From an optimization exercise on the open Yosys and OpenROAD flow, aimed at small area, a short achievable clock period and few clock cycles; shortcuts taken in it are not production practice.
Only simulation tests tie the RTL to the original design; equivalence was not proved.
Some runs may be left out. An edit can pass the tests and still lose a function that they never use.
Power is estimated from default activity; no workload was simulated.

<file path="config.mk">
export PLATFORM = sky130hd
export DESIGN_NAME = pipecpu
export DESIGN_NICKNAME = pipecpu
export VERILOG_FILES = /design/flow/design.v
export SDC_FILE = /design/flow/constraint.sdc
export NUM_CORES = 4
export LEC_CHECK = 0
export CAP_MARGIN = 20
export CORE_MARGIN = 2
export CORE_UTILIZATION = 40
export SLEW_MARGIN = 20
</file>
<file path="constraint.sdc">
create_clock -name core_clock -period 28.0 [get_ports {clk}]
set_input_delay 5.6000 -clock core_clock [delete_from_list [all_inputs] [get_ports {clk}]]
set_output_delay 5.6000 -clock core_clock [all_outputs]
set_load 0.01 [all_outputs]
</file>
<file path="design.v">
`timescale 1ps/1ps
module g_inv  (output wire y, input wire a);
  not U_INV (y, a);
endmodule
module g_and2 (output wire y, input wire a, b);
  and U_AND2 (y, a, b);
endmodule
module g_and3 (output wire y, input wire a, b, c);
  and U_AND3 (y, a, b, c);
endmodule
module g_and4 (output wire y, input wire a, b, c, d);
  and U_AND4 (y, a, b, c, d);
endmodule
module g_or2  (output wire y, input wire a, b);
  or U_OR2  (y, a, b);
endmodule
module g_or3  (output wire y, input wire a, b, c);
  or U_OR3  (y, a, b, c);
endmodule
module g_or4  (output wire y, input wire a, b, c, d);
  or U_OR4  (y, a, b, c, d);
endmodule
`timescale 1ps/1ps
module mux2_1(output logic y, input logic a,b,s);
  logic ns, a0, a1;
  g_inv  U0(ns, s);
  g_and2 U1(a0, a, ns);
  g_and2 U2(a1, b, s);
  g_or2  U3(y, a0, a1);
endmodule
module mux2_64(output logic [63:0] y,
               input  logic [63:0] a,b,
               input  logic        s);
  genvar i;
  generate for (i=0;i<64;i++) begin: loop
    mux2_1 M(y[i], a[i], b[i], s);
	end 
  endgenerate
endmodule
module mux2_32(
  output logic [31:0] out,
  input  logic [31:0] i0,
  input  logic [31:0] i1,
  input  logic        sel
);
  genvar b;
  generate
    for (b = 0; b < 32; b++) begin : MUXBITS
      mux2_1 M(.y (out[b]),.a (i0[b]),.b (i1[b]),.s (sel));
    end
  endgenerate
endmodule
`timescale 1ps/1ps
module mux32_1bit(output logic y, input logic [31:0] d, input logic [4:0] s);
  logic [15:0] L0; genvar i;
  generate for (i=0;i<16;i++) begin: G0
    mux2_1 M(L0[i], d[2*i], d[2*i+1], s[0]);
  end endgenerate
  logic [7:0] L1; 
  generate for (i=0;i<8;i++) begin: G1
    mux2_1 M(L1[i], L0[2*i], L0[2*i+1], s[1]);
  end endgenerate
  logic [3:0] L2; 
  generate for (i=0;i<4;i++) begin: G2
    mux2_1 M(L2[i], L1[2*i], L1[2*i+1], s[2]);
  end endgenerate
  logic [1:0] L3; 
  generate for (i=0;i<2;i++) begin: G3
    mux2_1 M(L3[i], L2[2*i], L2[2*i+1], s[3]);
  end endgenerate
  mux2_1 M4(y, L3[0], L3[1], s[4]);
endmodule
module mux32_64(output logic [63:0] y,
                input  logic [31:0][63:0] d,
                input  logic [4:0]        s);
  genvar n, k;
  generate
    for (n=0; n<64; n++) begin: B
      logic [31:0] slice;
      for (k=0; k<32; k++) begin: K
        assign slice[k] = d[k][n];
      end
      mux32_1bit M(y[n], slice, s);
    end
  endgenerate
endmodule
`timescale 1ps/1ps
module dec2to4(output logic [3:0] y, input logic en, input logic [1:0] a);
  logic na1,na0; 
  g_inv I1(na1,a[1]); 
  g_inv I0(na0,a[0]);
  g_and3 A0(y[0], en, na1, na0);
  g_and3 A1(y[1], en, na1, a[0]);
  g_and3 A2(y[2], en, a[1], na0);
  g_and3 A3(y[3], en, a[1], a[0]);
endmodule
module dec3to8(output logic [7:0] y, input logic en, input logic [2:0] a);
  logic na2,na1,na0;
  g_inv I2(na2,a[2]); 
  g_inv I1(na1,a[1]); 
  g_inv I0(na0,a[0]);
  g_and4 A0(y[0], en, na2,na1,na0);
  g_and4 A1(y[1], en, na2,na1,a[0] );
  g_and4 A2(y[2], en, na2,a[1] ,na0);
  g_and4 A3(y[3], en, na2,a[1] ,a[0] );
  g_and4 A4(y[4], en, a[2] ,na1,na0);
  g_and4 A5(y[5], en, a[2] ,na1,a[0] );
  g_and4 A6(y[6], en, a[2] ,a[1] ,na0);
  g_and4 A7(y[7], en, a[2] ,a[1] ,a[0] );
endmodule
module dec5to32(output logic [31:0] y, input logic en, input logic [4:0] a);
  logic [3:0] d_hi; logic [7:0] d_lo; 
  genvar i,j;
  dec2to4 DHI(d_hi, en,   a[4:3]);
  dec3to8 DLO(d_lo, 1'b1, a[2:0]);
	generate
	  for (i=0; i<4; i++) begin: HI
		 for (j=0; j<8; j++) begin: LO
			g_and2 A( y[i*8 + j], d_hi[i], d_lo[j] );
		 end
	  end
	endgenerate
endmodule
`timescale 1ps/1ps
module D_FF (q, d, reset, clk);
 output reg q;
 input d, reset, clk;
 always_ff @(posedge clk)
 if (reset)
 q <= 0;  
 else
 q <= d;  
endmodule
module reg1_en(output logic q,
               input  logic d, en, reset, clk);
  logic d_next;
  mux2_1 M(.y(d_next), .a(q), .b(d), .s(en));
  D_FF   F(.q(q), .d(d_next), .reset(reset), .clk(clk));
endmodule
module reg64_en(
  output logic [63:0] q,
  input  logic [63:0] d,
  input  logic        en,
  input  logic        reset,
  input  logic        clk);
  genvar i;
  generate
    for (i = 0; i < 64; i++) begin : G
      reg1_en R(q[i], d[i], en, reset, clk);
    end
  endgenerate
endmodule
module regN_en #(parameter int N = 1)(
  output logic [N-1:0] q,
  input  logic [N-1:0] d,
  input  logic         en,
  input  logic         reset,
  input  logic         clk);
  genvar i;
  generate
    for (i = 0; i < N; i++) begin : GEN_REGN
      reg1_en R(q[i], d[i], en, reset, clk);
    end
  endgenerate
endmodule
`timescale 1ps/1ps
module regfile(
  output logic [63:0] ReadData1,
  output logic [63:0] ReadData2,
  input  logic [63:0] WriteData,
  input  logic [4:0]  ReadRegister1,
  input  logic [4:0]  ReadRegister2,
  input  logic [4:0]  WriteRegister,
  input  logic        RegWrite,
  input  logic        clk
);
  wire reset = 1'b0;  
  logic [31:0] wen_raw, wen;
  dec5to32 DEC(wen_raw, RegWrite, WriteRegister);
  assign wen[30:0] = wen_raw[30:0];
  assign wen[31]   = 1'b0;
  logic [31:0][63:0] regs_q;
  assign regs_q[31] = 64'b0;
  genvar r;
  generate for (r=0;r<31;r++) begin: REGS
    reg64_en RX(regs_q[r], WriteData, wen[r], reset, clk);
  end endgenerate
  mux32_64 RD1(ReadData1, regs_q, ReadRegister1);
  mux32_64 RD2(ReadData2, regs_q, ReadRegister2);
endmodule
`timescale 1ps/1ps
module adder1bit (
    output logic sum,
    output logic cout,
    input  logic a, b, cin
);
    logic axb, g1, g2;
    xor U1(axb, a, b);
    xor U2(sum, axb, cin);
    and U3(g1, a, b);
    and U4(g2, axb, cin);
    or U5(cout, g1, g2);
endmodule
module Big_adder64(
  output logic [63:0] sum,
  output logic        cout,
  output logic        cin_msb,
  input  logic [63:0] a,
  input  logic [63:0] b,
  input  logic        cin
);
  logic [63:0] c;
  adder1bit FA0 (.sum(sum[0]),  .cout(c[0]),  .a(a[0]),  .b(b[0]),  .cin(cin));
  genvar i;
  generate
    for (i=1; i<63; i++) begin : G
      adder1bit FA (.sum(sum[i]), .cout(c[i]), .a(a[i]), .b(b[i]), .cin(c[i-1]));
    end
  endgenerate
  adder1bit FA63(.sum(sum[63]), .cout(cout), .a(a[63]), .b(b[63]), .cin(c[62]));
  assign cin_msb = c[62];
endmodule
`timescale 1ps / 1ps
    module
    or_reduce64(output logic out_or, input logic [63:0] din);
logic [31:0] l1;
logic [15:0] l2;
logic [7:0] l3;
logic [3:0] l4;
logic [1:0] l5;
genvar i;
generate for (i = 0; i < 32; i = i + 1) begin : L1 
or OR1(l1[i], din[2 * i], din[2 * i + 1]);
end endgenerate
    generate for (i = 0; i < 16; i = i + 1) begin : L2 
	 or OR2(l2[i], l1[2 * i], l1[2 * i + 1]);
end endgenerate
    generate for (i = 0; i < 8; i = i + 1) begin : L3 
	 or OR3(l3[i], l2[2 * i], l2[2 * i + 1]);
end endgenerate
    generate for (i = 0; i < 4; i = i + 1) begin : L4 
	 or OR4(l4[i], l3[2 * i], l3[2 * i + 1]);
end endgenerate
    generate for (i = 0; i < 2; i = i + 1) begin : L5 
	 or OR5(l5[i], l4[2 * i], l4[2 * i + 1]);
end endgenerate
    or OR6(out_or, l5[0], l5[1]);
endmodule
module alu (
    input  logic [63:0] A,
    input  logic [63:0] B,
    input  logic [2:0]  ALUControl,
    output logic [63:0] Result,
    output logic        Zero,
    output logic        Overflow,
    output logic        CarryOut,
    output logic        Negative
);
    logic n0, n1, n2;
    not N0(n0, ALUControl[0]);
    not N1(n1, ALUControl[1]);
    not N2(n2, ALUControl[2]);
    logic sel_b, sel_add, sel_sub, sel_and, sel_or, sel_xor;
    and D_B   (sel_b,   n2, n1, n0);                     
    and D_ADD (sel_add, n2, ALUControl[1], n0);          
    and D_SUB (sel_sub, n2, ALUControl[1], ALUControl[0]);  
    and D_AND (sel_and, ALUControl[2], n1, n0);          
    and D_OR  (sel_or,  ALUControl[2], n1, ALUControl[0]);  
    and D_XOR (sel_xor, ALUControl[2], ALUControl[1], n0);  
    logic sel_sum;   
    or S_SUM(sel_sum, sel_add, sel_sub);
    logic invert_b;
    assign invert_b = sel_sub;
    logic [63:0] and_ab, or_ab, xor_ab, b_pass;
    genvar i;
    generate
        for (i=0; i<64; i++) begin : GEN_LOGIC
            and GAND(and_ab[i], A[i], B[i]);
            or GOR (or_ab[i],  A[i], B[i]);
            xor GXR (xor_ab[i], A[i], B[i]);
            assign b_pass[i] = B[i];
        end
    endgenerate
    logic [64:0] c;
    logic [63:0] b_mod, sum;
    assign c[0] = sel_sub;  
    generate
        for (i=0; i<64; i++) begin : GEN_ADD
            xor XB(b_mod[i], B[i], invert_b);  
            adder1bit FA(.sum(sum[i]), .cout(c[i+1]), .a(A[i]), .b(b_mod[i]), .cin(c[i]));
        end
    endgenerate
    logic [63:0] b_sel, and_sel, or_sel, xor_sel, sum_sel;
    logic [63:0] or1, or2, or3;
    generate
        for (i=0; i<64; i++) begin : GEN_RES
            and SB(b_sel[i],   b_pass[i], sel_b);
            and SA(and_sel[i], and_ab[i], sel_and);
            and SO(or_sel[i],  or_ab[i],  sel_or);
            and SX(xor_sel[i], xor_ab[i], sel_xor);
            and SS(sum_sel[i], sum[i],    sel_sum);
            or O1(or1[i], b_sel[i], and_sel[i]);     
            or O2(or2[i], or_sel[i], xor_sel[i]);   
            or O3(or3[i], or1[i],   or2[i]);         
            or OR(Result[i], or3[i], sum_sel[i]);    
        end
    endgenerate
    logic carry_raw;
    assign carry_raw = c[64];
    and COG(CarryOut, carry_raw, sel_sum);
    logic ovf_core;
    xor OVX(ovf_core, c[63], c[64]);
    and OVG(Overflow, ovf_core, sel_sum);
    assign Negative = Result[63];
    logic any1;
    or_reduce64 RED(any1, Result);
    not ZN(Zero, any1);
endmodule
module shifter(
	input logic		[63:0]	value,
	input logic					direction,  
	input	logic		[5:0]		distance,
	output logic	[63:0]	result
	);
	always_comb begin
		if (direction == 0)
			result = value << distance;
		else
			result = value >> distance;
	end
endmodule
`timescale 1ns / 10ps
    module
    controller(input logic [31:0] instr, input logic N, Z, C, V,   
               output logic [2:0] alu_ctl, output logic do_setflags, output logic RegWrite,
               output logic Reg2Loc, output logic ALUSrc, output logic MemWrite,
               output logic MemToReg, output logic is_branch, output logic UncondBr,
               output logic IsCBZ, output logic IsLSR);
logic [10:0] op11;
assign op11 = instr [31:21];
logic [9:0] op10;
assign op10 = instr [31:22];
logic [7:0] op8;
assign op8 = instr [31:24];
logic [5:0] op6;
assign op6 = instr [31:26];
logic [3:0] cond;
assign cond = instr [3:0];
logic dec_ADDI;
assign dec_ADDI = (op10 == 10'b1001000100);   
logic dec_ADDS;
assign dec_ADDS = (op11 == 11'b10101011000);   
logic dec_SUBS;
assign dec_SUBS = (op11 == 11'b11101011000);   
logic dec_AND;
assign dec_AND = (op11 == 11'b10001010000);   
logic dec_EOR;
assign dec_EOR = (op11 == 11'b11001010000);   
logic dec_LSR;
assign dec_LSR = (op11 == 11'b11010011010);   
logic dec_LDUR;
assign dec_LDUR = (op11 == 11'b11111000010);   
logic dec_STUR;
assign dec_STUR = (op11 == 11'b11111000000);   
logic dec_B;
assign dec_B = (op6 == 6'b000101);   
logic dec_BLT;
assign dec_BLT = (op8 == 8'b01010100) && (cond == 4'b1011);   
logic dec_CBZ;
assign dec_CBZ = (op8 == 8'b10110100);   
always_comb begin
    alu_ctl = 3'b010;   
do_setflags = 1'b0;
RegWrite = 1'b0;
Reg2Loc = 1'b0;   
ALUSrc = 1'b0;    
MemWrite = 1'b0;
MemToReg = 1'b0;
is_branch = 1'b0;
UncondBr = 1'b0;
IsCBZ = 1'b0;
IsLSR = 1'b0;
if (dec_ADDI) begin RegWrite = 1'b1;
ALUSrc = 1'b1;      
alu_ctl = 3'b010;   
end else if (dec_ADDS) begin RegWrite = 1'b1;
do_setflags = 1'b1;
ALUSrc = 1'b0;   
alu_ctl = 3'b010;
end else if (dec_SUBS) begin RegWrite = 1'b1;
do_setflags = 1'b1;
ALUSrc = 1'b0;
alu_ctl = 3'b011;   
end else if (dec_AND) begin RegWrite = 1'b1;
ALUSrc = 1'b0;
alu_ctl = 3'b100;
end else if (dec_EOR) begin RegWrite = 1'b1;
ALUSrc = 1'b0;
alu_ctl = 3'b110;
end else if (dec_LSR) begin RegWrite = 1'b1;
IsLSR = 1'b1;   
end else if (dec_LDUR) begin RegWrite = 1'b1;
ALUSrc = 1'b1;      
MemToReg = 1'b1;    
alu_ctl = 3'b010;   
end else if (dec_STUR) begin RegWrite = 1'b0;
ALUSrc = 1'b1;   
MemWrite = 1'b1;
Reg2Loc = 1'b1;   
alu_ctl = 3'b010;
end else if (dec_B) begin is_branch = 1'b1;
UncondBr = 1'b1;                                
end else if (dec_BLT) begin is_branch = 1'b1;   
UncondBr = 1'b0;                                
end else if (dec_CBZ) begin IsCBZ = 1'b1;       
Reg2Loc = 1'b1;                                 
end end
    endmodule
module forwarding_unit(input logic [4 : 0] idex_rs1, input logic [4 : 0] idex_rs2,
                       input logic [4 : 0] exmem_rd, input logic [4 : 0] memwb_rd,
                       input logic exmem_regwrite, input logic memwb_regwrite,
                       input logic exmem_memread,   
                       output logic [1 : 0] forwardA, output logic [1 : 0] forwardB);
localparam logic [4:0] XZR_IDX = 5'd31;
always_comb begin
    forwardA = 2'b00;
forwardB = 2'b00;
if (exmem_regwrite && !exmem_memread && (exmem_rd != XZR_IDX))
  begin if (exmem_rd == idex_rs1) forwardA = 2'b10;
if (exmem_rd == idex_rs2) forwardB = 2'b10;
end
    if (memwb_regwrite && (memwb_rd != XZR_IDX))
        begin if ((memwb_rd == idex_rs1) && (forwardA == 2'b00)) forwardA = 2'b01;
if ((memwb_rd == idex_rs2) && (forwardB == 2'b00)) forwardB = 2'b01;
end end endmodule
`timescale 1ns / 10ps
    module
    pipecpu(input logic clk, input logic reset,
            output logic [63:0] imem_addr, input logic [31:0] imem_data,
            output logic [63:0] dmem_addr, output logic dmem_we, output logic dmem_re,
            output logic [63:0] dmem_wdata, input logic [63:0] dmem_rdata);
logic N_q, Z_q, C_q, V_q;
logic [63:0] pc_q_if, pc_next, pc_plus4_if;
logic [31:0] instr_if;
reg64_en PC_IF(.q(pc_q_if), .d(pc_next), .en(1'b1), .reset(reset), .clk(clk));
logic [63:0] PC_q;
logic [31:0] Instruction;
assign PC_q = pc_q_if;
assign Instruction = instr_if;
alu ADD_PC4(.A(pc_q_if), .B(64'd4), .ALUControl(3'b010), .Result(pc_plus4_if), .Zero(), .Overflow(),
            .CarryOut(), .Negative());
assign imem_addr = pc_q_if;
assign instr_if = imem_data;
logic [63:0] ifid_pc_q;
logic [31:0] ifid_instr_q;
logic ex_branch_taken;
logic [31:0] ifid_instr_next;
logic [31:0] nop_instr;
assign nop_instr = 32'h910003FF;
reg64_en IFID_PC(.q(ifid_pc_q), .d(pc_q_if), .en(1'b1), .reset(reset), .clk(clk));
mux2_32 IFID_FLUSH_MUX(.out(ifid_instr_next), .i0(instr_if), .i1(nop_instr), .sel(ex_branch_taken));
regN_en #(.N(32))IFID_IR(.q(ifid_instr_q), .d(ifid_instr_next), .en(1'b1), .reset(reset),
                         .clk(clk));
logic [63:0] pc_id;
logic [31:0] instr_id;
assign pc_id = ifid_pc_q;
assign instr_id = ifid_instr_q;
logic [4:0] Rd_id, Rn_id, Rm_id;
logic [5:0] Shamt_id;
logic [11:0] Imm12_id;
logic [18:0] CondAddr19_id;
logic [25:0] BrAddr26_id;
logic [8:0] DAddr9_id;
assign Rd_id = instr_id [4:0];
assign Rn_id = instr_id [9:5];
assign Rm_id = instr_id [20:16];
assign Shamt_id = instr_id [15:10];
assign Imm12_id = instr_id [21:10];
assign CondAddr19_id = instr_id [23:5];
assign BrAddr26_id = instr_id [25:0];
assign DAddr9_id = instr_id [20:12];
logic [63:0] SE_Imm12_id, SE_DAddr9_id, SE_CondAddr_id, SE_BrAddr_id;
assign SE_Imm12_id = {52'b0, Imm12_id};                                     
assign SE_DAddr9_id = {{55 {DAddr9_id[8]}}, DAddr9_id};                     
assign SE_CondAddr_id = {{45 {CondAddr19_id[18]}}, CondAddr19_id, 2'b00};   
assign SE_BrAddr_id = {{37 {BrAddr26_id[25]}}, BrAddr26_id, 2'b00};         
logic [2:0] ALUOp_id;
logic do_setflags_id;
logic RegWrite_id, Reg2Loc_id, ALUSrc_id;
logic MemWrite_id, MemToReg_id;
logic is_branch_id, UncondBr_id, IsCBZ_id, IsLSR_id;
controller CTRL_ID(.instr(instr_id), .N(N_q), .Z(Z_q), .C(C_q), .V(V_q), .alu_ctl(ALUOp_id),
                   .do_setflags(do_setflags_id), .RegWrite(RegWrite_id), .Reg2Loc(Reg2Loc_id),
                   .ALUSrc(ALUSrc_id), .MemWrite(MemWrite_id), .MemToReg(MemToReg_id),
                   .is_branch(is_branch_id), .UncondBr(UncondBr_id), .IsCBZ(IsCBZ_id),
                   .IsLSR(IsLSR_id));
logic [63:0] wb_write_data;
logic [4:0] wb_rd_addr;
logic wb_reg_write;
localparam logic [4:0] XZR_IDX = 5'd31;
logic [4:0] Aa_id, Ab_id;
logic aa_sel_id;
g_or2 OR_AA_ID(aa_sel_id, IsCBZ_id, is_branch_id);
genvar ia;
generate for (ia = 0; ia < 5; ia++) begin :
    GEN_AA_ID mux2_1 M_AA_ID(.y(Aa_id[ia]), .a(Rn_id[ia]), .b(XZR_IDX[ia]), .s(aa_sel_id));
end endgenerate
    genvar ib;
generate for (ib = 0; ib < 5; ib++) begin :
    GEN_AB_ID mux2_1 M_AB_ID(.y(Ab_id[ib]), .a(Rm_id[ib]), .b(Rd_id[ib]), .s(Reg2Loc_id));
end endgenerate
logic [63:0] Da_id,
    Db_id;
regfile RF(.ReadData1(Da_id), .ReadData2(Db_id), .WriteData(wb_write_data), .ReadRegister1(Aa_id),
           .ReadRegister2(Ab_id), .WriteRegister(wb_rd_addr), .RegWrite(wb_reg_write), .clk(clk));
logic idA_sel_wb, idB_sel_wb;
logic [63:0] idA_val, idB_val;
logic [4:0] xnor_a;
logic and_a_4, and_a_3, and_a_2, and_a_1, eq_a;
genvar xa;
generate for (xa = 0; xa < 5; xa++) begin :
    CMP_A xnor XNOR_A(xnor_a[xa], wb_rd_addr[xa], Aa_id[xa]);
end endgenerate
    and AND_A4(and_a_4, xnor_a[4], xnor_a[3]);
and AND_A3(and_a_3, xnor_a[2], xnor_a[1]);
and AND_A2(and_a_2, and_a_4, and_a_3);
and AND_A1(eq_a, and_a_2, xnor_a[0]);
logic [4:0] xnor_a_31;
logic and_a31_4, and_a31_3, and_a31_2, eq_a_31, not_eq_a_31;
genvar ya;
generate for (ya = 0; ya < 5; ya++) begin :
    CMP_A31 xnor XNOR_A31(xnor_a_31[ya], Aa_id[ya], XZR_IDX[ya]);
end endgenerate
    and AND_A31_4(and_a31_4, xnor_a_31[4], xnor_a_31[3]);
and AND_A31_3(and_a31_3, xnor_a_31[2], xnor_a_31[1]);
and AND_A31_2(and_a31_2, and_a31_4, and_a31_3);
and AND_A31_1(eq_a_31, and_a31_2, xnor_a_31[0]);
not NOT_A31(not_eq_a_31, eq_a_31);
and AND_BYPA(idA_sel_wb, wb_reg_write, eq_a, not_eq_a_31);
logic [4:0] xnor_b;
logic and_b_4, and_b_3, and_b_2, and_b_1, eq_b;
genvar xb;
generate for (xb = 0; xb < 5; xb++) begin :
    CMP_B xnor XNOR_B(xnor_b[xb], wb_rd_addr[xb], Ab_id[xb]);
end endgenerate
    and AND_B4(and_b_4, xnor_b[4], xnor_b[3]);
and AND_B3(and_b_3, xnor_b[2], xnor_b[1]);
and AND_B2(and_b_2, and_b_4, and_b_3);
and AND_B1(eq_b, and_b_2, xnor_b[0]);
logic [4:0] xnor_b_31;
logic and_b31_4, and_b31_3, and_b31_2, eq_b_31, not_eq_b_31;
genvar yb;
generate for (yb = 0; yb < 5; yb++) begin :
    CMP_B31 xnor XNOR_B31(xnor_b_31[yb], Ab_id[yb], XZR_IDX[yb]);
end endgenerate
    and AND_B31_4(and_b31_4, xnor_b_31[4], xnor_b_31[3]);
and AND_B31_3(and_b31_3, xnor_b_31[2], xnor_b_31[1]);
and AND_B31_2(and_b31_2, and_b31_4, and_b31_3);
and AND_B31_1(eq_b_31, and_b31_2, xnor_b_31[0]);
not NOT_B31(not_eq_b_31, eq_b_31);
and AND_BYPB(idB_sel_wb, wb_reg_write, eq_b, not_eq_b_31);
mux2_64 IDA_MUX(.y(idA_val), .a(Da_id), .b(wb_write_data), .s(idA_sel_wb));
mux2_64 IDB_MUX(.y(idB_val), .a(Db_id), .b(wb_write_data), .s(idB_sel_wb));
logic [63:0] idex_pc_q;
logic [63:0] idex_rs1_data_q, idex_rs2_data_q;
logic [63:0] idex_imm12_q, idex_daddr9_q, idex_condaddr_q, idex_braddr_q;
logic [5:0] idex_shamt_q;
logic [4:0] idex_rs1_addr_q, idex_rs2_addr_q, idex_rd_addr_q;
logic [2:0] idex_aluop_q;
logic idex_do_setflags_q;
logic idex_RegWrite_q, idex_Reg2Loc_q, idex_ALUSrc_q;
logic idex_MemWrite_q, idex_MemToReg_q;
logic idex_is_branch_q, idex_UncondBr_q, idex_IsCBZ_q, idex_IsLSR_q;
localparam logic ID_EX_EN = 1'b1;
reg64_en IDEX_PC(.q(idex_pc_q), .d(pc_id), .en(ID_EX_EN), .reset(reset), .clk(clk));
reg64_en IDEX_RS1(.q(idex_rs1_data_q), .d(idA_val), .en(ID_EX_EN), .reset(reset), .clk(clk));
reg64_en IDEX_RS2(.q(idex_rs2_data_q), .d(idB_val), .en(ID_EX_EN), .reset(reset), .clk(clk));
reg64_en IDEX_IMM12(.q(idex_imm12_q), .d(SE_Imm12_id), .en(ID_EX_EN), .reset(reset), .clk(clk));
reg64_en IDEX_DADDR9(.q(idex_daddr9_q), .d(SE_DAddr9_id), .en(ID_EX_EN), .reset(reset), .clk(clk));
reg64_en IDEX_COND19(.q(idex_condaddr_q), .d(SE_CondAddr_id), .en(ID_EX_EN), .reset(reset),
                     .clk(clk));
reg64_en IDEX_BR26(.q(idex_braddr_q), .d(SE_BrAddr_id), .en(ID_EX_EN), .reset(reset), .clk(clk));
regN_en #(.N(6))IDEX_SHAMT(.q(idex_shamt_q), .d(Shamt_id), .en(ID_EX_EN), .reset(reset), .clk(clk));
regN_en #(.N(5))IDEX_RS1A(.q(idex_rs1_addr_q), .d(Aa_id), .en(ID_EX_EN), .reset(reset), .clk(clk));
regN_en #(.N(5))IDEX_RS2A(.q(idex_rs2_addr_q), .d(Ab_id), .en(ID_EX_EN), .reset(reset), .clk(clk));
regN_en #(.N(5))IDEX_RDA(.q(idex_rd_addr_q), .d(Rd_id), .en(ID_EX_EN), .reset(reset), .clk(clk));
regN_en #(.N(3))IDEX_ALUOP(.q(idex_aluop_q), .d(ALUOp_id), .en(ID_EX_EN), .reset(reset), .clk(clk));
reg1_en IDEX_SETFL(.q(idex_do_setflags_q), .d(do_setflags_id), .en(ID_EX_EN), .reset(reset),
                   .clk(clk));
reg1_en IDEX_RW(.q(idex_RegWrite_q), .d(RegWrite_id), .en(ID_EX_EN), .reset(reset), .clk(clk));
reg1_en IDEX_R2L(.q(idex_Reg2Loc_q), .d(Reg2Loc_id), .en(ID_EX_EN), .reset(reset), .clk(clk));
reg1_en IDEX_AS(.q(idex_ALUSrc_q), .d(ALUSrc_id), .en(ID_EX_EN), .reset(reset), .clk(clk));
reg1_en IDEX_MW(.q(idex_MemWrite_q), .d(MemWrite_id), .en(ID_EX_EN), .reset(reset), .clk(clk));
reg1_en IDEX_MTR(.q(idex_MemToReg_q), .d(MemToReg_id), .en(ID_EX_EN), .reset(reset), .clk(clk));
reg1_en IDEX_BR(.q(idex_is_branch_q), .d(is_branch_id), .en(ID_EX_EN), .reset(reset), .clk(clk));
reg1_en IDEX_UBR(.q(idex_UncondBr_q), .d(UncondBr_id), .en(ID_EX_EN), .reset(reset), .clk(clk));
reg1_en IDEX_CBZ(.q(idex_IsCBZ_q), .d(IsCBZ_id), .en(ID_EX_EN), .reset(reset), .clk(clk));
reg1_en IDEX_LSR(.q(idex_IsLSR_q), .d(IsLSR_id), .en(ID_EX_EN), .reset(reset), .clk(clk));
logic [1:0] fwdA_sel, fwdB_sel;
logic [4:0] exmem_rd_addr_q, memwb_rd_addr_q;
logic exmem_RegWrite_q, memwb_RegWrite_q;
logic exmem_MemToReg_q;   
forwarding_unit FWD(.idex_rs1(idex_rs1_addr_q), .idex_rs2(idex_rs2_addr_q),
                    .exmem_rd(exmem_rd_addr_q), .memwb_rd(memwb_rd_addr_q),
                    .exmem_regwrite(exmem_RegWrite_q), .memwb_regwrite(memwb_RegWrite_q),
                    .exmem_memread(exmem_MemToReg_q), .forwardA(fwdA_sel), .forwardB(fwdB_sel));
logic [63:0] exmem_alu_y_q;
logic [63:0] memwb_alu_y_q;
logic [63:0] memwb_mem_y_q;
logic [63:0] memwb_shf_y_q;
logic memwb_MemToReg_q;
logic memwb_IsLSR_q;
logic exmem_IsLSR_q;
logic [63:0] exmem_shf_y_q;
logic [63:0] wb_from_mem_or_alu;
mux2_64 WB_MEMMUX(.y(wb_from_mem_or_alu), .a(memwb_alu_y_q), .b(memwb_mem_y_q),
                  .s(memwb_MemToReg_q));
mux2_64 WB_SHIFTMUX(.y(wb_write_data), .a(wb_from_mem_or_alu), .b(memwb_shf_y_q),
                    .s(memwb_IsLSR_q));
logic [63:0] ex_A_src0, ex_A_src;
logic [63:0] ex_B_src0, ex_B_src;
logic [63:0] exmem_fwd_value;
mux2_64 EXMEM_FWD_MUX(.y(exmem_fwd_value), .a(exmem_alu_y_q), .b(exmem_shf_y_q), .s(exmem_IsLSR_q));
mux2_64 FWD_A0(.y(ex_A_src0), .a(idex_rs1_data_q), .b(wb_write_data), .s(fwdA_sel[0]));
mux2_64 FWD_A1(.y(ex_A_src), .a(ex_A_src0), .b(exmem_fwd_value), .s(fwdA_sel[1]));
mux2_64 FWD_B0(.y(ex_B_src0), .a(idex_rs2_data_q), .b(wb_write_data), .s(fwdB_sel[0]));
mux2_64 FWD_B1(.y(ex_B_src), .a(ex_B_src0), .b(exmem_fwd_value), .s(fwdB_sel[1]));
logic memOp_ex;
logic [63:0] ExtImm_ex;
logic [63:0] ALU_B_ex;
g_or2 OR_MEMOP_EX(memOp_ex, idex_MemWrite_q, idex_MemToReg_q);
mux2_64 MUX_EXTIMM_EX(.y(ExtImm_ex), .a(idex_imm12_q), .b(idex_daddr9_q), .s(memOp_ex));
mux2_64 MUX_ALUB_EX(.y(ALU_B_ex), .a(ex_B_src), .b(ExtImm_ex), .s(idex_ALUSrc_q));
logic [63:0] ALU_Y_ex;
logic flagZ_ex, flagN_ex, flagV_ex, flagC_ex;
alu ALU_EX(.A(ex_A_src), .B(ALU_B_ex), .ALUControl(idex_aluop_q), .Result(ALU_Y_ex),
           .Zero(flagZ_ex), .Overflow(flagV_ex), .CarryOut(flagC_ex), .Negative(flagN_ex));
reg1_en FN(.q(N_q), .d(flagN_ex), .en(idex_do_setflags_q), .reset(reset), .clk(clk));
reg1_en FZ(.q(Z_q), .d(flagZ_ex), .en(idex_do_setflags_q), .reset(reset), .clk(clk));
reg1_en FC(.q(C_q), .d(flagC_ex), .en(idex_do_setflags_q), .reset(reset), .clk(clk));
reg1_en FV(.q(V_q), .d(flagV_ex), .en(idex_do_setflags_q), .reset(reset), .clk(clk));
logic [63:0] SHF_Y_ex;
shifter SHIFT_EX(.value(ex_A_src), .direction(1'b1), .distance(idex_shamt_q),
                 .result(SHF_Y_ex));   
logic [63:0] BrOffset_ex, PC_branch_ex;
mux2_64 MUX_BROFF_EX(.y(BrOffset_ex), .a(idex_condaddr_q), .b(idex_braddr_q), .s(idex_UncondBr_q));
alu ADD_BR_EX(.A(idex_pc_q), .B(BrOffset_ex), .ALUControl(3'b010), .Result(PC_branch_ex), .Zero(),
              .Overflow(), .CarryOut(), .Negative());
logic db_any_ex, db_is_zero_ex;
or_reduce64 OR_DB_EX(.out_or(db_any_ex), .din(ex_B_src));
g_inv INVZ_EX(db_is_zero_ex, db_any_ex);
logic nN_ex, nV_ex, tNV_ex, tVN_ex, cond_lt_ex;
g_inv INVN_EX(nN_ex, N_q);
g_inv INVV_EX(nV_ex, V_q);
g_and2 A1_EX(tNV_ex, N_q, nV_ex);
g_and2 A2_EX(tVN_ex, nN_ex, V_q);
g_or2 OX_EX(cond_lt_ex, tNV_ex, tVN_ex);
logic nUncondBr_ex, t_uncond_ex, t_cond_pre_ex, t_cond_ex, t_cbz_ex, t_or1_ex;
g_inv NUC_EX(nUncondBr_ex, idex_UncondBr_q);
g_and2 A_UNC_EX(t_uncond_ex, idex_is_branch_q, idex_UncondBr_q);
g_and2 A_PRE_EX(t_cond_pre_ex, idex_is_branch_q, nUncondBr_ex);
g_and2 A_COND_EX(t_cond_ex, t_cond_pre_ex, cond_lt_ex);
g_and2 A_CBZ_EX(t_cbz_ex, idex_IsCBZ_q, db_is_zero_ex);
g_or2 O1_EX(t_or1_ex, t_uncond_ex, t_cond_ex);
g_or2 O2_EX(ex_branch_taken, t_or1_ex, t_cbz_ex);
logic [63:0] exmem_pc_q;
logic [63:0] exmem_store_data_q;
logic exmem_MemWrite_q;
reg64_en EXMEM_PC(.q(exmem_pc_q), .d(idex_pc_q), .en(1'b1), .reset(reset), .clk(clk));
reg64_en EXMEM_ALU_Y(.q(exmem_alu_y_q), .d(ALU_Y_ex), .en(1'b1), .reset(reset), .clk(clk));
reg64_en EXMEM_STORE(.q(exmem_store_data_q), .d(ex_B_src), .en(1'b1), .reset(reset), .clk(clk));
reg64_en EXMEM_SHF(.q(exmem_shf_y_q), .d(SHF_Y_ex), .en(1'b1), .reset(reset), .clk(clk));
regN_en #(.N(5))EXMEM_RD(.q(exmem_rd_addr_q), .d(idex_rd_addr_q), .en(1'b1), .reset(reset),
                         .clk(clk));
reg1_en EXMEM_MW(.q(exmem_MemWrite_q), .d(idex_MemWrite_q), .en(1'b1), .reset(reset), .clk(clk));
reg1_en EXMEM_MTR(.q(exmem_MemToReg_q), .d(idex_MemToReg_q), .en(1'b1), .reset(reset), .clk(clk));
reg1_en EXMEM_LSR(.q(exmem_IsLSR_q), .d(idex_IsLSR_q), .en(1'b1), .reset(reset), .clk(clk));
reg1_en EXMEM_RW(.q(exmem_RegWrite_q), .d(idex_RegWrite_q), .en(1'b1), .reset(reset), .clk(clk));
logic [63:0] DMEM_Dout;
assign dmem_addr = exmem_alu_y_q;
assign dmem_we = exmem_MemWrite_q;
assign dmem_re = exmem_MemToReg_q;   
assign dmem_wdata = exmem_store_data_q;
assign DMEM_Dout = dmem_rdata;
reg64_en MEMWB_ALU_Y(.q(memwb_alu_y_q), .d(exmem_alu_y_q), .en(1'b1), .reset(reset), .clk(clk));
reg64_en MEMWB_MEM_Y(.q(memwb_mem_y_q), .d(DMEM_Dout), .en(1'b1), .reset(reset), .clk(clk));
reg64_en MEMWB_SHF_Y(.q(memwb_shf_y_q), .d(exmem_shf_y_q), .en(1'b1), .reset(reset), .clk(clk));
regN_en #(.N(5))MEMWB_RD(.q(memwb_rd_addr_q), .d(exmem_rd_addr_q), .en(1'b1), .reset(reset),
                         .clk(clk));
reg1_en MEMWB_MTR(.q(memwb_MemToReg_q), .d(exmem_MemToReg_q), .en(1'b1), .reset(reset), .clk(clk));
reg1_en MEMWB_LSR(.q(memwb_IsLSR_q), .d(exmem_IsLSR_q), .en(1'b1), .reset(reset), .clk(clk));
reg1_en MEMWB_RW(.q(memwb_RegWrite_q), .d(exmem_RegWrite_q), .en(1'b1), .reset(reset), .clk(clk));
assign wb_rd_addr = memwb_rd_addr_q;
assign wb_reg_write = memwb_RegWrite_q;
mux2_64 MUX_NPC(.y(pc_next), .a(pc_plus4_if), .b(PC_branch_ex), .s(ex_branch_taken));
endmodule
</file>
<file path="run.sh">
#!/bin/bash
# synth_recipe.tcl (not shown) runs the flow's synth.tcl, then flattens the netlist and writes it again
# the make line also repeats each setting of config.mk as NAME=value (left out here)
make -C /OpenROAD-flow-scripts/flow DESIGN_CONFIG=/design/flow/config.mk WORK_HOME=/design/flow/orfs CLKGATE_MAP_FILE= SYNTH_SCRIPT=/design/flow/synth_recipe.tcl finish
</file>
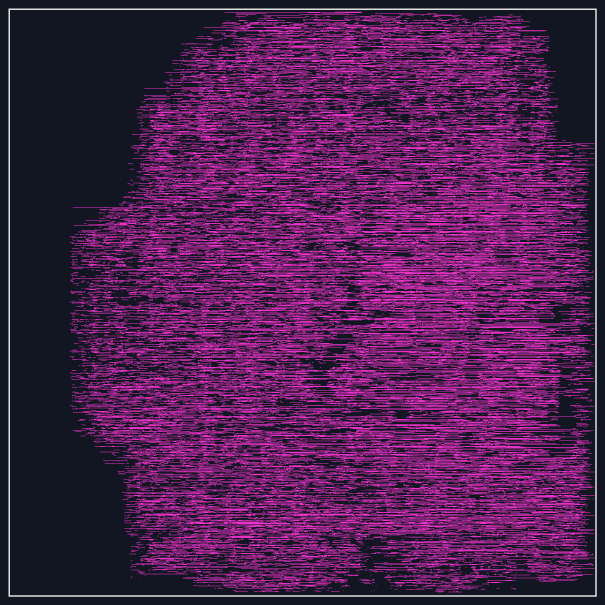
run_1/met1.png
(1 px per um)
share of all routed wire: 36%
longest straight run: 186 um
main direction: horizontal
wire length on this layer: 223 mm
nets with wire on the layer: 10067

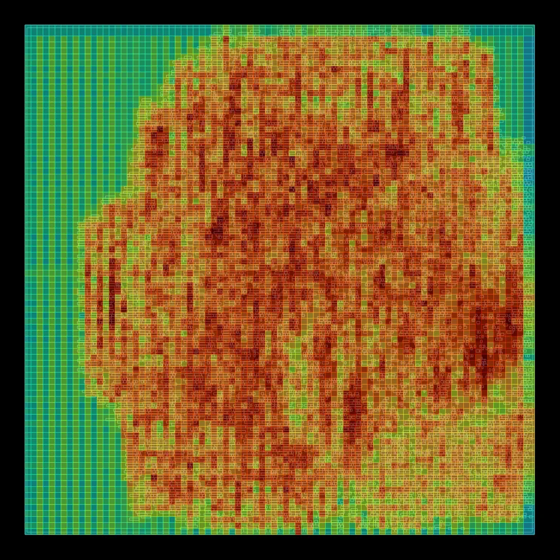
run_1/final_congestion.png
Avg WL per Cell: 40.8 um
met2 global-route usage: 50.4%
Finished Core Util: 45.5%

==> results.json, run 1 <==
{
  "cts_buffers": 301,
  "timing.critical_path.mode_cell": "fa_1",
  "io_buffers": 291,
  "cp.required_ns": 28.85,
  "synth.most_common_cell": "edfxtp_1",
  "pwr-share-clk_pct": 41.4,
  "endpoint_kind": "flop",
  "swShare_pct": 27.7,
  "final_cell_mix": "edfxtp_1, nand2_1, dfxtp_1",
  "clock_path_buffers": 4,
  "dpl-instance-area_sq_um": 143000,
  "total_leakage_power_nw": 53.0,
  "cp-start-kind": "flop",
  "synth_compound_area_share_pct": 11.6,
  "status": "timing/DRC/antenna clean",
  "drc": 0,
  "nNetsFinal": 10700,
  "synthTopCellsByArea": "edfxtp_1, dfxtp_1, mux4_2, mux2i_1, nand2_1",
  "rrSetupSlack_ns": 0.59,
  "ys_dominant_reg_cell": "edfxtp_1",
  "nClkBuffers": 398,
  "hold_class": "flop to flop",
  "met3_length_um": 89000,
  "grtUsageMet1_pct": 45.3,
  "r2r_start": "IDEX_RS2A.GEN_REGN[0].R.F.q$_SDFF_PP0_",
  "antenna_found_initial": 86,
  "fmax_ghz": 0.0365,
  "path_delay_family": "adder cells",
  "ff2ff_path_depth": 79,
  "critPathMaxStageDelay_ns": 0.53,
  "critPathSlowestCell": "or3_2",
  "tns_ns": 0,
  "muxShareOfSynthArea_pct": 16.0,
  "async_flop_share_pct": 0,
  "cp.arrival_ns": 28.26,
  "slew-limit-headroom_pct": 15.8,
  "top_power_group": "registers",
  "ys_seq_elements": 2787,
  "synthAdderAreaFrac_pct": 3.57,
  "clockRootBuffer": "clkbuf_16",
  "post-place-ws_ns": -0.213
}
Testbench counts for the RTL of run 1, summed over its fixed seeds: cycles 38,388.
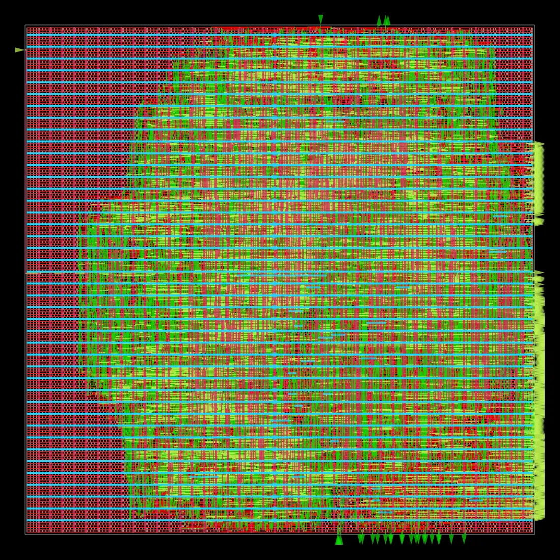
run_1/final_all.png
die area: 343000 sq um
IO Count: 292
width of the die: 585 um
WL final: 616000 um

run_1/metal_stack.png
(1 px per um)
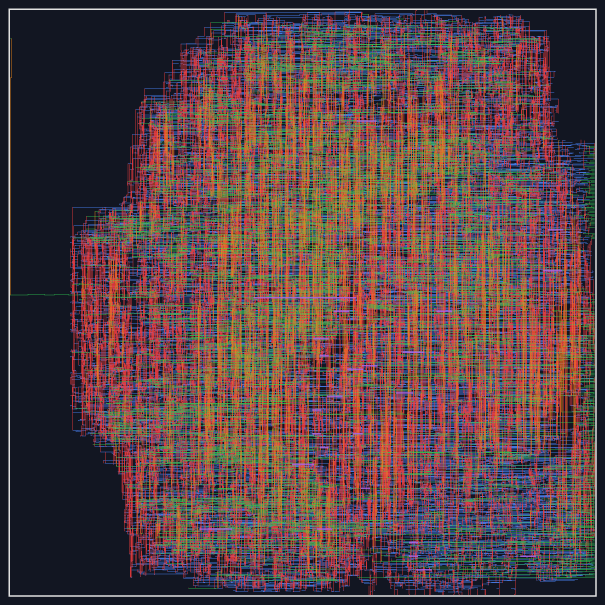

--- run 2 (changed files replaced; the others as in run 1) ---
removed: run.sh
==> design.v <==
module pipecpu(input logic clk, input logic reset,
               output logic [63:0] imem_addr, input logic [31:0] imem_data,
               output logic [63:0] dmem_addr, output logic dmem_we, output logic dmem_re,
               output logic [63:0] dmem_wdata, input logic [63:0] dmem_rdata);
  logic [61:0] pcw;
  assign imem_addr = {pcw, 2'b00};
  logic [31:0] iw;
  assign iw = imem_data;
  logic f_addi, f_adds, f_subs, f_and, f_eor, f_lsr, f_ldur, f_stur, f_b, f_blt, f_cbz;
  assign f_addi = (iw[31:22] == 10'b1001000100);
  assign f_adds = (iw[31:21] == 11'b10101011000);
  assign f_subs = (iw[31:21] == 11'b11101011000);
  assign f_and  = (iw[31:21] == 11'b10001010000);
  assign f_eor  = (iw[31:21] == 11'b11001010000);
  assign f_lsr  = (iw[31:21] == 11'b11010011010);
  assign f_ldur = (iw[31:21] == 11'b11111000010);
  assign f_stur = (iw[31:21] == 11'b11111000000);
  assign f_b    = (iw[31:26] == 6'b000101);
  assign f_blt  = (iw[31:24] == 8'b01010100) & (iw[3:0] == 4'b1011);
  assign f_cbz  = (iw[31:24] == 8'b10110100);
  logic [4:0] f_ra, f_rb, f_rd;
  assign f_ra = iw[9:5];
  assign f_rb = (iw[31:24] == 8'b11111000 || iw[31:24] == 8'b10110100) ? iw[4:0] : iw[20:16];
  assign f_rd = iw[4:0];
  logic f_wen;
  assign f_wen = (f_addi | f_adds | f_subs | f_and | f_eor | f_lsr | f_ldur) & (f_rd != 5'd31);
  logic        x_wen, x_ldur, x_stur, x_b, x_blt, x_cbz, x_setf, x_sub, x_and, x_eor, x_lsr, x_useimm;
  logic [4:0]  x_ra, x_rb, x_rd;
  logic        x_fwa, x_fwb;
  logic [12:0] x_imm;     
  logic [5:0]  x_sh;
  logic [27:0] x_offm1;   
  logic f_fwa, f_fwb;
  assign f_fwa = x_wen & ~x_ldur & (x_rd == f_ra);
  assign f_fwb = x_wen & ~x_ldur & (x_rd == f_rb);
  logic [27:0] f_off26m1, f_off19m1;
  dec28 D26(.x({{2{iw[25]}}, iw[25:0]}), .y(f_off26m1));
  dec28 D19(.x({{9{iw[23]}}, iw[23:5]}), .y(f_off19m1));
  always_ff @(posedge clk) begin
    if (reset) begin
      x_wen <= 1'b0; x_ldur <= 1'b0; x_stur <= 1'b0;
      x_b <= 1'b0; x_blt <= 1'b0; x_cbz <= 1'b0; x_setf <= 1'b0;
    end else begin
      x_wen  <= f_wen;
      x_ldur <= f_ldur;
      x_stur <= f_stur;
      x_b    <= f_b;
      x_blt  <= f_blt;
      x_cbz  <= f_cbz;
      x_setf <= f_adds | f_subs;
    end
  end
  always_ff @(posedge clk) begin
    x_sub    <= f_subs;
    x_and    <= f_and;
    x_eor    <= f_eor;
    x_lsr    <= f_lsr;
    x_useimm <= f_addi | f_ldur | f_stur;
    x_fwa    <= f_fwa;
    x_fwb    <= f_fwb;
    x_ra     <= f_fwa ? 5'd31 : f_ra;
    x_rb     <= f_fwb ? 5'd31 : f_rb;
    x_rd     <= f_rd;
    x_imm    <= f_addi ? {1'b0, iw[21:10]} : {{4{iw[20]}}, iw[20:12]};
    x_sh     <= iw[15:10];
    x_offm1  <= f_b ? f_off26m1 : f_off19m1;
  end
  logic [63:0] regs [0:30];
  logic [63:0] a, b, a_n, b_n;
  assign a = ~a_n;
  assign b = ~b_n;
  logic [63:0] wb_data;
  logic [4:0]  m_rd;
  logic        m_wen, m_load, m_store, m_wbld;
  logic [63:0] m_res, m_sdata;
  logic [31:0] sel_a, sel_b;
  always_comb begin
    for (int i = 0; i < 31; i++) begin
      sel_a[i] = (x_ra == i[4:0]);
      sel_b[i] = (x_rb == i[4:0]);
    end
    sel_a[31] = x_fwa;
    sel_b[31] = x_fwb;
  end
  genvar k, j;
  for (k = 0; k < 64; k++) begin : RD
    logic [31:0] col;
    for (j = 0; j < 31; j++) begin : C
      assign col[j] = regs[j][k];
    end
    assign col[31] = m_res[k];
    rdsl RA(.sel(sel_a), .d(col), .yn(a_n[k]));
    rdsl RB(.sel(sel_b), .d(col), .yn(b_n[k]));
  end
  assign wb_data = m_wbld ? dmem_rdata : m_res;
  always_ff @(posedge clk) begin
    for (int i = 0; i < 31; i++)
      if (m_wen && m_rd == i[4:0]) regs[i] <= wb_data;
  end
  logic [63:0] opb, addb, p, g, cy, sum, res;
  logic        lt_q;
  assign opb  = x_useimm ? {{51{x_imm[12]}}, x_imm} : b;
  assign addb = opb ^ {64{x_sub}};
  assign p    = a ^ addb;
  assign g    = a & addb;
  logic [63:0] gc;
  logic        g0;
  assign g0 = g[0] | (p[0] & x_sub);
  pfx64 PFX(.g({g[63:1], g0}), .p(p), .c(gc));
  assign cy = {gc[62:0], x_sub};    
  assign sum = p ^ cy;
  logic [63:0] shr;
  shr64 SHR(.x(a), .sh(x_sh), .y(shr));
  always_comb begin
    if (x_and)      res = g;
    else if (x_eor) res = p;
    else if (x_lsr) res = shr;
    else            res = sum;
  end
  logic ovf;
  assign ovf = (a[63] == addb[63]) & (sum[63] != a[63]);
  logic taken;
  assign taken = x_b | (x_blt & lt_q) | (x_cbz & (b == 64'd0));
  logic [27:0] lo_seq, lo_tgt;
  logic        c_seq, c_tgt, up_t, dn_t;
  logic [33:0] ones_below, zeros_below, hi_seq, hi_tgt;
  inc28 INC(.a(pcw[27:0]), .s(lo_seq), .co(c_seq));
  add28 TGT(.a(pcw[27:0]), .b(x_offm1), .s(lo_tgt), .co(c_tgt));
  always_comb begin
    ones_below[0]  = 1'b1;
    zeros_below[0] = 1'b1;
    for (int i = 1; i < 34; i++) begin
      ones_below[i]  = ones_below[i-1] & pcw[28+i-1];
      zeros_below[i] = zeros_below[i-1] & ~pcw[28+i-1];
    end
  end
  assign up_t   = c_tgt & ~x_offm1[27];
  assign dn_t   = x_offm1[27] & ~c_tgt;
  assign hi_seq = pcw[61:28] ^ ({34{c_seq}} & ones_below);
  assign hi_tgt = pcw[61:28] ^ (({34{up_t}} & ones_below) | ({34{dn_t}} & zeros_below));
  always_ff @(posedge clk) begin
    if (reset) begin
      pcw     <= 62'd0;
      lt_q    <= 1'b0;
      m_wen   <= 1'b0;
      m_load  <= 1'b0;
      m_wbld  <= 1'b0;
      m_store <= 1'b0;
    end else begin
      pcw     <= taken ? {hi_tgt, lo_tgt} : {hi_seq, lo_seq};
      if (x_setf) lt_q <= sum[63] ^ ovf;
      m_wen   <= x_wen;
      m_load  <= x_ldur;
      m_wbld  <= x_ldur & x_wen;
      m_store <= x_stur;
    end
  end
  always_ff @(posedge clk) begin
    m_rd    <= x_rd;
    m_res   <= res;
    m_sdata <= b;
  end
  assign dmem_addr  = m_res;
  assign dmem_we    = m_store;
  assign dmem_re    = m_load;
  assign dmem_wdata = m_sdata;
endmodule
module ao222n(input logic s0, d0, s1, d1, s2, d2, output logic yn);
  assign yn = ~((s0 & d0) | (s1 & d1) | (s2 & d2));
endmodule
module rdsl(input logic [31:0] sel, input logic [31:0] d, output logic yn);
  logic [10:0] t;
  genvar i;
  for (i = 0; i < 10; i++) begin : G
    ao222n A(.s0(sel[3*i]), .d0(d[3*i]), .s1(sel[3*i+1]), .d1(d[3*i+1]),
             .s2(sel[3*i+2]), .d2(d[3*i+2]), .yn(t[i]));
  end
  assign t[10] = ~((sel[30] & d[30]) | (sel[31] & d[31]));
  assign yn = ~(~&t[3:0] | ~&t[7:4] | ~&t[10:8]);
endmodule
module mx2n(input logic a, b, s, output logic yn);
  assign yn = ~(s ? b : a);
endmodule
module shr64(input logic [63:0] x, input logic [5:0] sh, output logic [63:0] y);
  logic [63:0] st [0:6];
  assign st[0] = x;
  genvar l, i;
  for (l = 0; l < 6; l++) begin : L
    for (i = 0; i < 64; i++) begin : B
      if (i + (1 << l) < 64) begin : M
        mx2n U(.a(st[l][i]), .b(st[l][i + (1 << l)]), .s(sh[l]), .yn(st[l+1][i]));
      end else begin : Z
        if (l % 2 == 0) begin : E
          assign st[l+1][i] = ~(st[l][i] & ~sh[l]);
        end else begin : O
          assign st[l+1][i] = ~(st[l][i] | sh[l]);
        end
      end
    end
  end
  assign y = st[6];
endmodule
module dec28(input logic [27:0] x, output logic [27:0] y);
  assign y = x - 28'd1;
endmodule
module inc28(input logic [27:0] a, output logic [27:0] s, output logic co);
  assign {co, s} = {1'b0, a} + 29'd1;
endmodule
module add28(input logic [27:0] a, b, output logic [27:0] s, output logic co);
  assign {co, s} = {1'b0, a} + {1'b0, b};
endmodule
module pfx64(input logic [63:0] g, p, output logic [63:0] c);
  always_comb begin
    logic [63:0] gg, pp, gn, pn;
    gg = g;
    pp = p;
    for (int l = 0; l < 6; l++) begin
      gn = gg;
      pn = pp;
      for (int i = 0; i < 64; i++)
        if ((i >> l) & 1) begin
          gn[i] = gg[i] | (pp[i] & gg[((i >> l) << l) - 1]);
          pn[i] = pp[i] & pp[((i >> l) << l) - 1];
        end
      gg = gn;
      pp = pn;
    end
    c = gg;
  end
endmodule
==> flow/run.sh <==
#!/bin/bash
set -euo pipefail
MARGIN=$(cat flow/margin.txt)
bash standard.sh "SETUP_SLACK_MARGIN=$MARGIN" \
  "BUFFER_PORTS_ARGS=-buffer_cell sky130_fd_sc_hd__buf_2" \
  "CTS_ARGS=-sink_clustering_enable -repair_clock_nets -dont_use_dummy_load -sink_clustering_size 25 -sink_clustering_max_diameter 90" \
  finish > flow_standard.log 2>&1
==> flow/margin.txt <==
21
==> standard.sh <==
#!/bin/bash
# synth_recipe.tcl (not shown) runs the flow's synth.tcl, then flattens the netlist and writes it again
# the make line also repeats each setting of config.mk as NAME=value (left out here)
make -C /OpenROAD-flow-scripts/flow DESIGN_CONFIG=/design/flow/config.mk WORK_HOME=/design/flow/orfs CLKGATE_MAP_FILE= SYNTH_SCRIPT=/design/flow/synth_recipe.tcl "${@:-finish}"
==> config.mk <==
export PLATFORM = sky130hd
export DESIGN_NAME = pipecpu
export DESIGN_NICKNAME = pipecpu
export VERILOG_FILES = /design/flow/design.v
export SDC_FILE = /design/flow/constraint.sdc
export NUM_CORES = 4
export LEC_CHECK = 0
export CAP_MARGIN = 20
export CORE_MARGIN = 2
export CORE_UTILIZATION = 40
export SLEW_MARGIN = 20
export SYNTH_HIERARCHICAL = 1
export SYNTH_MINIMUM_KEEP_SIZE = 0
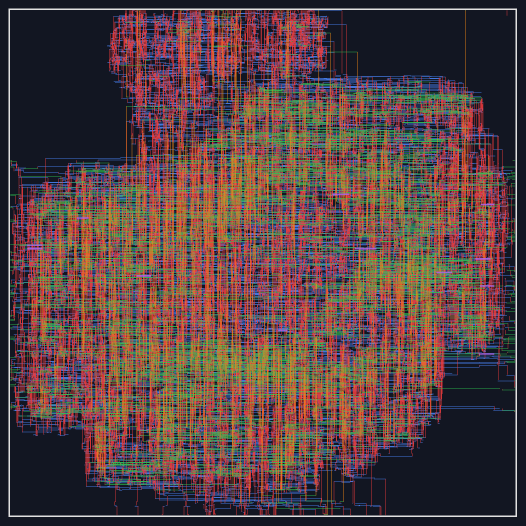
run_2/metal_stack.png
(1 px per um)
[met2] red | wire length: 190 mm
[met3] green | wire length: 69.2 mm
[met1] blue | wire length: 152 mm
[met5] purple | wire length: 159 um
[met4] orange | wire length: 34.9 mm
WL final: 446000 um
Avg WL per Cell: 41.8 um

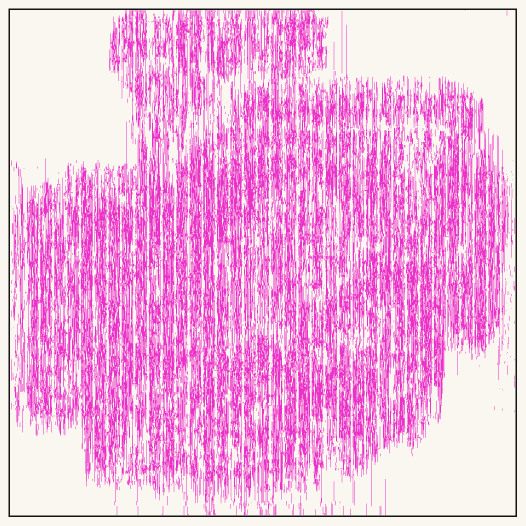
run_2/met2.png
(1 px per um)
main direction: vertical
share of all routed wire: 43%

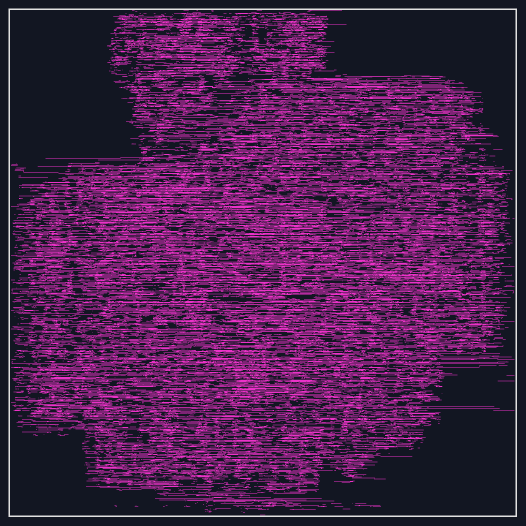
run_2/met1.png
(1 px per um)
nets with wire on the layer: 7170
share of all routed wire: 34%
wire length on this layer: 152 mm
main direction: horizontal
met1 Track Usage GR: 41.8%
Via Count: 80900

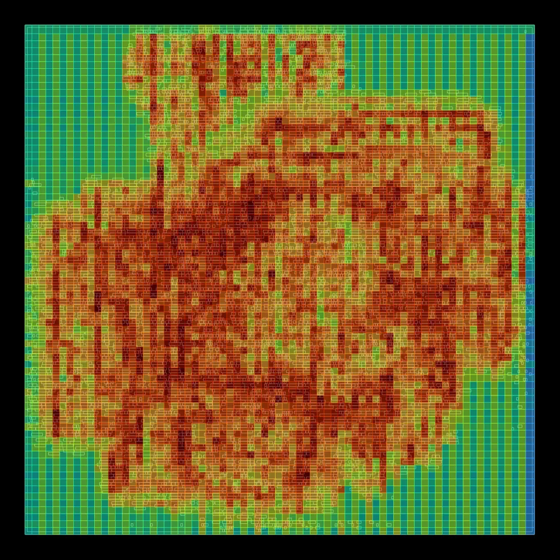
run_2/final_congestion.png
GRT busiest layer: met2
total global-route track usage: 33.4%
met3 global-route usage: 10.6%
met2 global-route usage: 49.6%

==> run 2 against run 1 <==
Against the previous run: total power is 24% lower; clock skew rose by 0.073 ns; cell area shrank 27%; die area fell by 25%; hold slack lost 0.032 ns; sequential share of layout area rose by 8.8 points; flip-flop and latch count is 527 lower; via count shrank 21%; non-clock buffer count is 115 lower; final cell count down 29%; clock-buffer cell count shrank 286; worst setup slack gained 20 ns; largest power group unchanged.
==> results.json, run 2 <==
{
  "fmax_ghz": 0.142,
  "met1_length_um": 152000,
  "clockRootBuffer": "clkbuf_16",
  "swShare_pct": 30.2,
  "pwr-share-clk_pct": 23.1,
  "hold_class": "flop to flop",
  "status": "timing/DRC/antenna clean",
  "largestClassByArea": "sequential cells",
  "pg_comb_mw": 1.52,
  "final-setup-viol-count": 0,
  "p_int_mw": 5.33,
  "grt-ovfl-total": 0,
  "top_power_group": "registers",
  "core.rowCount": 184,
  "top_regs": "regs x1984, m_res x64, m_sdata x64",
  "power_density_nw_per_um2": 67.9,
  "nWellTaps": 3348,
  "fp.dieH_um": 506,
  "antenna_found_initial": 32,
  "finish.utilization_pct": 44.8,
  "dieArea_sq_um": 256000,
  "drc": 0,
  "antennaDiodeCount": 22,
  "endpoint_kind": "output pin",
  "final_cell_mix": "edfxtp_1, a222oi_1, mux2i_1",
  "tns_ns": 0,
  "cp.required_ns": 22.40,
  "sh_seq_area_pct": 58.3,
  "multi_input_area_sq_um": 34800,
  "fin_cells": 10700,
  "pg_clk_mw": 1.77,
  "r2r_end": "m_res[63]$_DFF_P_",
  "syn2layout_area_growth_pct": 11.7,
  "fp.dieW_um": 506,
  "buffers": 593,
  "largest_register_ffs": 1984,
  "cts_setup_buffers": 52,
  "ys_warn_count": 12,
  "clk-insertion-delay-late_ns": 0.87,
  "start_util_pct": 40.1,
  "ios": 292,
  "power_mw": 7.64,
  "final_hold_viol_count": 0,
  "crit_path_end": "dmem_addr[1]",
  "period_share_pct": 25.2,
  "cp.arrival_ns": 1.44,
  "ff2ff_path_depth": 21,
  "avgViaCountPerCell": 7.56,
  "drv_slew": 0,
  "r2r_start": "x_ra[0]$_SDFF_PP1_",
  "dpl-instance-area_sq_um": 108000,
  "skew_ns": 0.126,
  "startpoint": "m_res[1]$_DFF_P_",
  "cts_max_level": 3,
  "nClkBuffers": 112,
  "p_seq_mw": 4.35,
  "cp-start-kind": "flop",
  "whs_path_depth": 0,
  "tritoncts": "yes",
  "cts_buffers": 112,
  "n_all_inverters": 176,
  "drive_above_1_share_pct": 18.1,
  "clock_path_buffers": 3,
  "path_class": "flop to output pin",
  "syn_area_per_cell_sq_um": 14.8,
  "ir_worst_vdd_v": 0.0000612,
  "multi_input_cells": 4180,
  "p_seq_share_pct": 56.9,
  "worst_pin_slew_ns": 1.21,
  "syn_inst": 6820,
  "worstPathMaxFanout": 4,
  "nFillCells": 22200,
  "io_buffers": 289,
  "path_clk_slew_ns": 0.10,
  "post-place-ws_ns": 20.07,
  "critPathSlowestCell": "dfxtp_2",
  "hold_path_startpoint": "x_rd[2]$_DFF_P_",
  "met3_length_um": 69200,
  "combPwrFrac_pct": 20.0,
  "nNetsFinal": 7519,
  "cp_num_buf_inv": 2,
  "slew-limit-headroom_pct": 19.5,
  "dr_wl_met2_um": 190000,
  "routed.top_layer": "met5",
  "ant_nets": 0,
  "rrSetupSlack_ns": 21.05,
  "numClockSinks": 2260,
  "rsz0062_at_grt": "yes",
  "switching_power_mw": 2.31,
  "path_delay_family": "flip-flops",
  "sequential_cell_total": 2260,
  "grt_pass1_vias": 77800,
  "total_leakage_power_nw": 37.2,
  "dp_hpwl_um": 273000,
  "gp_congestion": 0.986,
  "nonClkBufAreaFrac_pct": 3.84,
  "place_inst": 10500,
  "worst_slack_ns": 20.96,
  "critPathMaxStageDelay_ns": 0.34
}
Testbench counts for the RTL of run 2, summed over its fixed seeds: cycles 35,905.
run_2/final_all.png
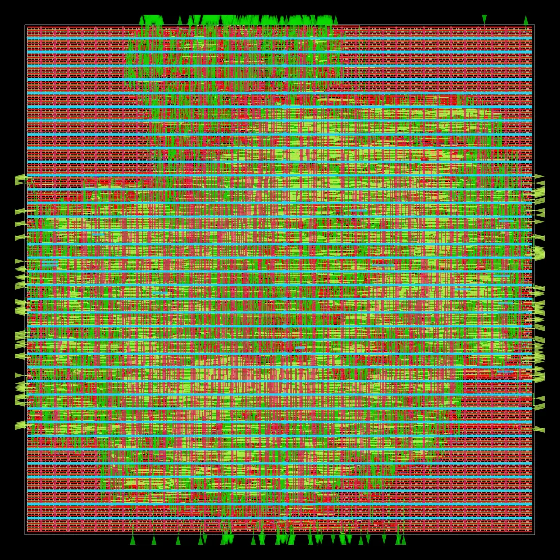

--- run 3 (diff from run 2) ---
--- a/design.v
+++ b/design.v
@@ -27,15 +27,11 @@
   logic        x_wen, x_ldur, x_stur, x_b, x_blt, x_cbz, x_setf, x_sub, x_and, x_eor, x_lsr, x_useimm;
   logic [4:0]  x_ra, x_rb, x_rd;
   logic        x_fwa, x_fwb;
-  logic [12:0] x_imm;     
-  logic [5:0]  x_sh;
-  logic [27:0] x_offm1;   
+  logic [25:0] x_iw;      
+  logic        x_addi;
   logic f_fwa, f_fwb;
   assign f_fwa = x_wen & ~x_ldur & (x_rd == f_ra);
   assign f_fwb = x_wen & ~x_ldur & (x_rd == f_rb);
-  logic [27:0] f_off26m1, f_off19m1;
-  dec28 D26(.x({{2{iw[25]}}, iw[25:0]}), .y(f_off26m1));
-  dec28 D19(.x({{9{iw[23]}}, iw[23:5]}), .y(f_off19m1));
   always_ff @(posedge clk) begin
     if (reset) begin
       x_wen <= 1'b0; x_ldur <= 1'b0; x_stur <= 1'b0;
@@ -61,9 +57,8 @@
     x_ra     <= f_fwa ? 5'd31 : f_ra;
     x_rb     <= f_fwb ? 5'd31 : f_rb;
     x_rd     <= f_rd;
-    x_imm    <= f_addi ? {1'b0, iw[21:10]} : {{4{iw[20]}}, iw[20:12]};
-    x_sh     <= iw[15:10];
-    x_offm1  <= f_b ? f_off26m1 : f_off19m1;
+    x_iw     <= iw[25:0];
+    x_addi   <= f_addi;
   end
   logic [63:0] regs [0:30];
   logic [63:0] a, b, a_n, b_n;
@@ -99,6 +94,8 @@
   end
   logic [63:0] opb, addb, p, g, cy, sum, res;
   logic        lt_q;
+  logic [12:0] x_imm;     
+  assign x_imm = x_addi ? {1'b0, x_iw[21:10]} : {{4{x_iw[20]}}, x_iw[20:12]};
   assign opb  = x_useimm ? {{51{x_imm[12]}}, x_imm} : b;
   assign addb = opb ^ {64{x_sub}};
   assign p    = a ^ addb;
@@ -110,7 +107,7 @@
   assign cy = {gc[62:0], x_sub};    
   assign sum = p ^ cy;
   logic [63:0] shr;
-  shr64 SHR(.x(a), .sh(x_sh), .y(shr));
+  shr64 SHR(.x(a), .sh(x_iw[15:10]), .y(shr));
   always_comb begin
     if (x_and)      res = g;
     else if (x_eor) res = p;
@@ -124,6 +121,8 @@
   logic [27:0] lo_seq, lo_tgt;
   logic        c_seq, c_tgt, up_t, dn_t;
   logic [33:0] ones_below, zeros_below, hi_seq, hi_tgt;
+  logic [27:0] x_offm1;
+  dec28 DEC(.x(x_b ? {{2{x_iw[25]}}, x_iw[25:0]} : {{9{x_iw[23]}}, x_iw[23:5]}), .y(x_offm1));
   inc28 INC(.a(pcw[27:0]), .s(lo_seq), .co(c_seq));
   add28 TGT(.a(pcw[27:0]), .b(x_offm1), .s(lo_tgt), .co(c_tgt));
   always_comb begin
@@ -207,7 +206,31 @@
   assign {co, s} = {1'b0, a} + 29'd1;
 endmodule
 module add28(input logic [27:0] a, b, output logic [27:0] s, output logic co);
-  assign {co, s} = {1'b0, a} + {1'b0, b};
+  logic [27:0] p, g, c;
+  assign p = a ^ b;
+  assign g = a & b;
+  pfx28 PFX(.g(g), .p(p), .c(c));
+  assign s  = p ^ {c[26:0], 1'b0};
+  assign co = c[27];
+endmodule
+module pfx28(input logic [27:0] g, p, output logic [27:0] c);
+  always_comb begin
+    logic [27:0] gg, pp, gn, pn;
+    gg = g;
+    pp = p;
+    for (int l = 0; l < 5; l++) begin
+      gn = gg;
+      pn = pp;
+      for (int i = 0; i < 28; i++)
+        if ((i >> l) & 1) begin
+          gn[i] = gg[i] | (pp[i] & gg[((i >> l) << l) - 1]);
+          pn[i] = pp[i] & pp[((i >> l) << l) - 1];
+        end
+      gg = gn;
+      pp = pn;
+    end
+    c = gg;
+  end
 endmodule
 module pfx64(input logic [63:0] g, p, output logic [63:0] c);
   always_comb begin
--- a/config.mk
+++ b/config.mk
@@ -7,7 +7,7 @@
 export LEC_CHECK = 0
 export CAP_MARGIN = 20
 export CORE_MARGIN = 2
-export CORE_UTILIZATION = 40
+export CORE_UTILIZATION = 55
 export SLEW_MARGIN = 20
 export SYNTH_HIERARCHICAL = 1
 export SYNTH_MINIMUM_KEEP_SIZE = 0
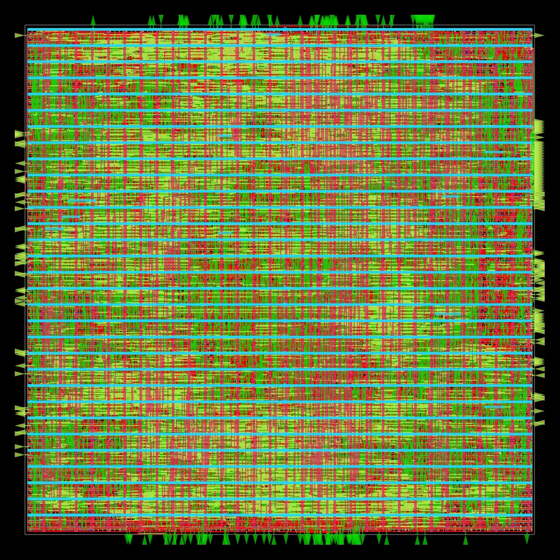
run_3/final_all.png
site row count: 155
Finished Core Util: 61.0%
post-route design area: 109000 sq um
die area: 183000 sq um
WL final: 431000 um

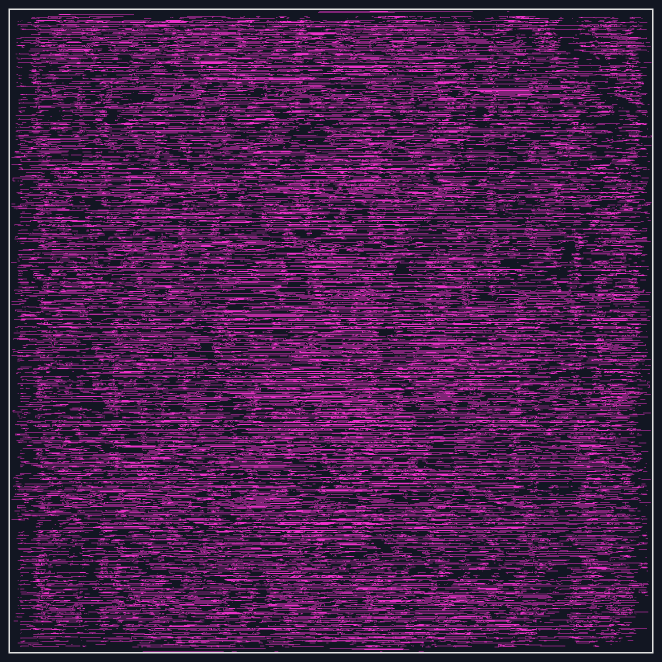
run_3/met1.png
(1.5 px per um)
longest straight run: 123 um
wire length on this layer: 145 mm
main direction: horizontal

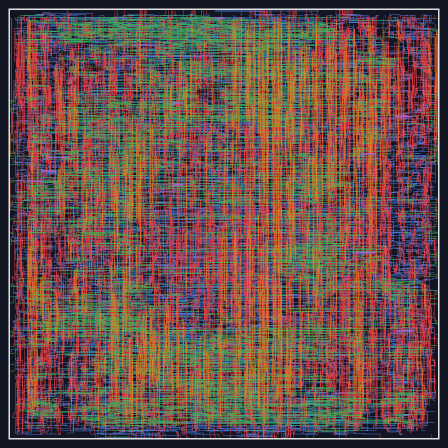
run_3/metal_stack.png
(1 px per um)
[met5] purple | wire length: 137 um
[met3] green | wire length: 74.4 mm
[met4] orange | wire length: 30.8 mm
[met2] red | wire length: 181 mm
[met1] blue | wire length: 145 mm

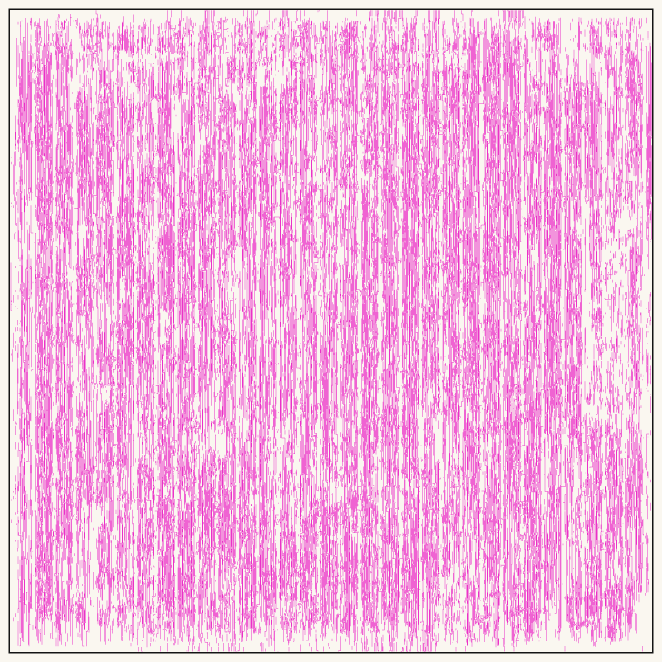
run_3/met2.png
(1.5 px per um)
nets with wire on the layer: 6525
wire length on this layer: 181 mm
main direction: vertical

==> run 3 against run 2 <==
Against the previous run: flip-flop and latch count down 25; still clean on timing, DRC and antenna; total power down 3.0%; highest routed layer unchanged; clock power down 5%; clock skew down 0.055 ns; hold slack better by 0.059 ns; largest power group unchanged; clock-buffer cell count down 7; sequential power down 2%.
==> results.json, run 3 <==
{
  "use_met3_pct": 18.0,
  "fp.dieH_um": 428,
  "final_cell_mix": "edfxtp_1, a222oi_1, mux2i_1",
  "num_vias": 78700,
  "buffers": 596,
  "path_class": "flop to output pin",
  "top_power_group": "registers",
  "io_buffers": 289,
  "drive_above_1_share_pct": 17.9,
  "total_leakage_power_nw": 36.7,
  "nFillCells": 13600,
  "path_clk_slew_ns": 0.10,
  "syn_area_per_cell_sq_um": 15.0,
  "largest_register_ffs": 1984,
  "pwr-share-clk_pct": 22.9,
  "dr_wl_met2_um": 181000,
  "post-place-ws_ns": 20.31,
  "start_util_pct": 55.4,
  "clock_path_buffers": 3,
  "sequential_cell_total": 2235,
  "syn_inst": 6606,
  "crit_path_end": "dmem_addr[57]",
  "cp_num_buf_inv": 1,
  "numClockSinks": 2235,
  "period_share_pct": 25.1,
  "sh_seq_area_pct": 59.6,
  "whs_path_depth": 0,
  "fmax_ghz": 0.142,
  "tritoncts": "yes",
  "swShare_pct": 29.8,
  "p_seq_share_pct": 57.8,
  "p_int_mw": 5.20,
  "nNetsFinal": 7311,
  "dpl-instance-area_sq_um": 105000,
  "ys_warn_count": 13,
  "n_all_inverters": 170,
  "worstPathMaxFanout": 4,
  "critPathMaxStageDelay_ns": 0.46,
  "drv_slew": 0,
  "hold_path_startpoint": "x_iw[2]$_DFF_P_",
  "cp-start-kind": "flop",
  "multi_input_cells": 4009,
  "nClkBuffers": 105,
  "antennaDiodeCount": 11,
  "p_seq_mw": 4.28,
  "drc": 0,
  "grtUsageMet1_pct": 58.0,
  "power_density_nw_per_um2": 68.0,
  "cts_max_level": 3,
  "avgRoutedWirePerCell_um": 45.4,
  "dp_hpwl_um": 262000,
  "cp.required_ns": 22.40,
  "nWellTaps": 2355,
  "cts_buffers": 105,
  "pg_clk_mw": 1.69,
  "path_delay_family": "flip-flops",
  "largestClassByArea": "sequential cells",
  "critPathSlowestCell": "dfxtp_4",
  "status": "timing/DRC/antenna clean",
  "avgViaCountPerCell": 8.30,
  "met1_length_um": 145000,
  "multi_input_area_sq_um": 33700,
  "gp_congestion": 1.00,
  "grt_pass1_vias": 74000,
  "nonClkBufAreaFrac_pct": 3.77,
  "rsz0062_at_grt": "yes",
  "grt_util_all_layers_pct": 45.3,
  "endpoint_kind": "output pin",
  "clkCellAreaFrac_pct": 2.41,
  "pg_comb_mw": 1.43,
  "cts_setup_buffers": 26,
  "gr-usage-met2_pct": 65.4,
  "clockRootBuffer": "clkbuf_16",
  "syn2layout_area_growth_pct": 10.3,
  "clk-insertion-delay-late_ns": 0.83,
  "cp.arrival_ns": 1.43,
  "met3_length_um": 74400,
  "ff2ff_path_depth": 24,
  "ios": 292,
  "switching_power_mw": 2.21,
  "fp.dieW_um": 428,
  "grt-ovfl-total": 0,
  "fin_cells": 9481,
  "period_minus_slack_ns": 7.03,
  "worst_pin_slew_ns": 1.24,
  "ant_nets": 0,
  "r2r_start": "x_ra[4]$_SDFF_PP1_",
  "routed.top_layer": "met5",
  "power_mw": 7.41,
  "top_regs": "regs x1984, m_res x64, m_sdata x64",
  "hold_class": "flop to flop",
  "combPwrFrac_pct": 19.3,
  "r2r_end": "m_res[62]$_DFF_P_",
  "grt.busiest_layer": "met2",
  "slew-limit-headroom_pct": 17.4,
  "place_inst": 9328,
  "worst_slack_ns": 20.97,
  "skew_ns": 0.0707,
  "rrSetupSlack_ns": 20.99,
  "ir_worst_vdd_v": 0.0000939,
  "startpoint": "m_res[57]$_DFF_P_",
  "final_hold_viol_count": 0,
  "final-setup-viol-count": 0,
  "synth_area_sq_um": 98900,
  "antenna_found_initial": 25,
  "tns_ns": 0
}
Testbench counts for the RTL of run 3, summed over its fixed seeds: cycles 35,905.
run_3/drive_strength.png
(1.5 px per um)
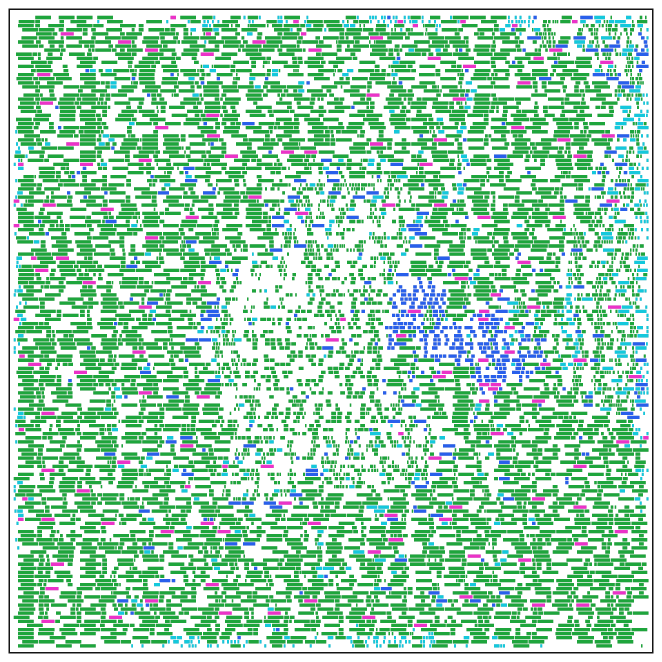

--- run 4 (diff from run 3) ---
--- a/design.v
+++ b/design.v
@@ -25,7 +25,9 @@
   logic f_wen;
   assign f_wen = (f_addi | f_adds | f_subs | f_and | f_eor | f_lsr | f_ldur) & (f_rd != 5'd31);
   logic        x_wen, x_ldur, x_stur, x_b, x_blt, x_cbz, x_setf, x_sub, x_and, x_eor, x_lsr, x_useimm;
-  logic [4:0]  x_ra, x_rb, x_rd;
+  logic [4:0]  x_rd;
+  logic [3:0]  x_ra_hi, x_rb_hi;    
+  logic [7:0]  x_ra_lo, x_rb_lo;    
   logic        x_fwa, x_fwb;
   logic [25:0] x_iw;      
   logic        x_addi;
@@ -54,8 +56,14 @@
     x_useimm <= f_addi | f_ldur | f_stur;
     x_fwa    <= f_fwa;
     x_fwb    <= f_fwb;
-    x_ra     <= f_fwa ? 5'd31 : f_ra;
-    x_rb     <= f_fwb ? 5'd31 : f_rb;
+    for (int i = 0; i < 4; i++) begin
+      x_ra_hi[i] <= f_fwa ? (i == 3) : (f_ra[4:3] == i[1:0]);
+      x_rb_hi[i] <= f_fwb ? (i == 3) : (f_rb[4:3] == i[1:0]);
+    end
+    for (int i = 0; i < 8; i++) begin
+      x_ra_lo[i] <= f_fwa ? (i == 7) : (f_ra[2:0] == i[2:0]);
+      x_rb_lo[i] <= f_fwb ? (i == 7) : (f_rb[2:0] == i[2:0]);
+    end
     x_rd     <= f_rd;
     x_iw     <= iw[25:0];
     x_addi   <= f_addi;
@@ -71,8 +79,8 @@
   logic [31:0] sel_a, sel_b;
   always_comb begin
     for (int i = 0; i < 31; i++) begin
-      sel_a[i] = (x_ra == i[4:0]);
-      sel_b[i] = (x_rb == i[4:0]);
+      sel_a[i] = x_ra_hi[i >> 3] & x_ra_lo[i & 7];
+      sel_b[i] = x_rb_hi[i >> 3] & x_rb_lo[i & 7];
     end
     sel_a[31] = x_fwa;
     sel_b[31] = x_fwb;
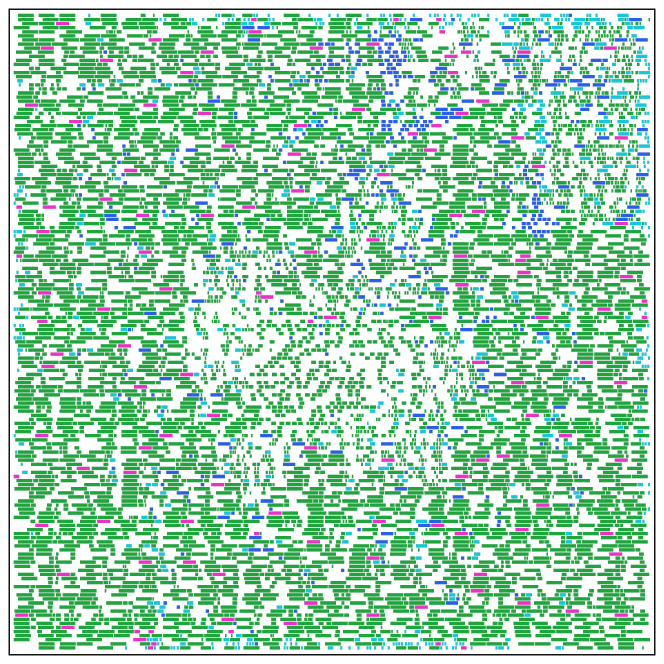
run_4/drive_strength.png
(1.5 px per um)
[drive 3 to 4] blue | cells: 512 | share: 7.1% | most used: buf_4
[drive 1 or less] green | cells: 5870 | share: 82% | most used: edfxtp_1
[drive 6 and up] magenta | cells: 133 | share: 1.9% | most used: clkbuf_16
[drive 2] cyan | cells: 646 | share: 9.0% | most used: buf_2

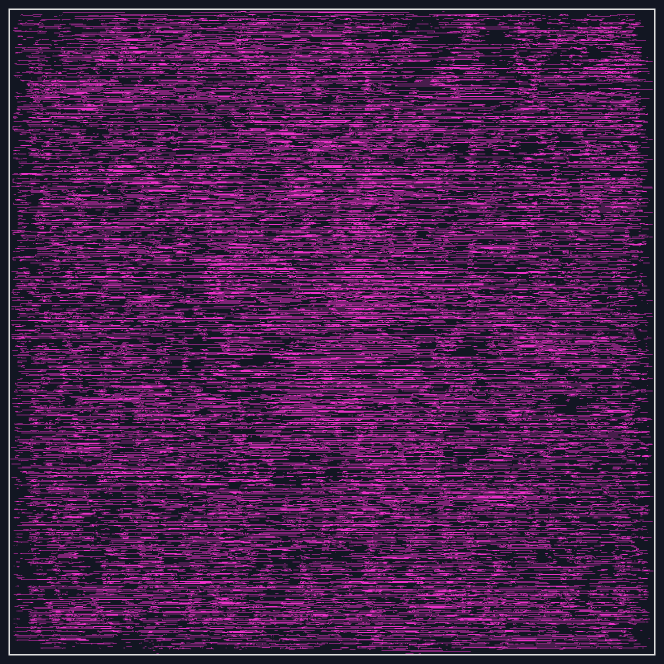
run_4/met1.png
(1.5 px per um)
share of all routed wire: 33%
longest straight run: 146 um
nets with wire on the layer: 7066

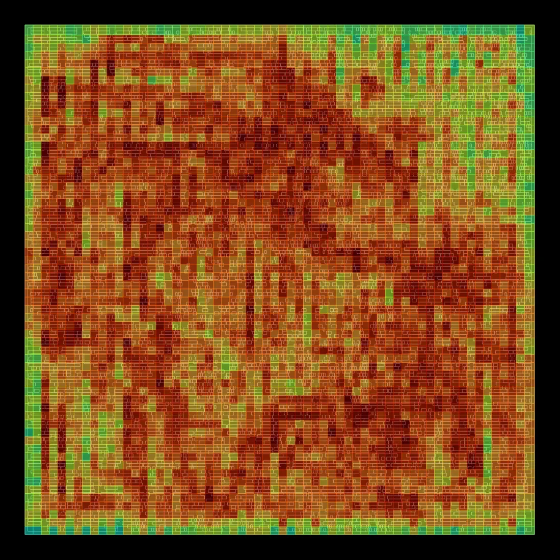
run_4/final_congestion.png
met2 global-route usage: 68.4%
met3 global-route usage: 18.9%
Finished Core Util: 60.5%
Avg WL per Cell: 47.7 um

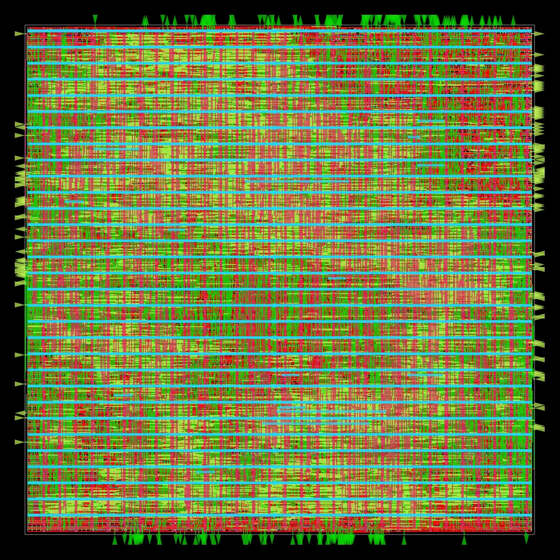
run_4/final_all.png
Finished Layout Cells: 9552
site row count: 156
width of the die: 429 um
post-route design area: 109000 sq um

==> run 4 against run 3 <==
Against the previous run: clock skew rose by 0.017 ns; hold slack improved by 0.0046 ns; synthesized cell count is 0.59% higher; clock-buffer cell count rose by 2; still clean.
==> results.json, run 4 <==
{
  "swShare_pct": 30.1,
  "cp.required_ns": 28.69,
  "worst_pin_slew_ns": 1.24,
  "grt.busiest_layer": "met2",
  "clk-insertion-delay-late_ns": 0.85,
  "avgViaCountPerCell": 8.48,
  "antenna_found_initial": 29,
  "num_vias": 81000,
  "critPathMaxStageDelay_ns": 0.56,
  "buffers": 595,
  "io_buffers": 289,
  "cts_buffers": 107,
  "combPwrFrac_pct": 19.6,
  "dr_wl_met2_um": 188000,
  "clockRootBuffer": "clkbuf_16",
  "syn_inst": 6645,
  "tritoncts": "yes",
  "path_delay_family": "compound AO/OA/AOI/OAI gates",
  "grt-ovfl-total": 0,
  "drt_wl_total_um": 456000,
  "top_regs": "regs x1984, m_res x64, m_sdata x64",
  "final_hold_viol_count": 0,
  "p_seq_share_pct": 57.3,
  "grt_util_all_layers_pct": 47.8,
  "numClockSinks": 2249,
  "drv_slew": 0,
  "multi_input_area_sq_um": 33500,
  "synth_area_sq_um": 99500,
  "status": "timing/DRC/antenna clean",
  "post-place-ws_ns": 19.90,
  "dieArea_sq_um": 184000,
  "worstPathMaxFanout": 29,
  "grtUsageMet1_pct": 59.0,
  "pwr-share-clk_pct": 23.0,
  "hold_class": "flop to flop",
  "cp_num_buf_inv": 3,
  "cp.arrival_ns": 7.84,
  "clock_path_buffers": 3,
  "skew_ns": 0.0877,
  "dp_hpwl_um": 276000,
  "cts_max_level": 3,
  "met1_length_um": 149000,
  "power_mw": 7.51,
  "sh_seq_area_pct": 59.9,
  "grt_pass1_vias": 75700,
  "nonClkBufAreaFrac_pct": 3.62,
  "routed.top_layer": "met5",
  "largest_register_ffs": 1984,
  "period_minus_slack_ns": 7.15,
  "syn_area_per_cell_sq_um": 15.0,
  "nFillCells": 13900,
  "path_clk_slew_ns": 0.11,
  "whs_path_depth": 1,
  "r2r_start": "x_rb_hi[3]$_SDFF_PP1_",
  "n_all_inverters": 162,
  "r2r_end": "m_res[63]$_DFF_P_",
  "crit_path_end": "m_res[63]$_DFF_P_"
}
Testbench counts for the RTL of run 4, summed over its fixed seeds: cycles 35,905.
run_4/met2.png
(1.5 px per um)
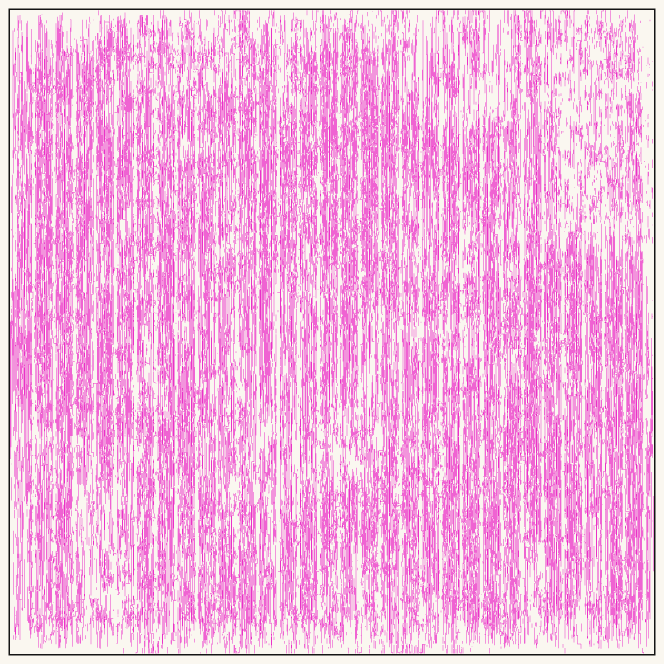

--- run 5 (diff from run 4) ---
==> flow/margin.txt (replaced) <==
21.4
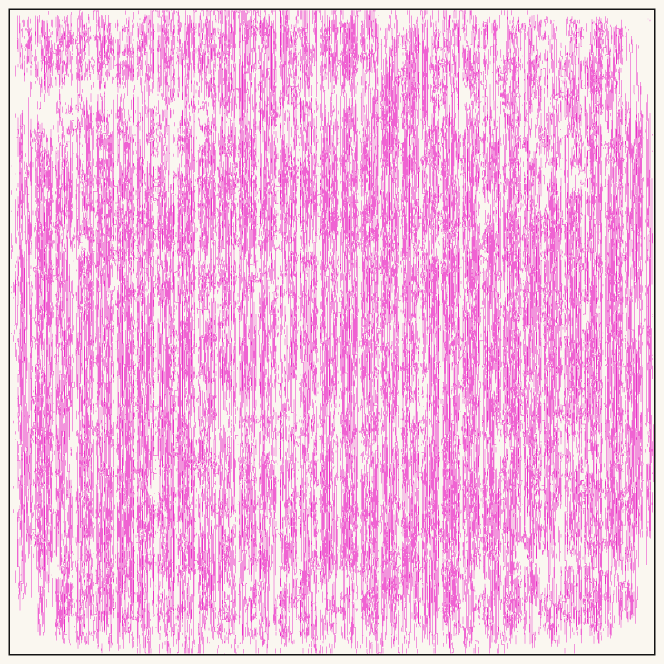
run_5/met2.png
(1.5 px per um)
wire length on this layer: 183 mm
longest straight run: 196 um
share of all routed wire: 42%
main direction: vertical
nets with wire on the layer: 6768

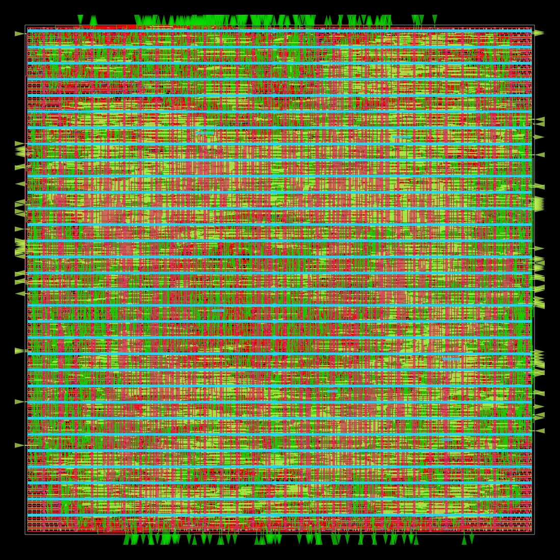
run_5/final_all.png
die height: 429 um
Finished Layout Cells: 9636
WL final: 439000 um

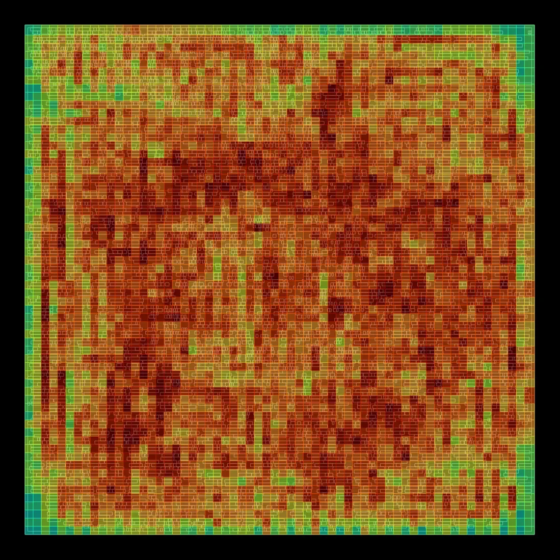
run_5/final_congestion.png
Avg WL per Cell: 45.5 um
Finished Core Util: 61.7%

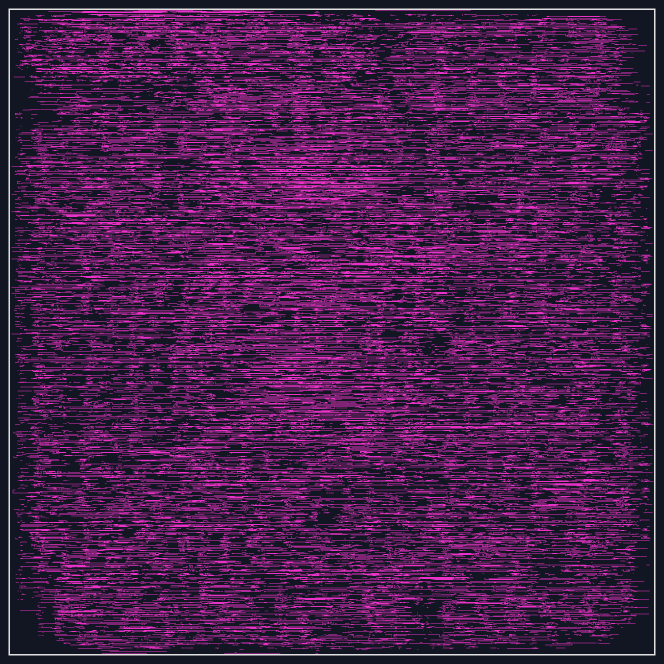
run_5/met1.png
(1.5 px per um)
nets with wire on the layer: 7147
share of all routed wire: 33%
longest straight run: 106 um
Via Count: 79900
met1 Track Usage GR: 57.5%

==> run 5 against run 4 <==
Against the previous run: clock skew shrank 0.0036 ns; clock power is essentially flat; via count shrank 1.4%; routed wire length shrank 3.7%; critical path depth shrank 21; utilization grew 1.2 points; hold slack lost 0.0037 ns; global-route usage shrank 1.9 points; total power grew 0.66%; critical endpoint is now dmem_addr[47]; largest cell class unchanged; largest power group unchanged.
==> results.json, run 5 <==
{
  "status": "timing/DRC/antenna clean",
  "gp_congestion": 0.999,
  "path_clk_slew_ns": 0.07,
  "nFillCells": 13800,
  "clockRootBuffer": "clkbuf_16",
  "cts_buffers": 108,
  "largest_register_ffs": 1984,
  "cp.required_ns": 22.40,
  "power_mw": 7.56,
  "grt_util_all_layers_pct": 45.9,
  "tritoncts": "yes",
  "postCtsResizedCells": 478,
  "nonClkBufAreaFrac_pct": 5.10,
  "cp_num_buf_inv": 1,
  "drv_slew": 0,
  "clock_path_buffers": 3,
  "grt-ovfl-total": 0,
  "dieArea_sq_um": 184000,
  "grt_pass1_vias": 75500,
  "core_sq_um": 180000,
  "r2r_end": "pcw[61]$_SDFF_PP0_",
  "n_all_inverters": 162,
  "final_hold_viol_count": 0,
  "post-place-ws_ns": 19.89,
  "gr-usage-met2_pct": 66.7,
  "dp_hpwl_um": 265000,
  "path_delay_family": "flip-flops",
  "path_depth": 1,
  "buffers": 686,
  "multi_input_area_sq_um": 33800,
  "critPathMaxStageDelay_ns": 0.48,
  "sh_seq_area_pct": 58.8,
  "grt.busiest_layer": "met2",
  "met1_length_um": 144000,
  "avgViaCountPerCell": 8.29,
  "use_met3_pct": 15.1,
  "skew_ns": 0.0841,
  "io_buffers": 289,
  "swShare_pct": 29.5,
  "core.rowCount": 156,
  "syn_area_per_cell_sq_um": 15.0,
  "pwr-share-clk_pct": 22.8,
  "clk-insertion-delay-late_ns": 0.86,
  "fp.dieW_um": 429,
  "top_regs": "regs x1984, m_res x64, m_sdata x64",
  "cts_max_level": 3,
  "antenna_found_initial": 17,
  "dr_wl_met2_um": 183000,
  "numClockSinks": 2249,
  "hold_class": "flop to flop",
  "crit_path_end": "dmem_addr[47]",
  "whs_path_depth": 1,
  "finalInstanceArea_sq_um": 111000,
  "grt_pass1_wl_um": 589000,
  "cp.arrival_ns": 1.48,
  "rrSetupSlack_ns": 21.22,
  "path_class": "flop to output pin",
  "p_seq_share_pct": 56.9,
  "r2r_start": "x_rb_hi[2]$_SDFF_PP0_",
  "period_minus_slack_ns": 7.08,
  "synth_area_sq_um": 99500,
  "tns_ns": 0,
  "syn_inst": 6645,
  "routed.top_layer": "met5",
  "combPwrFrac_pct": 20.4,
  "worst_pin_slew_ns": 1.27
}
run_5/metal_stack.png
(1 px per um)
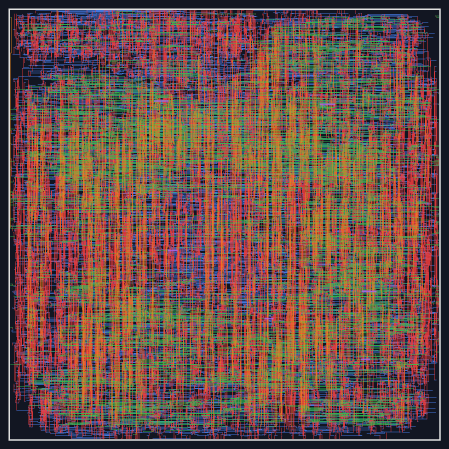

--- run 6 (diff from run 5) ---
==> flow/margin.txt (replaced) <==
21
--- a/config.mk
+++ b/config.mk
@@ -7,7 +7,7 @@
 export LEC_CHECK = 0
 export CAP_MARGIN = 20
 export CORE_MARGIN = 2
-export CORE_UTILIZATION = 55
+export CORE_UTILIZATION = 65
 export SLEW_MARGIN = 20
 export SYNTH_HIERARCHICAL = 1
 export SYNTH_MINIMUM_KEEP_SIZE = 0
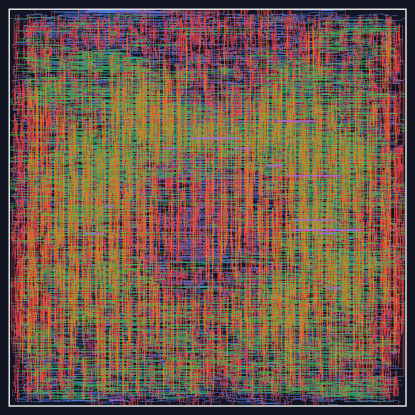
run_6/metal_stack.png
(1 px per um)
[met1] blue | wire length: 129 mm
[met3] green | wire length: 82.9 mm
[met2] red | wire length: 166 mm
[met5] purple | wire length: 356 um
[met4] orange | wire length: 43.9 mm

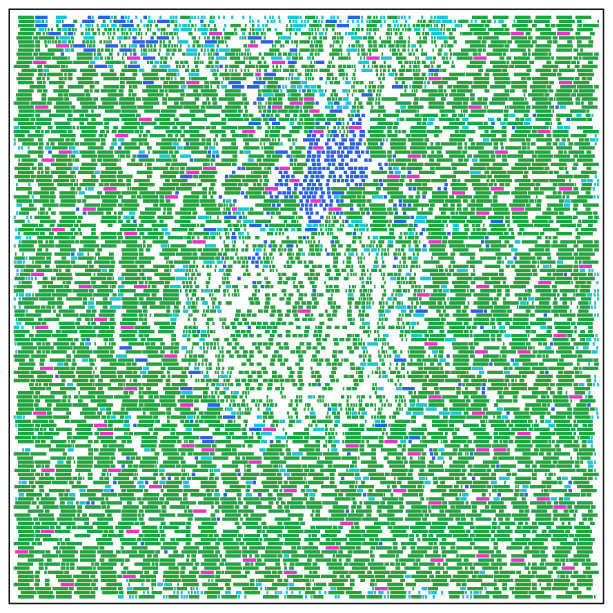
run_6/drive_strength.png
(1.5 px per um)
[drive 1 or less] green | cells: 5883 | share: 83% | most used: edfxtp_1
[drive 3 to 4] blue | cells: 428 | share: 6.0% | most used: buf_4
[drive 2] cyan | cells: 690 | share: 9.7% | most used: buf_2
[drive 6 and up] magenta | cells: 113 | share: 1.6% | most used: clkbuf_16
area added between synthesis and finish: 8.58%
slack of the critical path: 20.94 ns
post-route design area: 108000 sq um

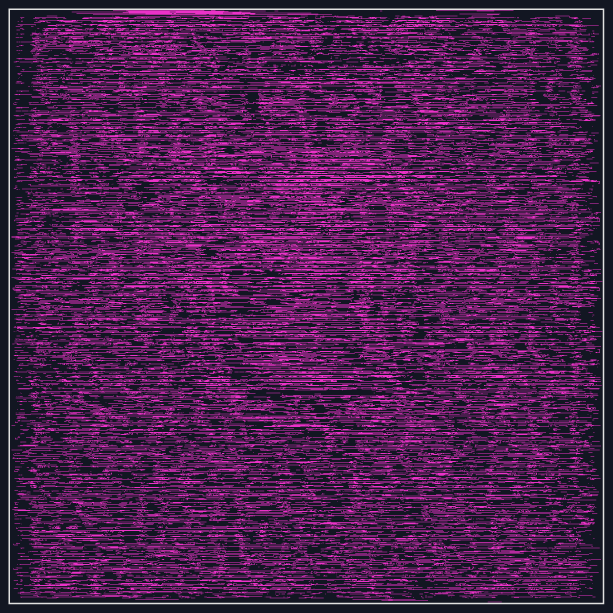
run_6/met1.png
(1.5 px per um)
nets with wire on the layer: 7003
wire length on this layer: 129 mm
share of all routed wire: 31%
longest straight run: 99.4 um
Via Count: 81800
met1 Track Usage GR: 64.0%
WL final: 422000 um

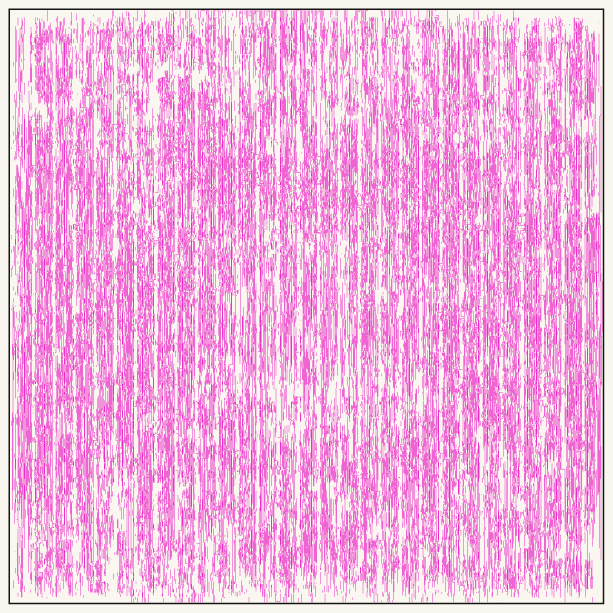
run_6/met2.png
(1.5 px per um)
nets with wire on the layer: 6657
wire length on this layer: 166 mm
share of all routed wire: 39%
main direction: vertical
met2 global-route usage: 70.5%

==> run 6 against run 5 <==
Against the previous run: still clean on timing, DRC and antenna; maximum frequency is 0.17% higher; clock power decreased by 3%; utilization grew 9.4 points; via count increased by 2.4%; first-iteration DRC count rose by 18%; synthesized cell count stayed put; clock-buffer cell count is 6 lower; flip-flop and latch count did not move; combinational power down 13%; largest power group unchanged.
==> results.json, run 6 <==
{
  "sh_seq_area_pct": 60.3,
  "tns_ns": 0,
  "r2r_end": "lt_q$_SDFFE_PP0P_",
  "met1_length_um": 129000,
  "ff2ff_path_depth": 20,
  "path_class": "flop to flop",
  "worst_pin_slew_ns": 1.28,
  "finish.utilization_pct": 71.1,
  "clockRootBuffer": "clkbuf_16",
  "drv_slew": 0,
  "post-place-ws_ns": 19.96,
  "gp_congestion": 1.06,
  "swShare_pct": 29.3,
  "path_clk_slew_ns": 0.10,
  "dieArea_sq_um": 156000,
  "core_sq_um": 152000,
  "whs_path_depth": 1,
  "cp.required_ns": 28.68,
  "final_hold_viol_count": 0,
  "drive_above_1_share_pct": 17.3,
  "period_minus_slack_ns": 7.06,
  "clk-insertion-delay-late_ns": 0.81,
  "first_pass_iters": 20,
  "antennaDiodeCount": 31,
  "power_mw": 7.31,
  "path_delay_family": "compound AO/OA/AOI/OAI gates",
  "multi_input_area_sq_um": 33500,
  "r2r_start": "x_rb_hi[2]$_SDFF_PP0_",
  "largestClassByArea": "sequential cells",
  "tritoncts": "yes",
  "clock_path_buffers": 3,
  "crit_path_end": "lt_q$_SDFFE_PP0P_",
  "grt_pass1_vias": 76400,
  "cp-start-kind": "flop",
  "p_seq_mw": 4.31,
  "cap_violations": 0,
  "path_cells": "and2_4, buf_4, a222oi_1, nand4_1, nor4_2, buf_4, mux2i_1, xnor2_1, ha_1, a21oi_2, o211ai_1, a221oi_2, a31oi_1, o31ai_2, o31ai_2, a41oi_1, o21ai_0, mux2i_1, mux2i_1, nor2_1",
  "dr_wl_met2_um": 166000,
  "grt_pass1_wl_um": 571000,
  "path_depth": 20,
  "switching_power_mw": 2.14,
  "final_cell_mix": "edfxtp_1, a222oi_1, mux2i_1",
  "largest_register_ffs": 1984,
  "io_buffers": 289,
  "syn_inst": 6645,
  "dpl-instance-area_sq_um": 105000,
  "grt-ovfl-total": 0,
  "worstPathMaxFanout": 32,
  "pwr-share-clk_pct": 22.7,
  "rrSetupSlack_ns": 20.94,
  "grt.busiest_layer": "met2",
  "core.rowCount": 143,
  "synth_area_sq_um": 99500,
  "antenna_found_initial": 27,
  "dp_hpwl_um": 255000,
  "fp.dieH_um": 395,
  "cp_num_buf_inv": 2,
  "cts_setup_buffers": 5,
  "status": "timing/DRC/antenna clean",
  "top_regs": "regs x1984, m_res x64, m_sdata x64",
  "hold_class": "flop to flop",
  "avgRoutedWirePerCell_um": 46.0,
  "n_all_inverters": 162,
  "cts_buffers": 102,
  "grt_util_all_layers_pct": 52.4,
  "cp.arrival_ns": 7.75,
  "avgViaCountPerCell": 8.92,
  "postCtsResizedCells": 133,
  "routed.top_layer": "met5",
  "buffers": 553,
  "numClockSinks": 2249,
  "pg_comb_mw": 1.34,
  "nonClkBufAreaFrac_pct": 3.30,
  "nFillCells": 10100,
  "fin_cells": 9175,
  "cts_max_level": 3,
  "combPwrFrac_pct": 18.3,
  "skew_ns": 0.108,
  "clkCellAreaFrac_pct": 2.36,
  "fp.dieW_um": 395,
  "met3_length_um": 82900,
  "p_seq_share_pct": 59.0,
  "use_met3_pct": 25.6,
  "critPathMaxStageDelay_ns": 0.78,
  "syn_area_per_cell_sq_um": 15.0
}
run_6/final_all.png
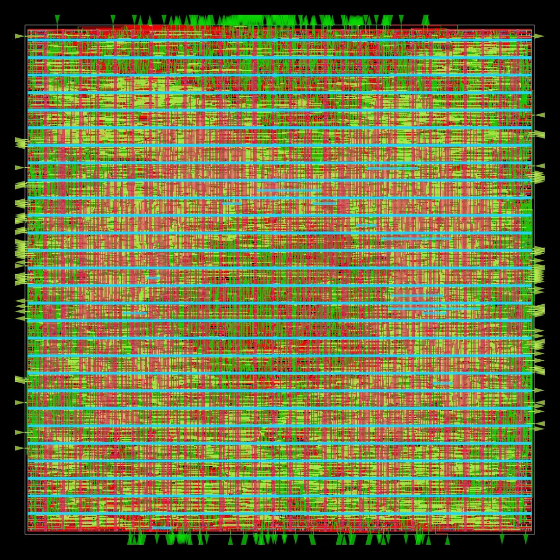

--- run 7 (diff from run 6) ---
--- a/design.v
+++ b/design.v
@@ -24,7 +24,7 @@
   assign f_rd = iw[4:0];
   logic f_wen;
   assign f_wen = (f_addi | f_adds | f_subs | f_and | f_eor | f_lsr | f_ldur) & (f_rd != 5'd31);
-  logic        x_wen, x_ldur, x_stur, x_b, x_blt, x_cbz, x_setf, x_sub, x_and, x_eor, x_lsr, x_useimm;
+  logic        x_wen, x_ldur, x_stur, x_b, x_blt, x_cbz, x_setf, x_sub, x_and, x_eor, x_lsr, x_sum, x_useimm;
   logic [4:0]  x_rd;
   logic [3:0]  x_ra_hi, x_rb_hi;    
   logic [7:0]  x_ra_lo, x_rb_lo;    
@@ -53,6 +53,7 @@
     x_and    <= f_and;
     x_eor    <= f_eor;
     x_lsr    <= f_lsr;
+    x_sum    <= ~(f_and | f_eor | f_lsr);
     x_useimm <= f_addi | f_ldur | f_stur;
     x_fwa    <= f_fwa;
     x_fwb    <= f_fwb;
@@ -116,14 +117,9 @@
   assign sum = p ^ cy;
   logic [63:0] shr;
   shr64 SHR(.x(a), .sh(x_iw[15:10]), .y(shr));
-  always_comb begin
-    if (x_and)      res = g;
-    else if (x_eor) res = p;
-    else if (x_lsr) res = shr;
-    else            res = sum;
-  end
-  logic ovf;
-  assign ovf = (a[63] == addb[63]) & (sum[63] != a[63]);
+  assign res = ({64{x_and}} & g) | ({64{x_eor}} & p) | ({64{x_lsr}} & shr) | ({64{x_sum}} & sum);
+  logic lt;
+  assign lt = p[63] ? sum[63] : a[63];
   logic taken;
   assign taken = x_b | (x_blt & lt_q) | (x_cbz & (b == 64'd0));
   logic [27:0] lo_seq, lo_tgt;
@@ -155,7 +151,7 @@
       m_store <= 1'b0;
     end else begin
       pcw     <= taken ? {hi_tgt, lo_tgt} : {hi_seq, lo_seq};
-      if (x_setf) lt_q <= sum[63] ^ ovf;
+      if (x_setf) lt_q <= lt;
       m_wen   <= x_wen;
       m_load  <= x_ldur;
       m_wbld  <= x_ldur & x_wen;
--- a/config.mk
+++ b/config.mk
@@ -7,7 +7,7 @@
 export LEC_CHECK = 0
 export CAP_MARGIN = 20
 export CORE_MARGIN = 2
-export CORE_UTILIZATION = 65
+export CORE_UTILIZATION = 55
 export SLEW_MARGIN = 20
 export SYNTH_HIERARCHICAL = 1
 export SYNTH_MINIMUM_KEEP_SIZE = 0
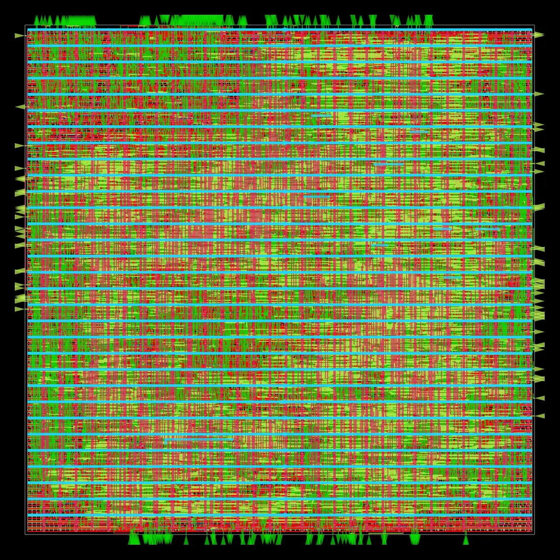
run_7/final_all.png
WL final: 440000 um
site row count: 155
width of the die: 428 um
Finished Layout Cells: 9394
Finished Core Util: 60.7%

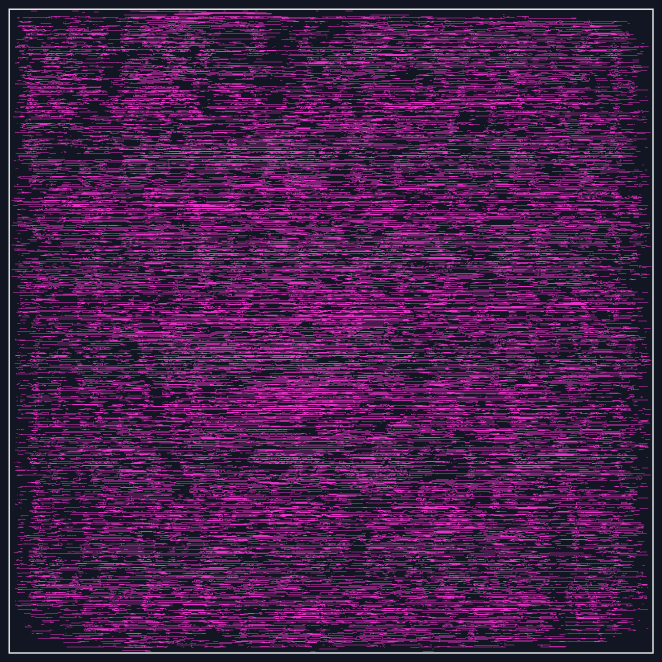
run_7/met1.png
(1.5 px per um)
share of all routed wire: 33%
longest straight run: 109 um
met1 Track Usage GR: 58.0%
Via Count: 79000

==> run 7 against run 6 <==
Against the previous run: hold slack got worse by 0.035 ns; total power rose by 2.7%; largest power group unchanged; flip-flop and latch count rose by 1; critical path type is now flop to output pin; highest routed layer unchanged; worst setup slack improved by 0.021 ns; global-route usage fell by 5.9 points; still clean on timing, DRC and antenna; clock power rose by 4%; combinational power rose by 9%.
==> results.json, run 7 <==
{
  "status": "timing/DRC/antenna clean",
  "nFillCells": 13800,
  "avgRoutedWirePerCell_um": 46.9,
  "cts_max_level": 3,
  "path_delay_family": "flip-flops",
  "core_sq_um": 179000,
  "syn_area_per_cell_sq_um": 15.2,
  "critPathMaxStageDelay_ns": 0.46,
  "swShare_pct": 29.9,
  "cp.required_ns": 22.40,
  "antennaDiodeCount": 18,
  "grt.busiest_layer": "met2",
  "path_class": "flop to output pin",
  "worst_slack_ns": 20.96,
  "cts_buffers": 107,
  "whs_path_depth": 0,
  "postCtsResizedCells": 263,
  "grt_pass1_wl_um": 593000,
  "skew_ns": 0.0624,
  "worstPathMaxFanout": 4,
  "drv_slew": 0,
  "path_cells": "buf_6",
  "r2r_start": "x_rb_hi[0]$_SDFF_PP0_",
  "syn2layout_area_growth_pct": 9.56,
  "n_all_inverters": 165,
  "tns_ns": 0,
  "multi_input_area_sq_um": 32900,
  "finalInstanceArea_sq_um": 108000,
  "r2r_end": "lt_q$_SDFFE_PP0P_",
  "dp_hpwl_um": 258000,
  "largest_register_ffs": 1984,
  "pwr-share-clk_pct": 23.0,
  "nonClkBufAreaFrac_pct": 3.52,
  "cp-start-kind": "flop",
  "rrSetupSlack_ns": 21.03,
  "dieArea_sq_um": 183000,
  "path_depth": 1,
  "cts_setup_buffers": 50,
  "syn_inst": 6523,
  "gp_congestion": 1.02,
  "antenna_found_initial": 24,
  "grt-ovfl-total": 0,
  "final_cell_mix": "edfxtp_1, a222oi_1, nand2_1",
  "hold_class": "flop to flop",
  "cp.arrival_ns": 1.44,
  "clkCellAreaFrac_pct": 2.47,
  "avgViaCountPerCell": 8.41,
  "met1_length_um": 144000,
  "post-place-ws_ns": 19.57,
  "cp_num_buf_inv": 1
}
Testbench counts for the RTL of run 7, summed over its fixed seeds: cycles 35,905.
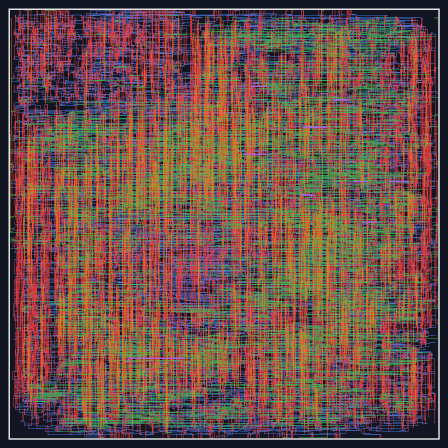
run_7/metal_stack.png
(1 px per um)
[met2] red | wire length: 186 mm
[met3] green | wire length: 72.9 mm
[met1] blue | wire length: 144 mm
[met5] purple | wire length: 187 um
[met4] orange | wire length: 37.2 mm

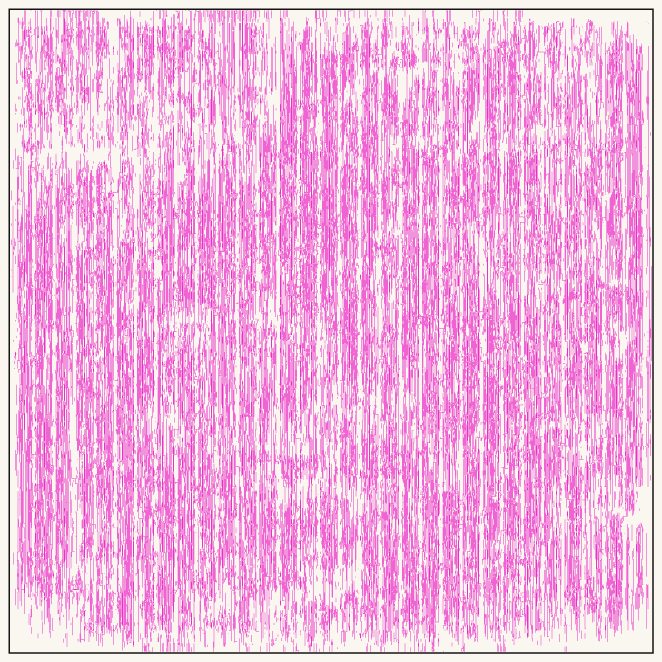
run_7/met2.png
(1.5 px per um)
nets with wire on the layer: 6511
longest straight run: 139 um
met2 global-route usage: 67.0%

run_7/drive_strength.png
(1.5 px per um)
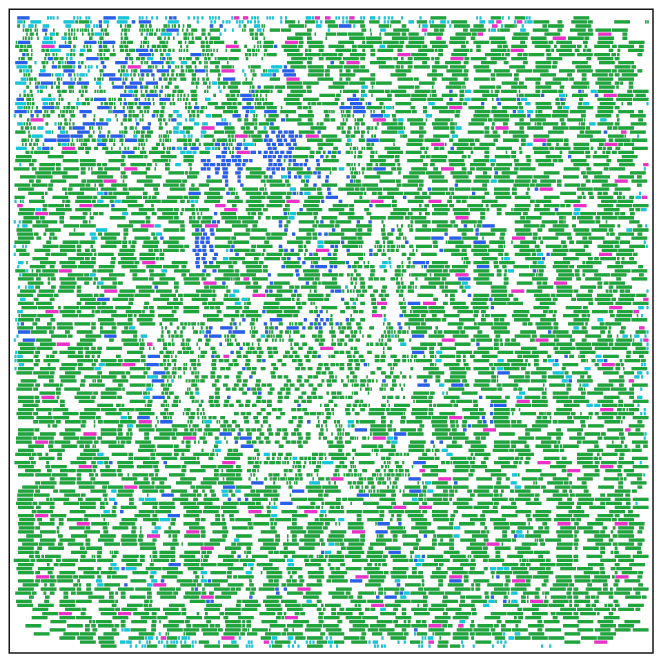

--- run 8 (diff from run 7) ---
==> flow/margin.txt (replaced) <==
21.15
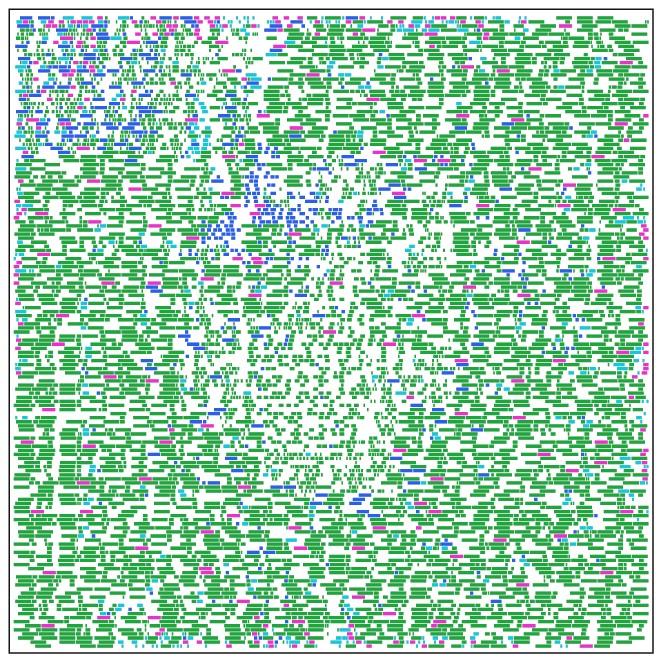
run_8/drive_strength.png
(1.5 px per um)
[drive 1 or less] green | cells: 5781 | share: 81% | most used: edfxtp_1
[drive 2] cyan | cells: 448 | share: 6.3% | most used: buf_2
[drive 3 to 4] blue | cells: 612 | share: 8.6% | most used: buf_4
[drive 6 and up] magenta | cells: 269 | share: 3.8% | most used: buf_6

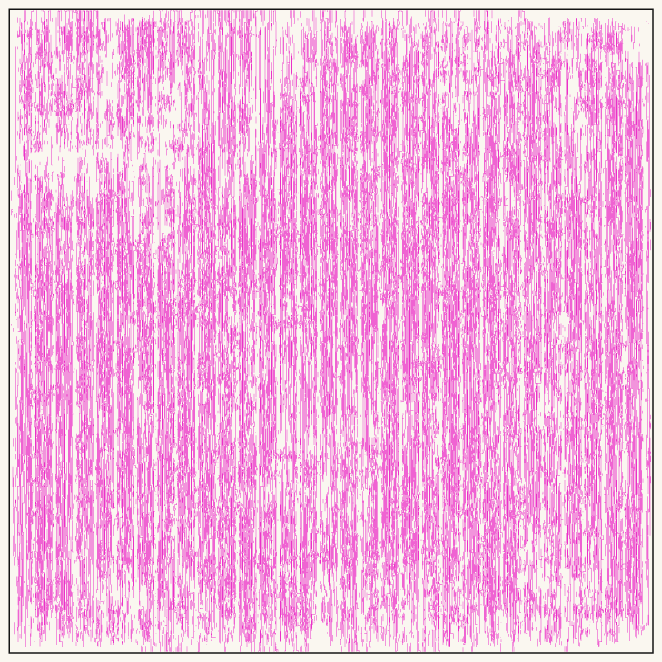
run_8/met2.png
(1.5 px per um)
wire length on this layer: 190 mm
nets with wire on the layer: 6631
main direction: vertical
longest straight run: 128 um
share of all routed wire: 43%

==> run 8 against run 7 <==
Against the previous run: still clean on timing, DRC and antenna; combinational power is 5% higher; sequential power about the same; worst setup slack gained 0.023 ns; die area did not move; final cell count up 1.0%; clock skew up 0.019 ns; register-to-register slack gained 0.07 ns; maximum frequency rose by 0.33%; critical endpoint is now dmem_addr[37]; largest power group unchanged; highest routed layer unchanged.
==> results.json, run 8 <==
{
  "worst_pin_slew_ns": 1.34,
  "cp_num_buf_inv": 1,
  "largest_register_ffs": 1984,
  "clkCellAreaFrac_pct": 2.46,
  "finalInstanceArea_sq_um": 110000,
  "gr-usage-met2_pct": 69.2,
  "fp.dieW_um": 428,
  "rrSetupSlack_ns": 21.10,
  "antenna_found_initial": 20,
  "cts_buffers": 108,
  "dr_wl_met2_um": 190000,
  "cap_violations": 0,
  "num_vias": 79500,
  "worstPathMaxFanout": 2,
  "clock_path_buffers": 3,
  "drv_slew": 0,
  "skew_ns": 0.0812,
  "gp_congestion": 0.969,
  "slew-limit-headroom_pct": 9.60,
  "first_pass_iters": 15,
  "r2r_start": "x_rb_hi[3]$_SDFF_PP1_",
  "grt-ovfl-total": 0,
  "critPathMaxStageDelay_ns": 0.47,
  "critPathSlowestCell": "dfxtp_4",
  "syn2layout_area_growth_pct": 11.2,
  "nNetsFinal": 7306,
  "grt_pass1_wl_um": 594000,
  "cp.arrival_ns": 1.42,
  "met1_length_um": 143000,
  "postCtsResizedCells": 429,
  "cp.required_ns": 22.40,
  "grt.busiest_layer": "met2",
  "tns_ns": 0,
  "syn_inst": 6523,
  "path_class": "flop to output pin",
  "path_delay_family": "flip-flops",
  "cts_setup_buffers": 117,
  "worst_slack_ns": 20.98,
  "antennaDiodeCount": 24,
  "grtUsageMet1_pct": 57.0,
  "nFillCells": 13600,
  "whs_path_depth": 1,
  "ir_worst_vdd_v": 0.0000725,
  "start_util_pct": 55.4,
  "p_seq_mw": 4.33,
  "switching_power_mw": 2.26,
  "ios": 292,
  "core.rowCount": 155,
  "pwr-share-clk_pct": 22.8,
  "cts_max_level": 3,
  "mostFrequentLayoutCell": "edfxtp_1",
  "swShare_pct": 29.8,
  "fmax_ghz": 0.142,
  "dpl-instance-area_sq_um": 105000,
  "status": "timing/DRC/antenna clean",
  "r2r_end": "lt_q$_SDFFE_PP0P_",
  "endpoint_kind": "output pin",
  "place_inst": 9226,
  "drt-initial-drc-count": 20800,
  "min_to": "m_store$_SDFF_PP0_",
  "top_regs": "regs x1984, m_res x64, m_sdata x64",
  "nonClkBufAreaFrac_pct": 4.79,
  "final_cell_mix": "edfxtp_1, a222oi_1, nand2_1",
  "core_sq_um": 179000,
  "drc": 0,
  "avgRoutedWirePerCell_um": 46.4,
  "total_leakage_power_nw": 37.7,
  "syn_area_per_cell_sq_um": 15.2,
  "fin_cells": 9489,
  "cp-start-kind": "flop",
  "dp_hpwl_um": 259000,
  "fp.dieH_um": 428,
  "path_cells": "buf_6",
  "avgViaCountPerCell": 8.38,
  "hold_class": "flop to flop",
  "grt_pass1_vias": 75900,
  "fin_hold_ws_ns": 0.444,
  "path_depth": 1,
  "multi_input_area_sq_um": 33000,
  "post-place-ws_ns": 19.87,
  "n_all_inverters": 165,
  "top_power_group": "registers"
}
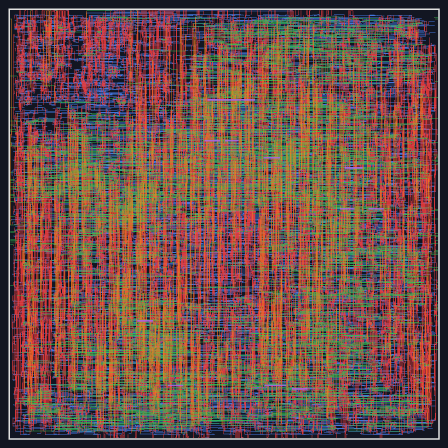
run_8/metal_stack.png
(1 px per um)
[met4] orange | wire length: 38.2 mm
[met2] red | wire length: 190 mm
[met1] blue | wire length: 143 mm
[met3] green | wire length: 69.8 mm
[met5] purple | wire length: 192 um

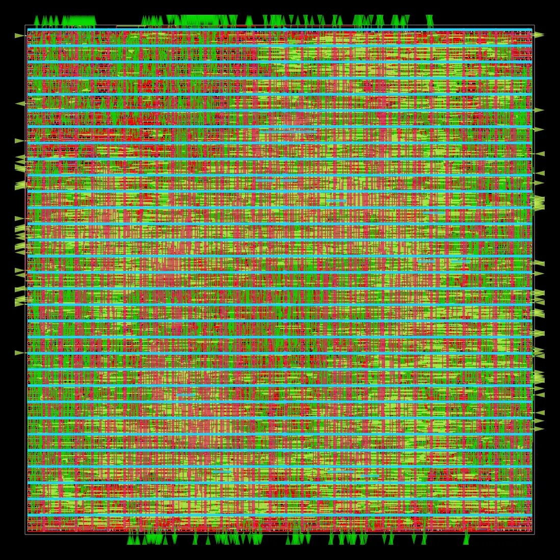
run_8/final_all.png
WL final: 441000 um
die area: 183000 sq um
Finished Core Util: 61.6%

==> afterwards: timing with drivers on the ports <==
In the flow no input, the clock included, has a driving cell. The finished layouts below were timed again as built, in two steps. Step 1, drivers: a clkbuf_16 drives clk and a buf_2 each remaining input, both assumed. Step 2 also shifts input and output timing later by t, the mid clock arrival at the registers, as if the neighbouring blocks saw the same clock. Three values: ideal ports, drivers, drivers and shift; two values: the first two.
| run | shift t [ns] | slack for setup (ns) | worst hold slack (ns) |
|---|---|---|---|
| run 1 | 1.038 | 0.589 / 0.589 / 0.589 | 0.435 / 0.435 / 0.435 |
| run 2 | 0.910 | 20.956 / 20.849 / 20.111 | 0.403 / 0.403 / 0.403 |
| run 3 | 0.885 | 20.966 / 20.875 / 20.278 | 0.462 / 0.462 / 0.462 |
| run 4 | 0.905 | 20.853 / 20.826 / 20.294 | 0.467 / 0.467 / 0.467 |
| run 5 | 0.908 | 20.925 / 20.834 / 20.296 | 0.463 / 0.463 / 0.463 |
| run 6 | 0.852 | 20.937 / 20.875 / 20.402 | 0.454 / 0.454 / 0.454 |
| run 7 | 0.908 | 20.957 / 20.866 / 20.254 | 0.418 / 0.418 / 0.418 |
| run 8 | 0.899 | 20.981 / 20.892 / 20.453 | 0.444 / 0.444 / 0.444 |
After both steps setup and hold are still met in every run listed. The setup slack of run 2, which loses most, moves by -0.107 ns with the drivers and by -0.845 ns with both steps.
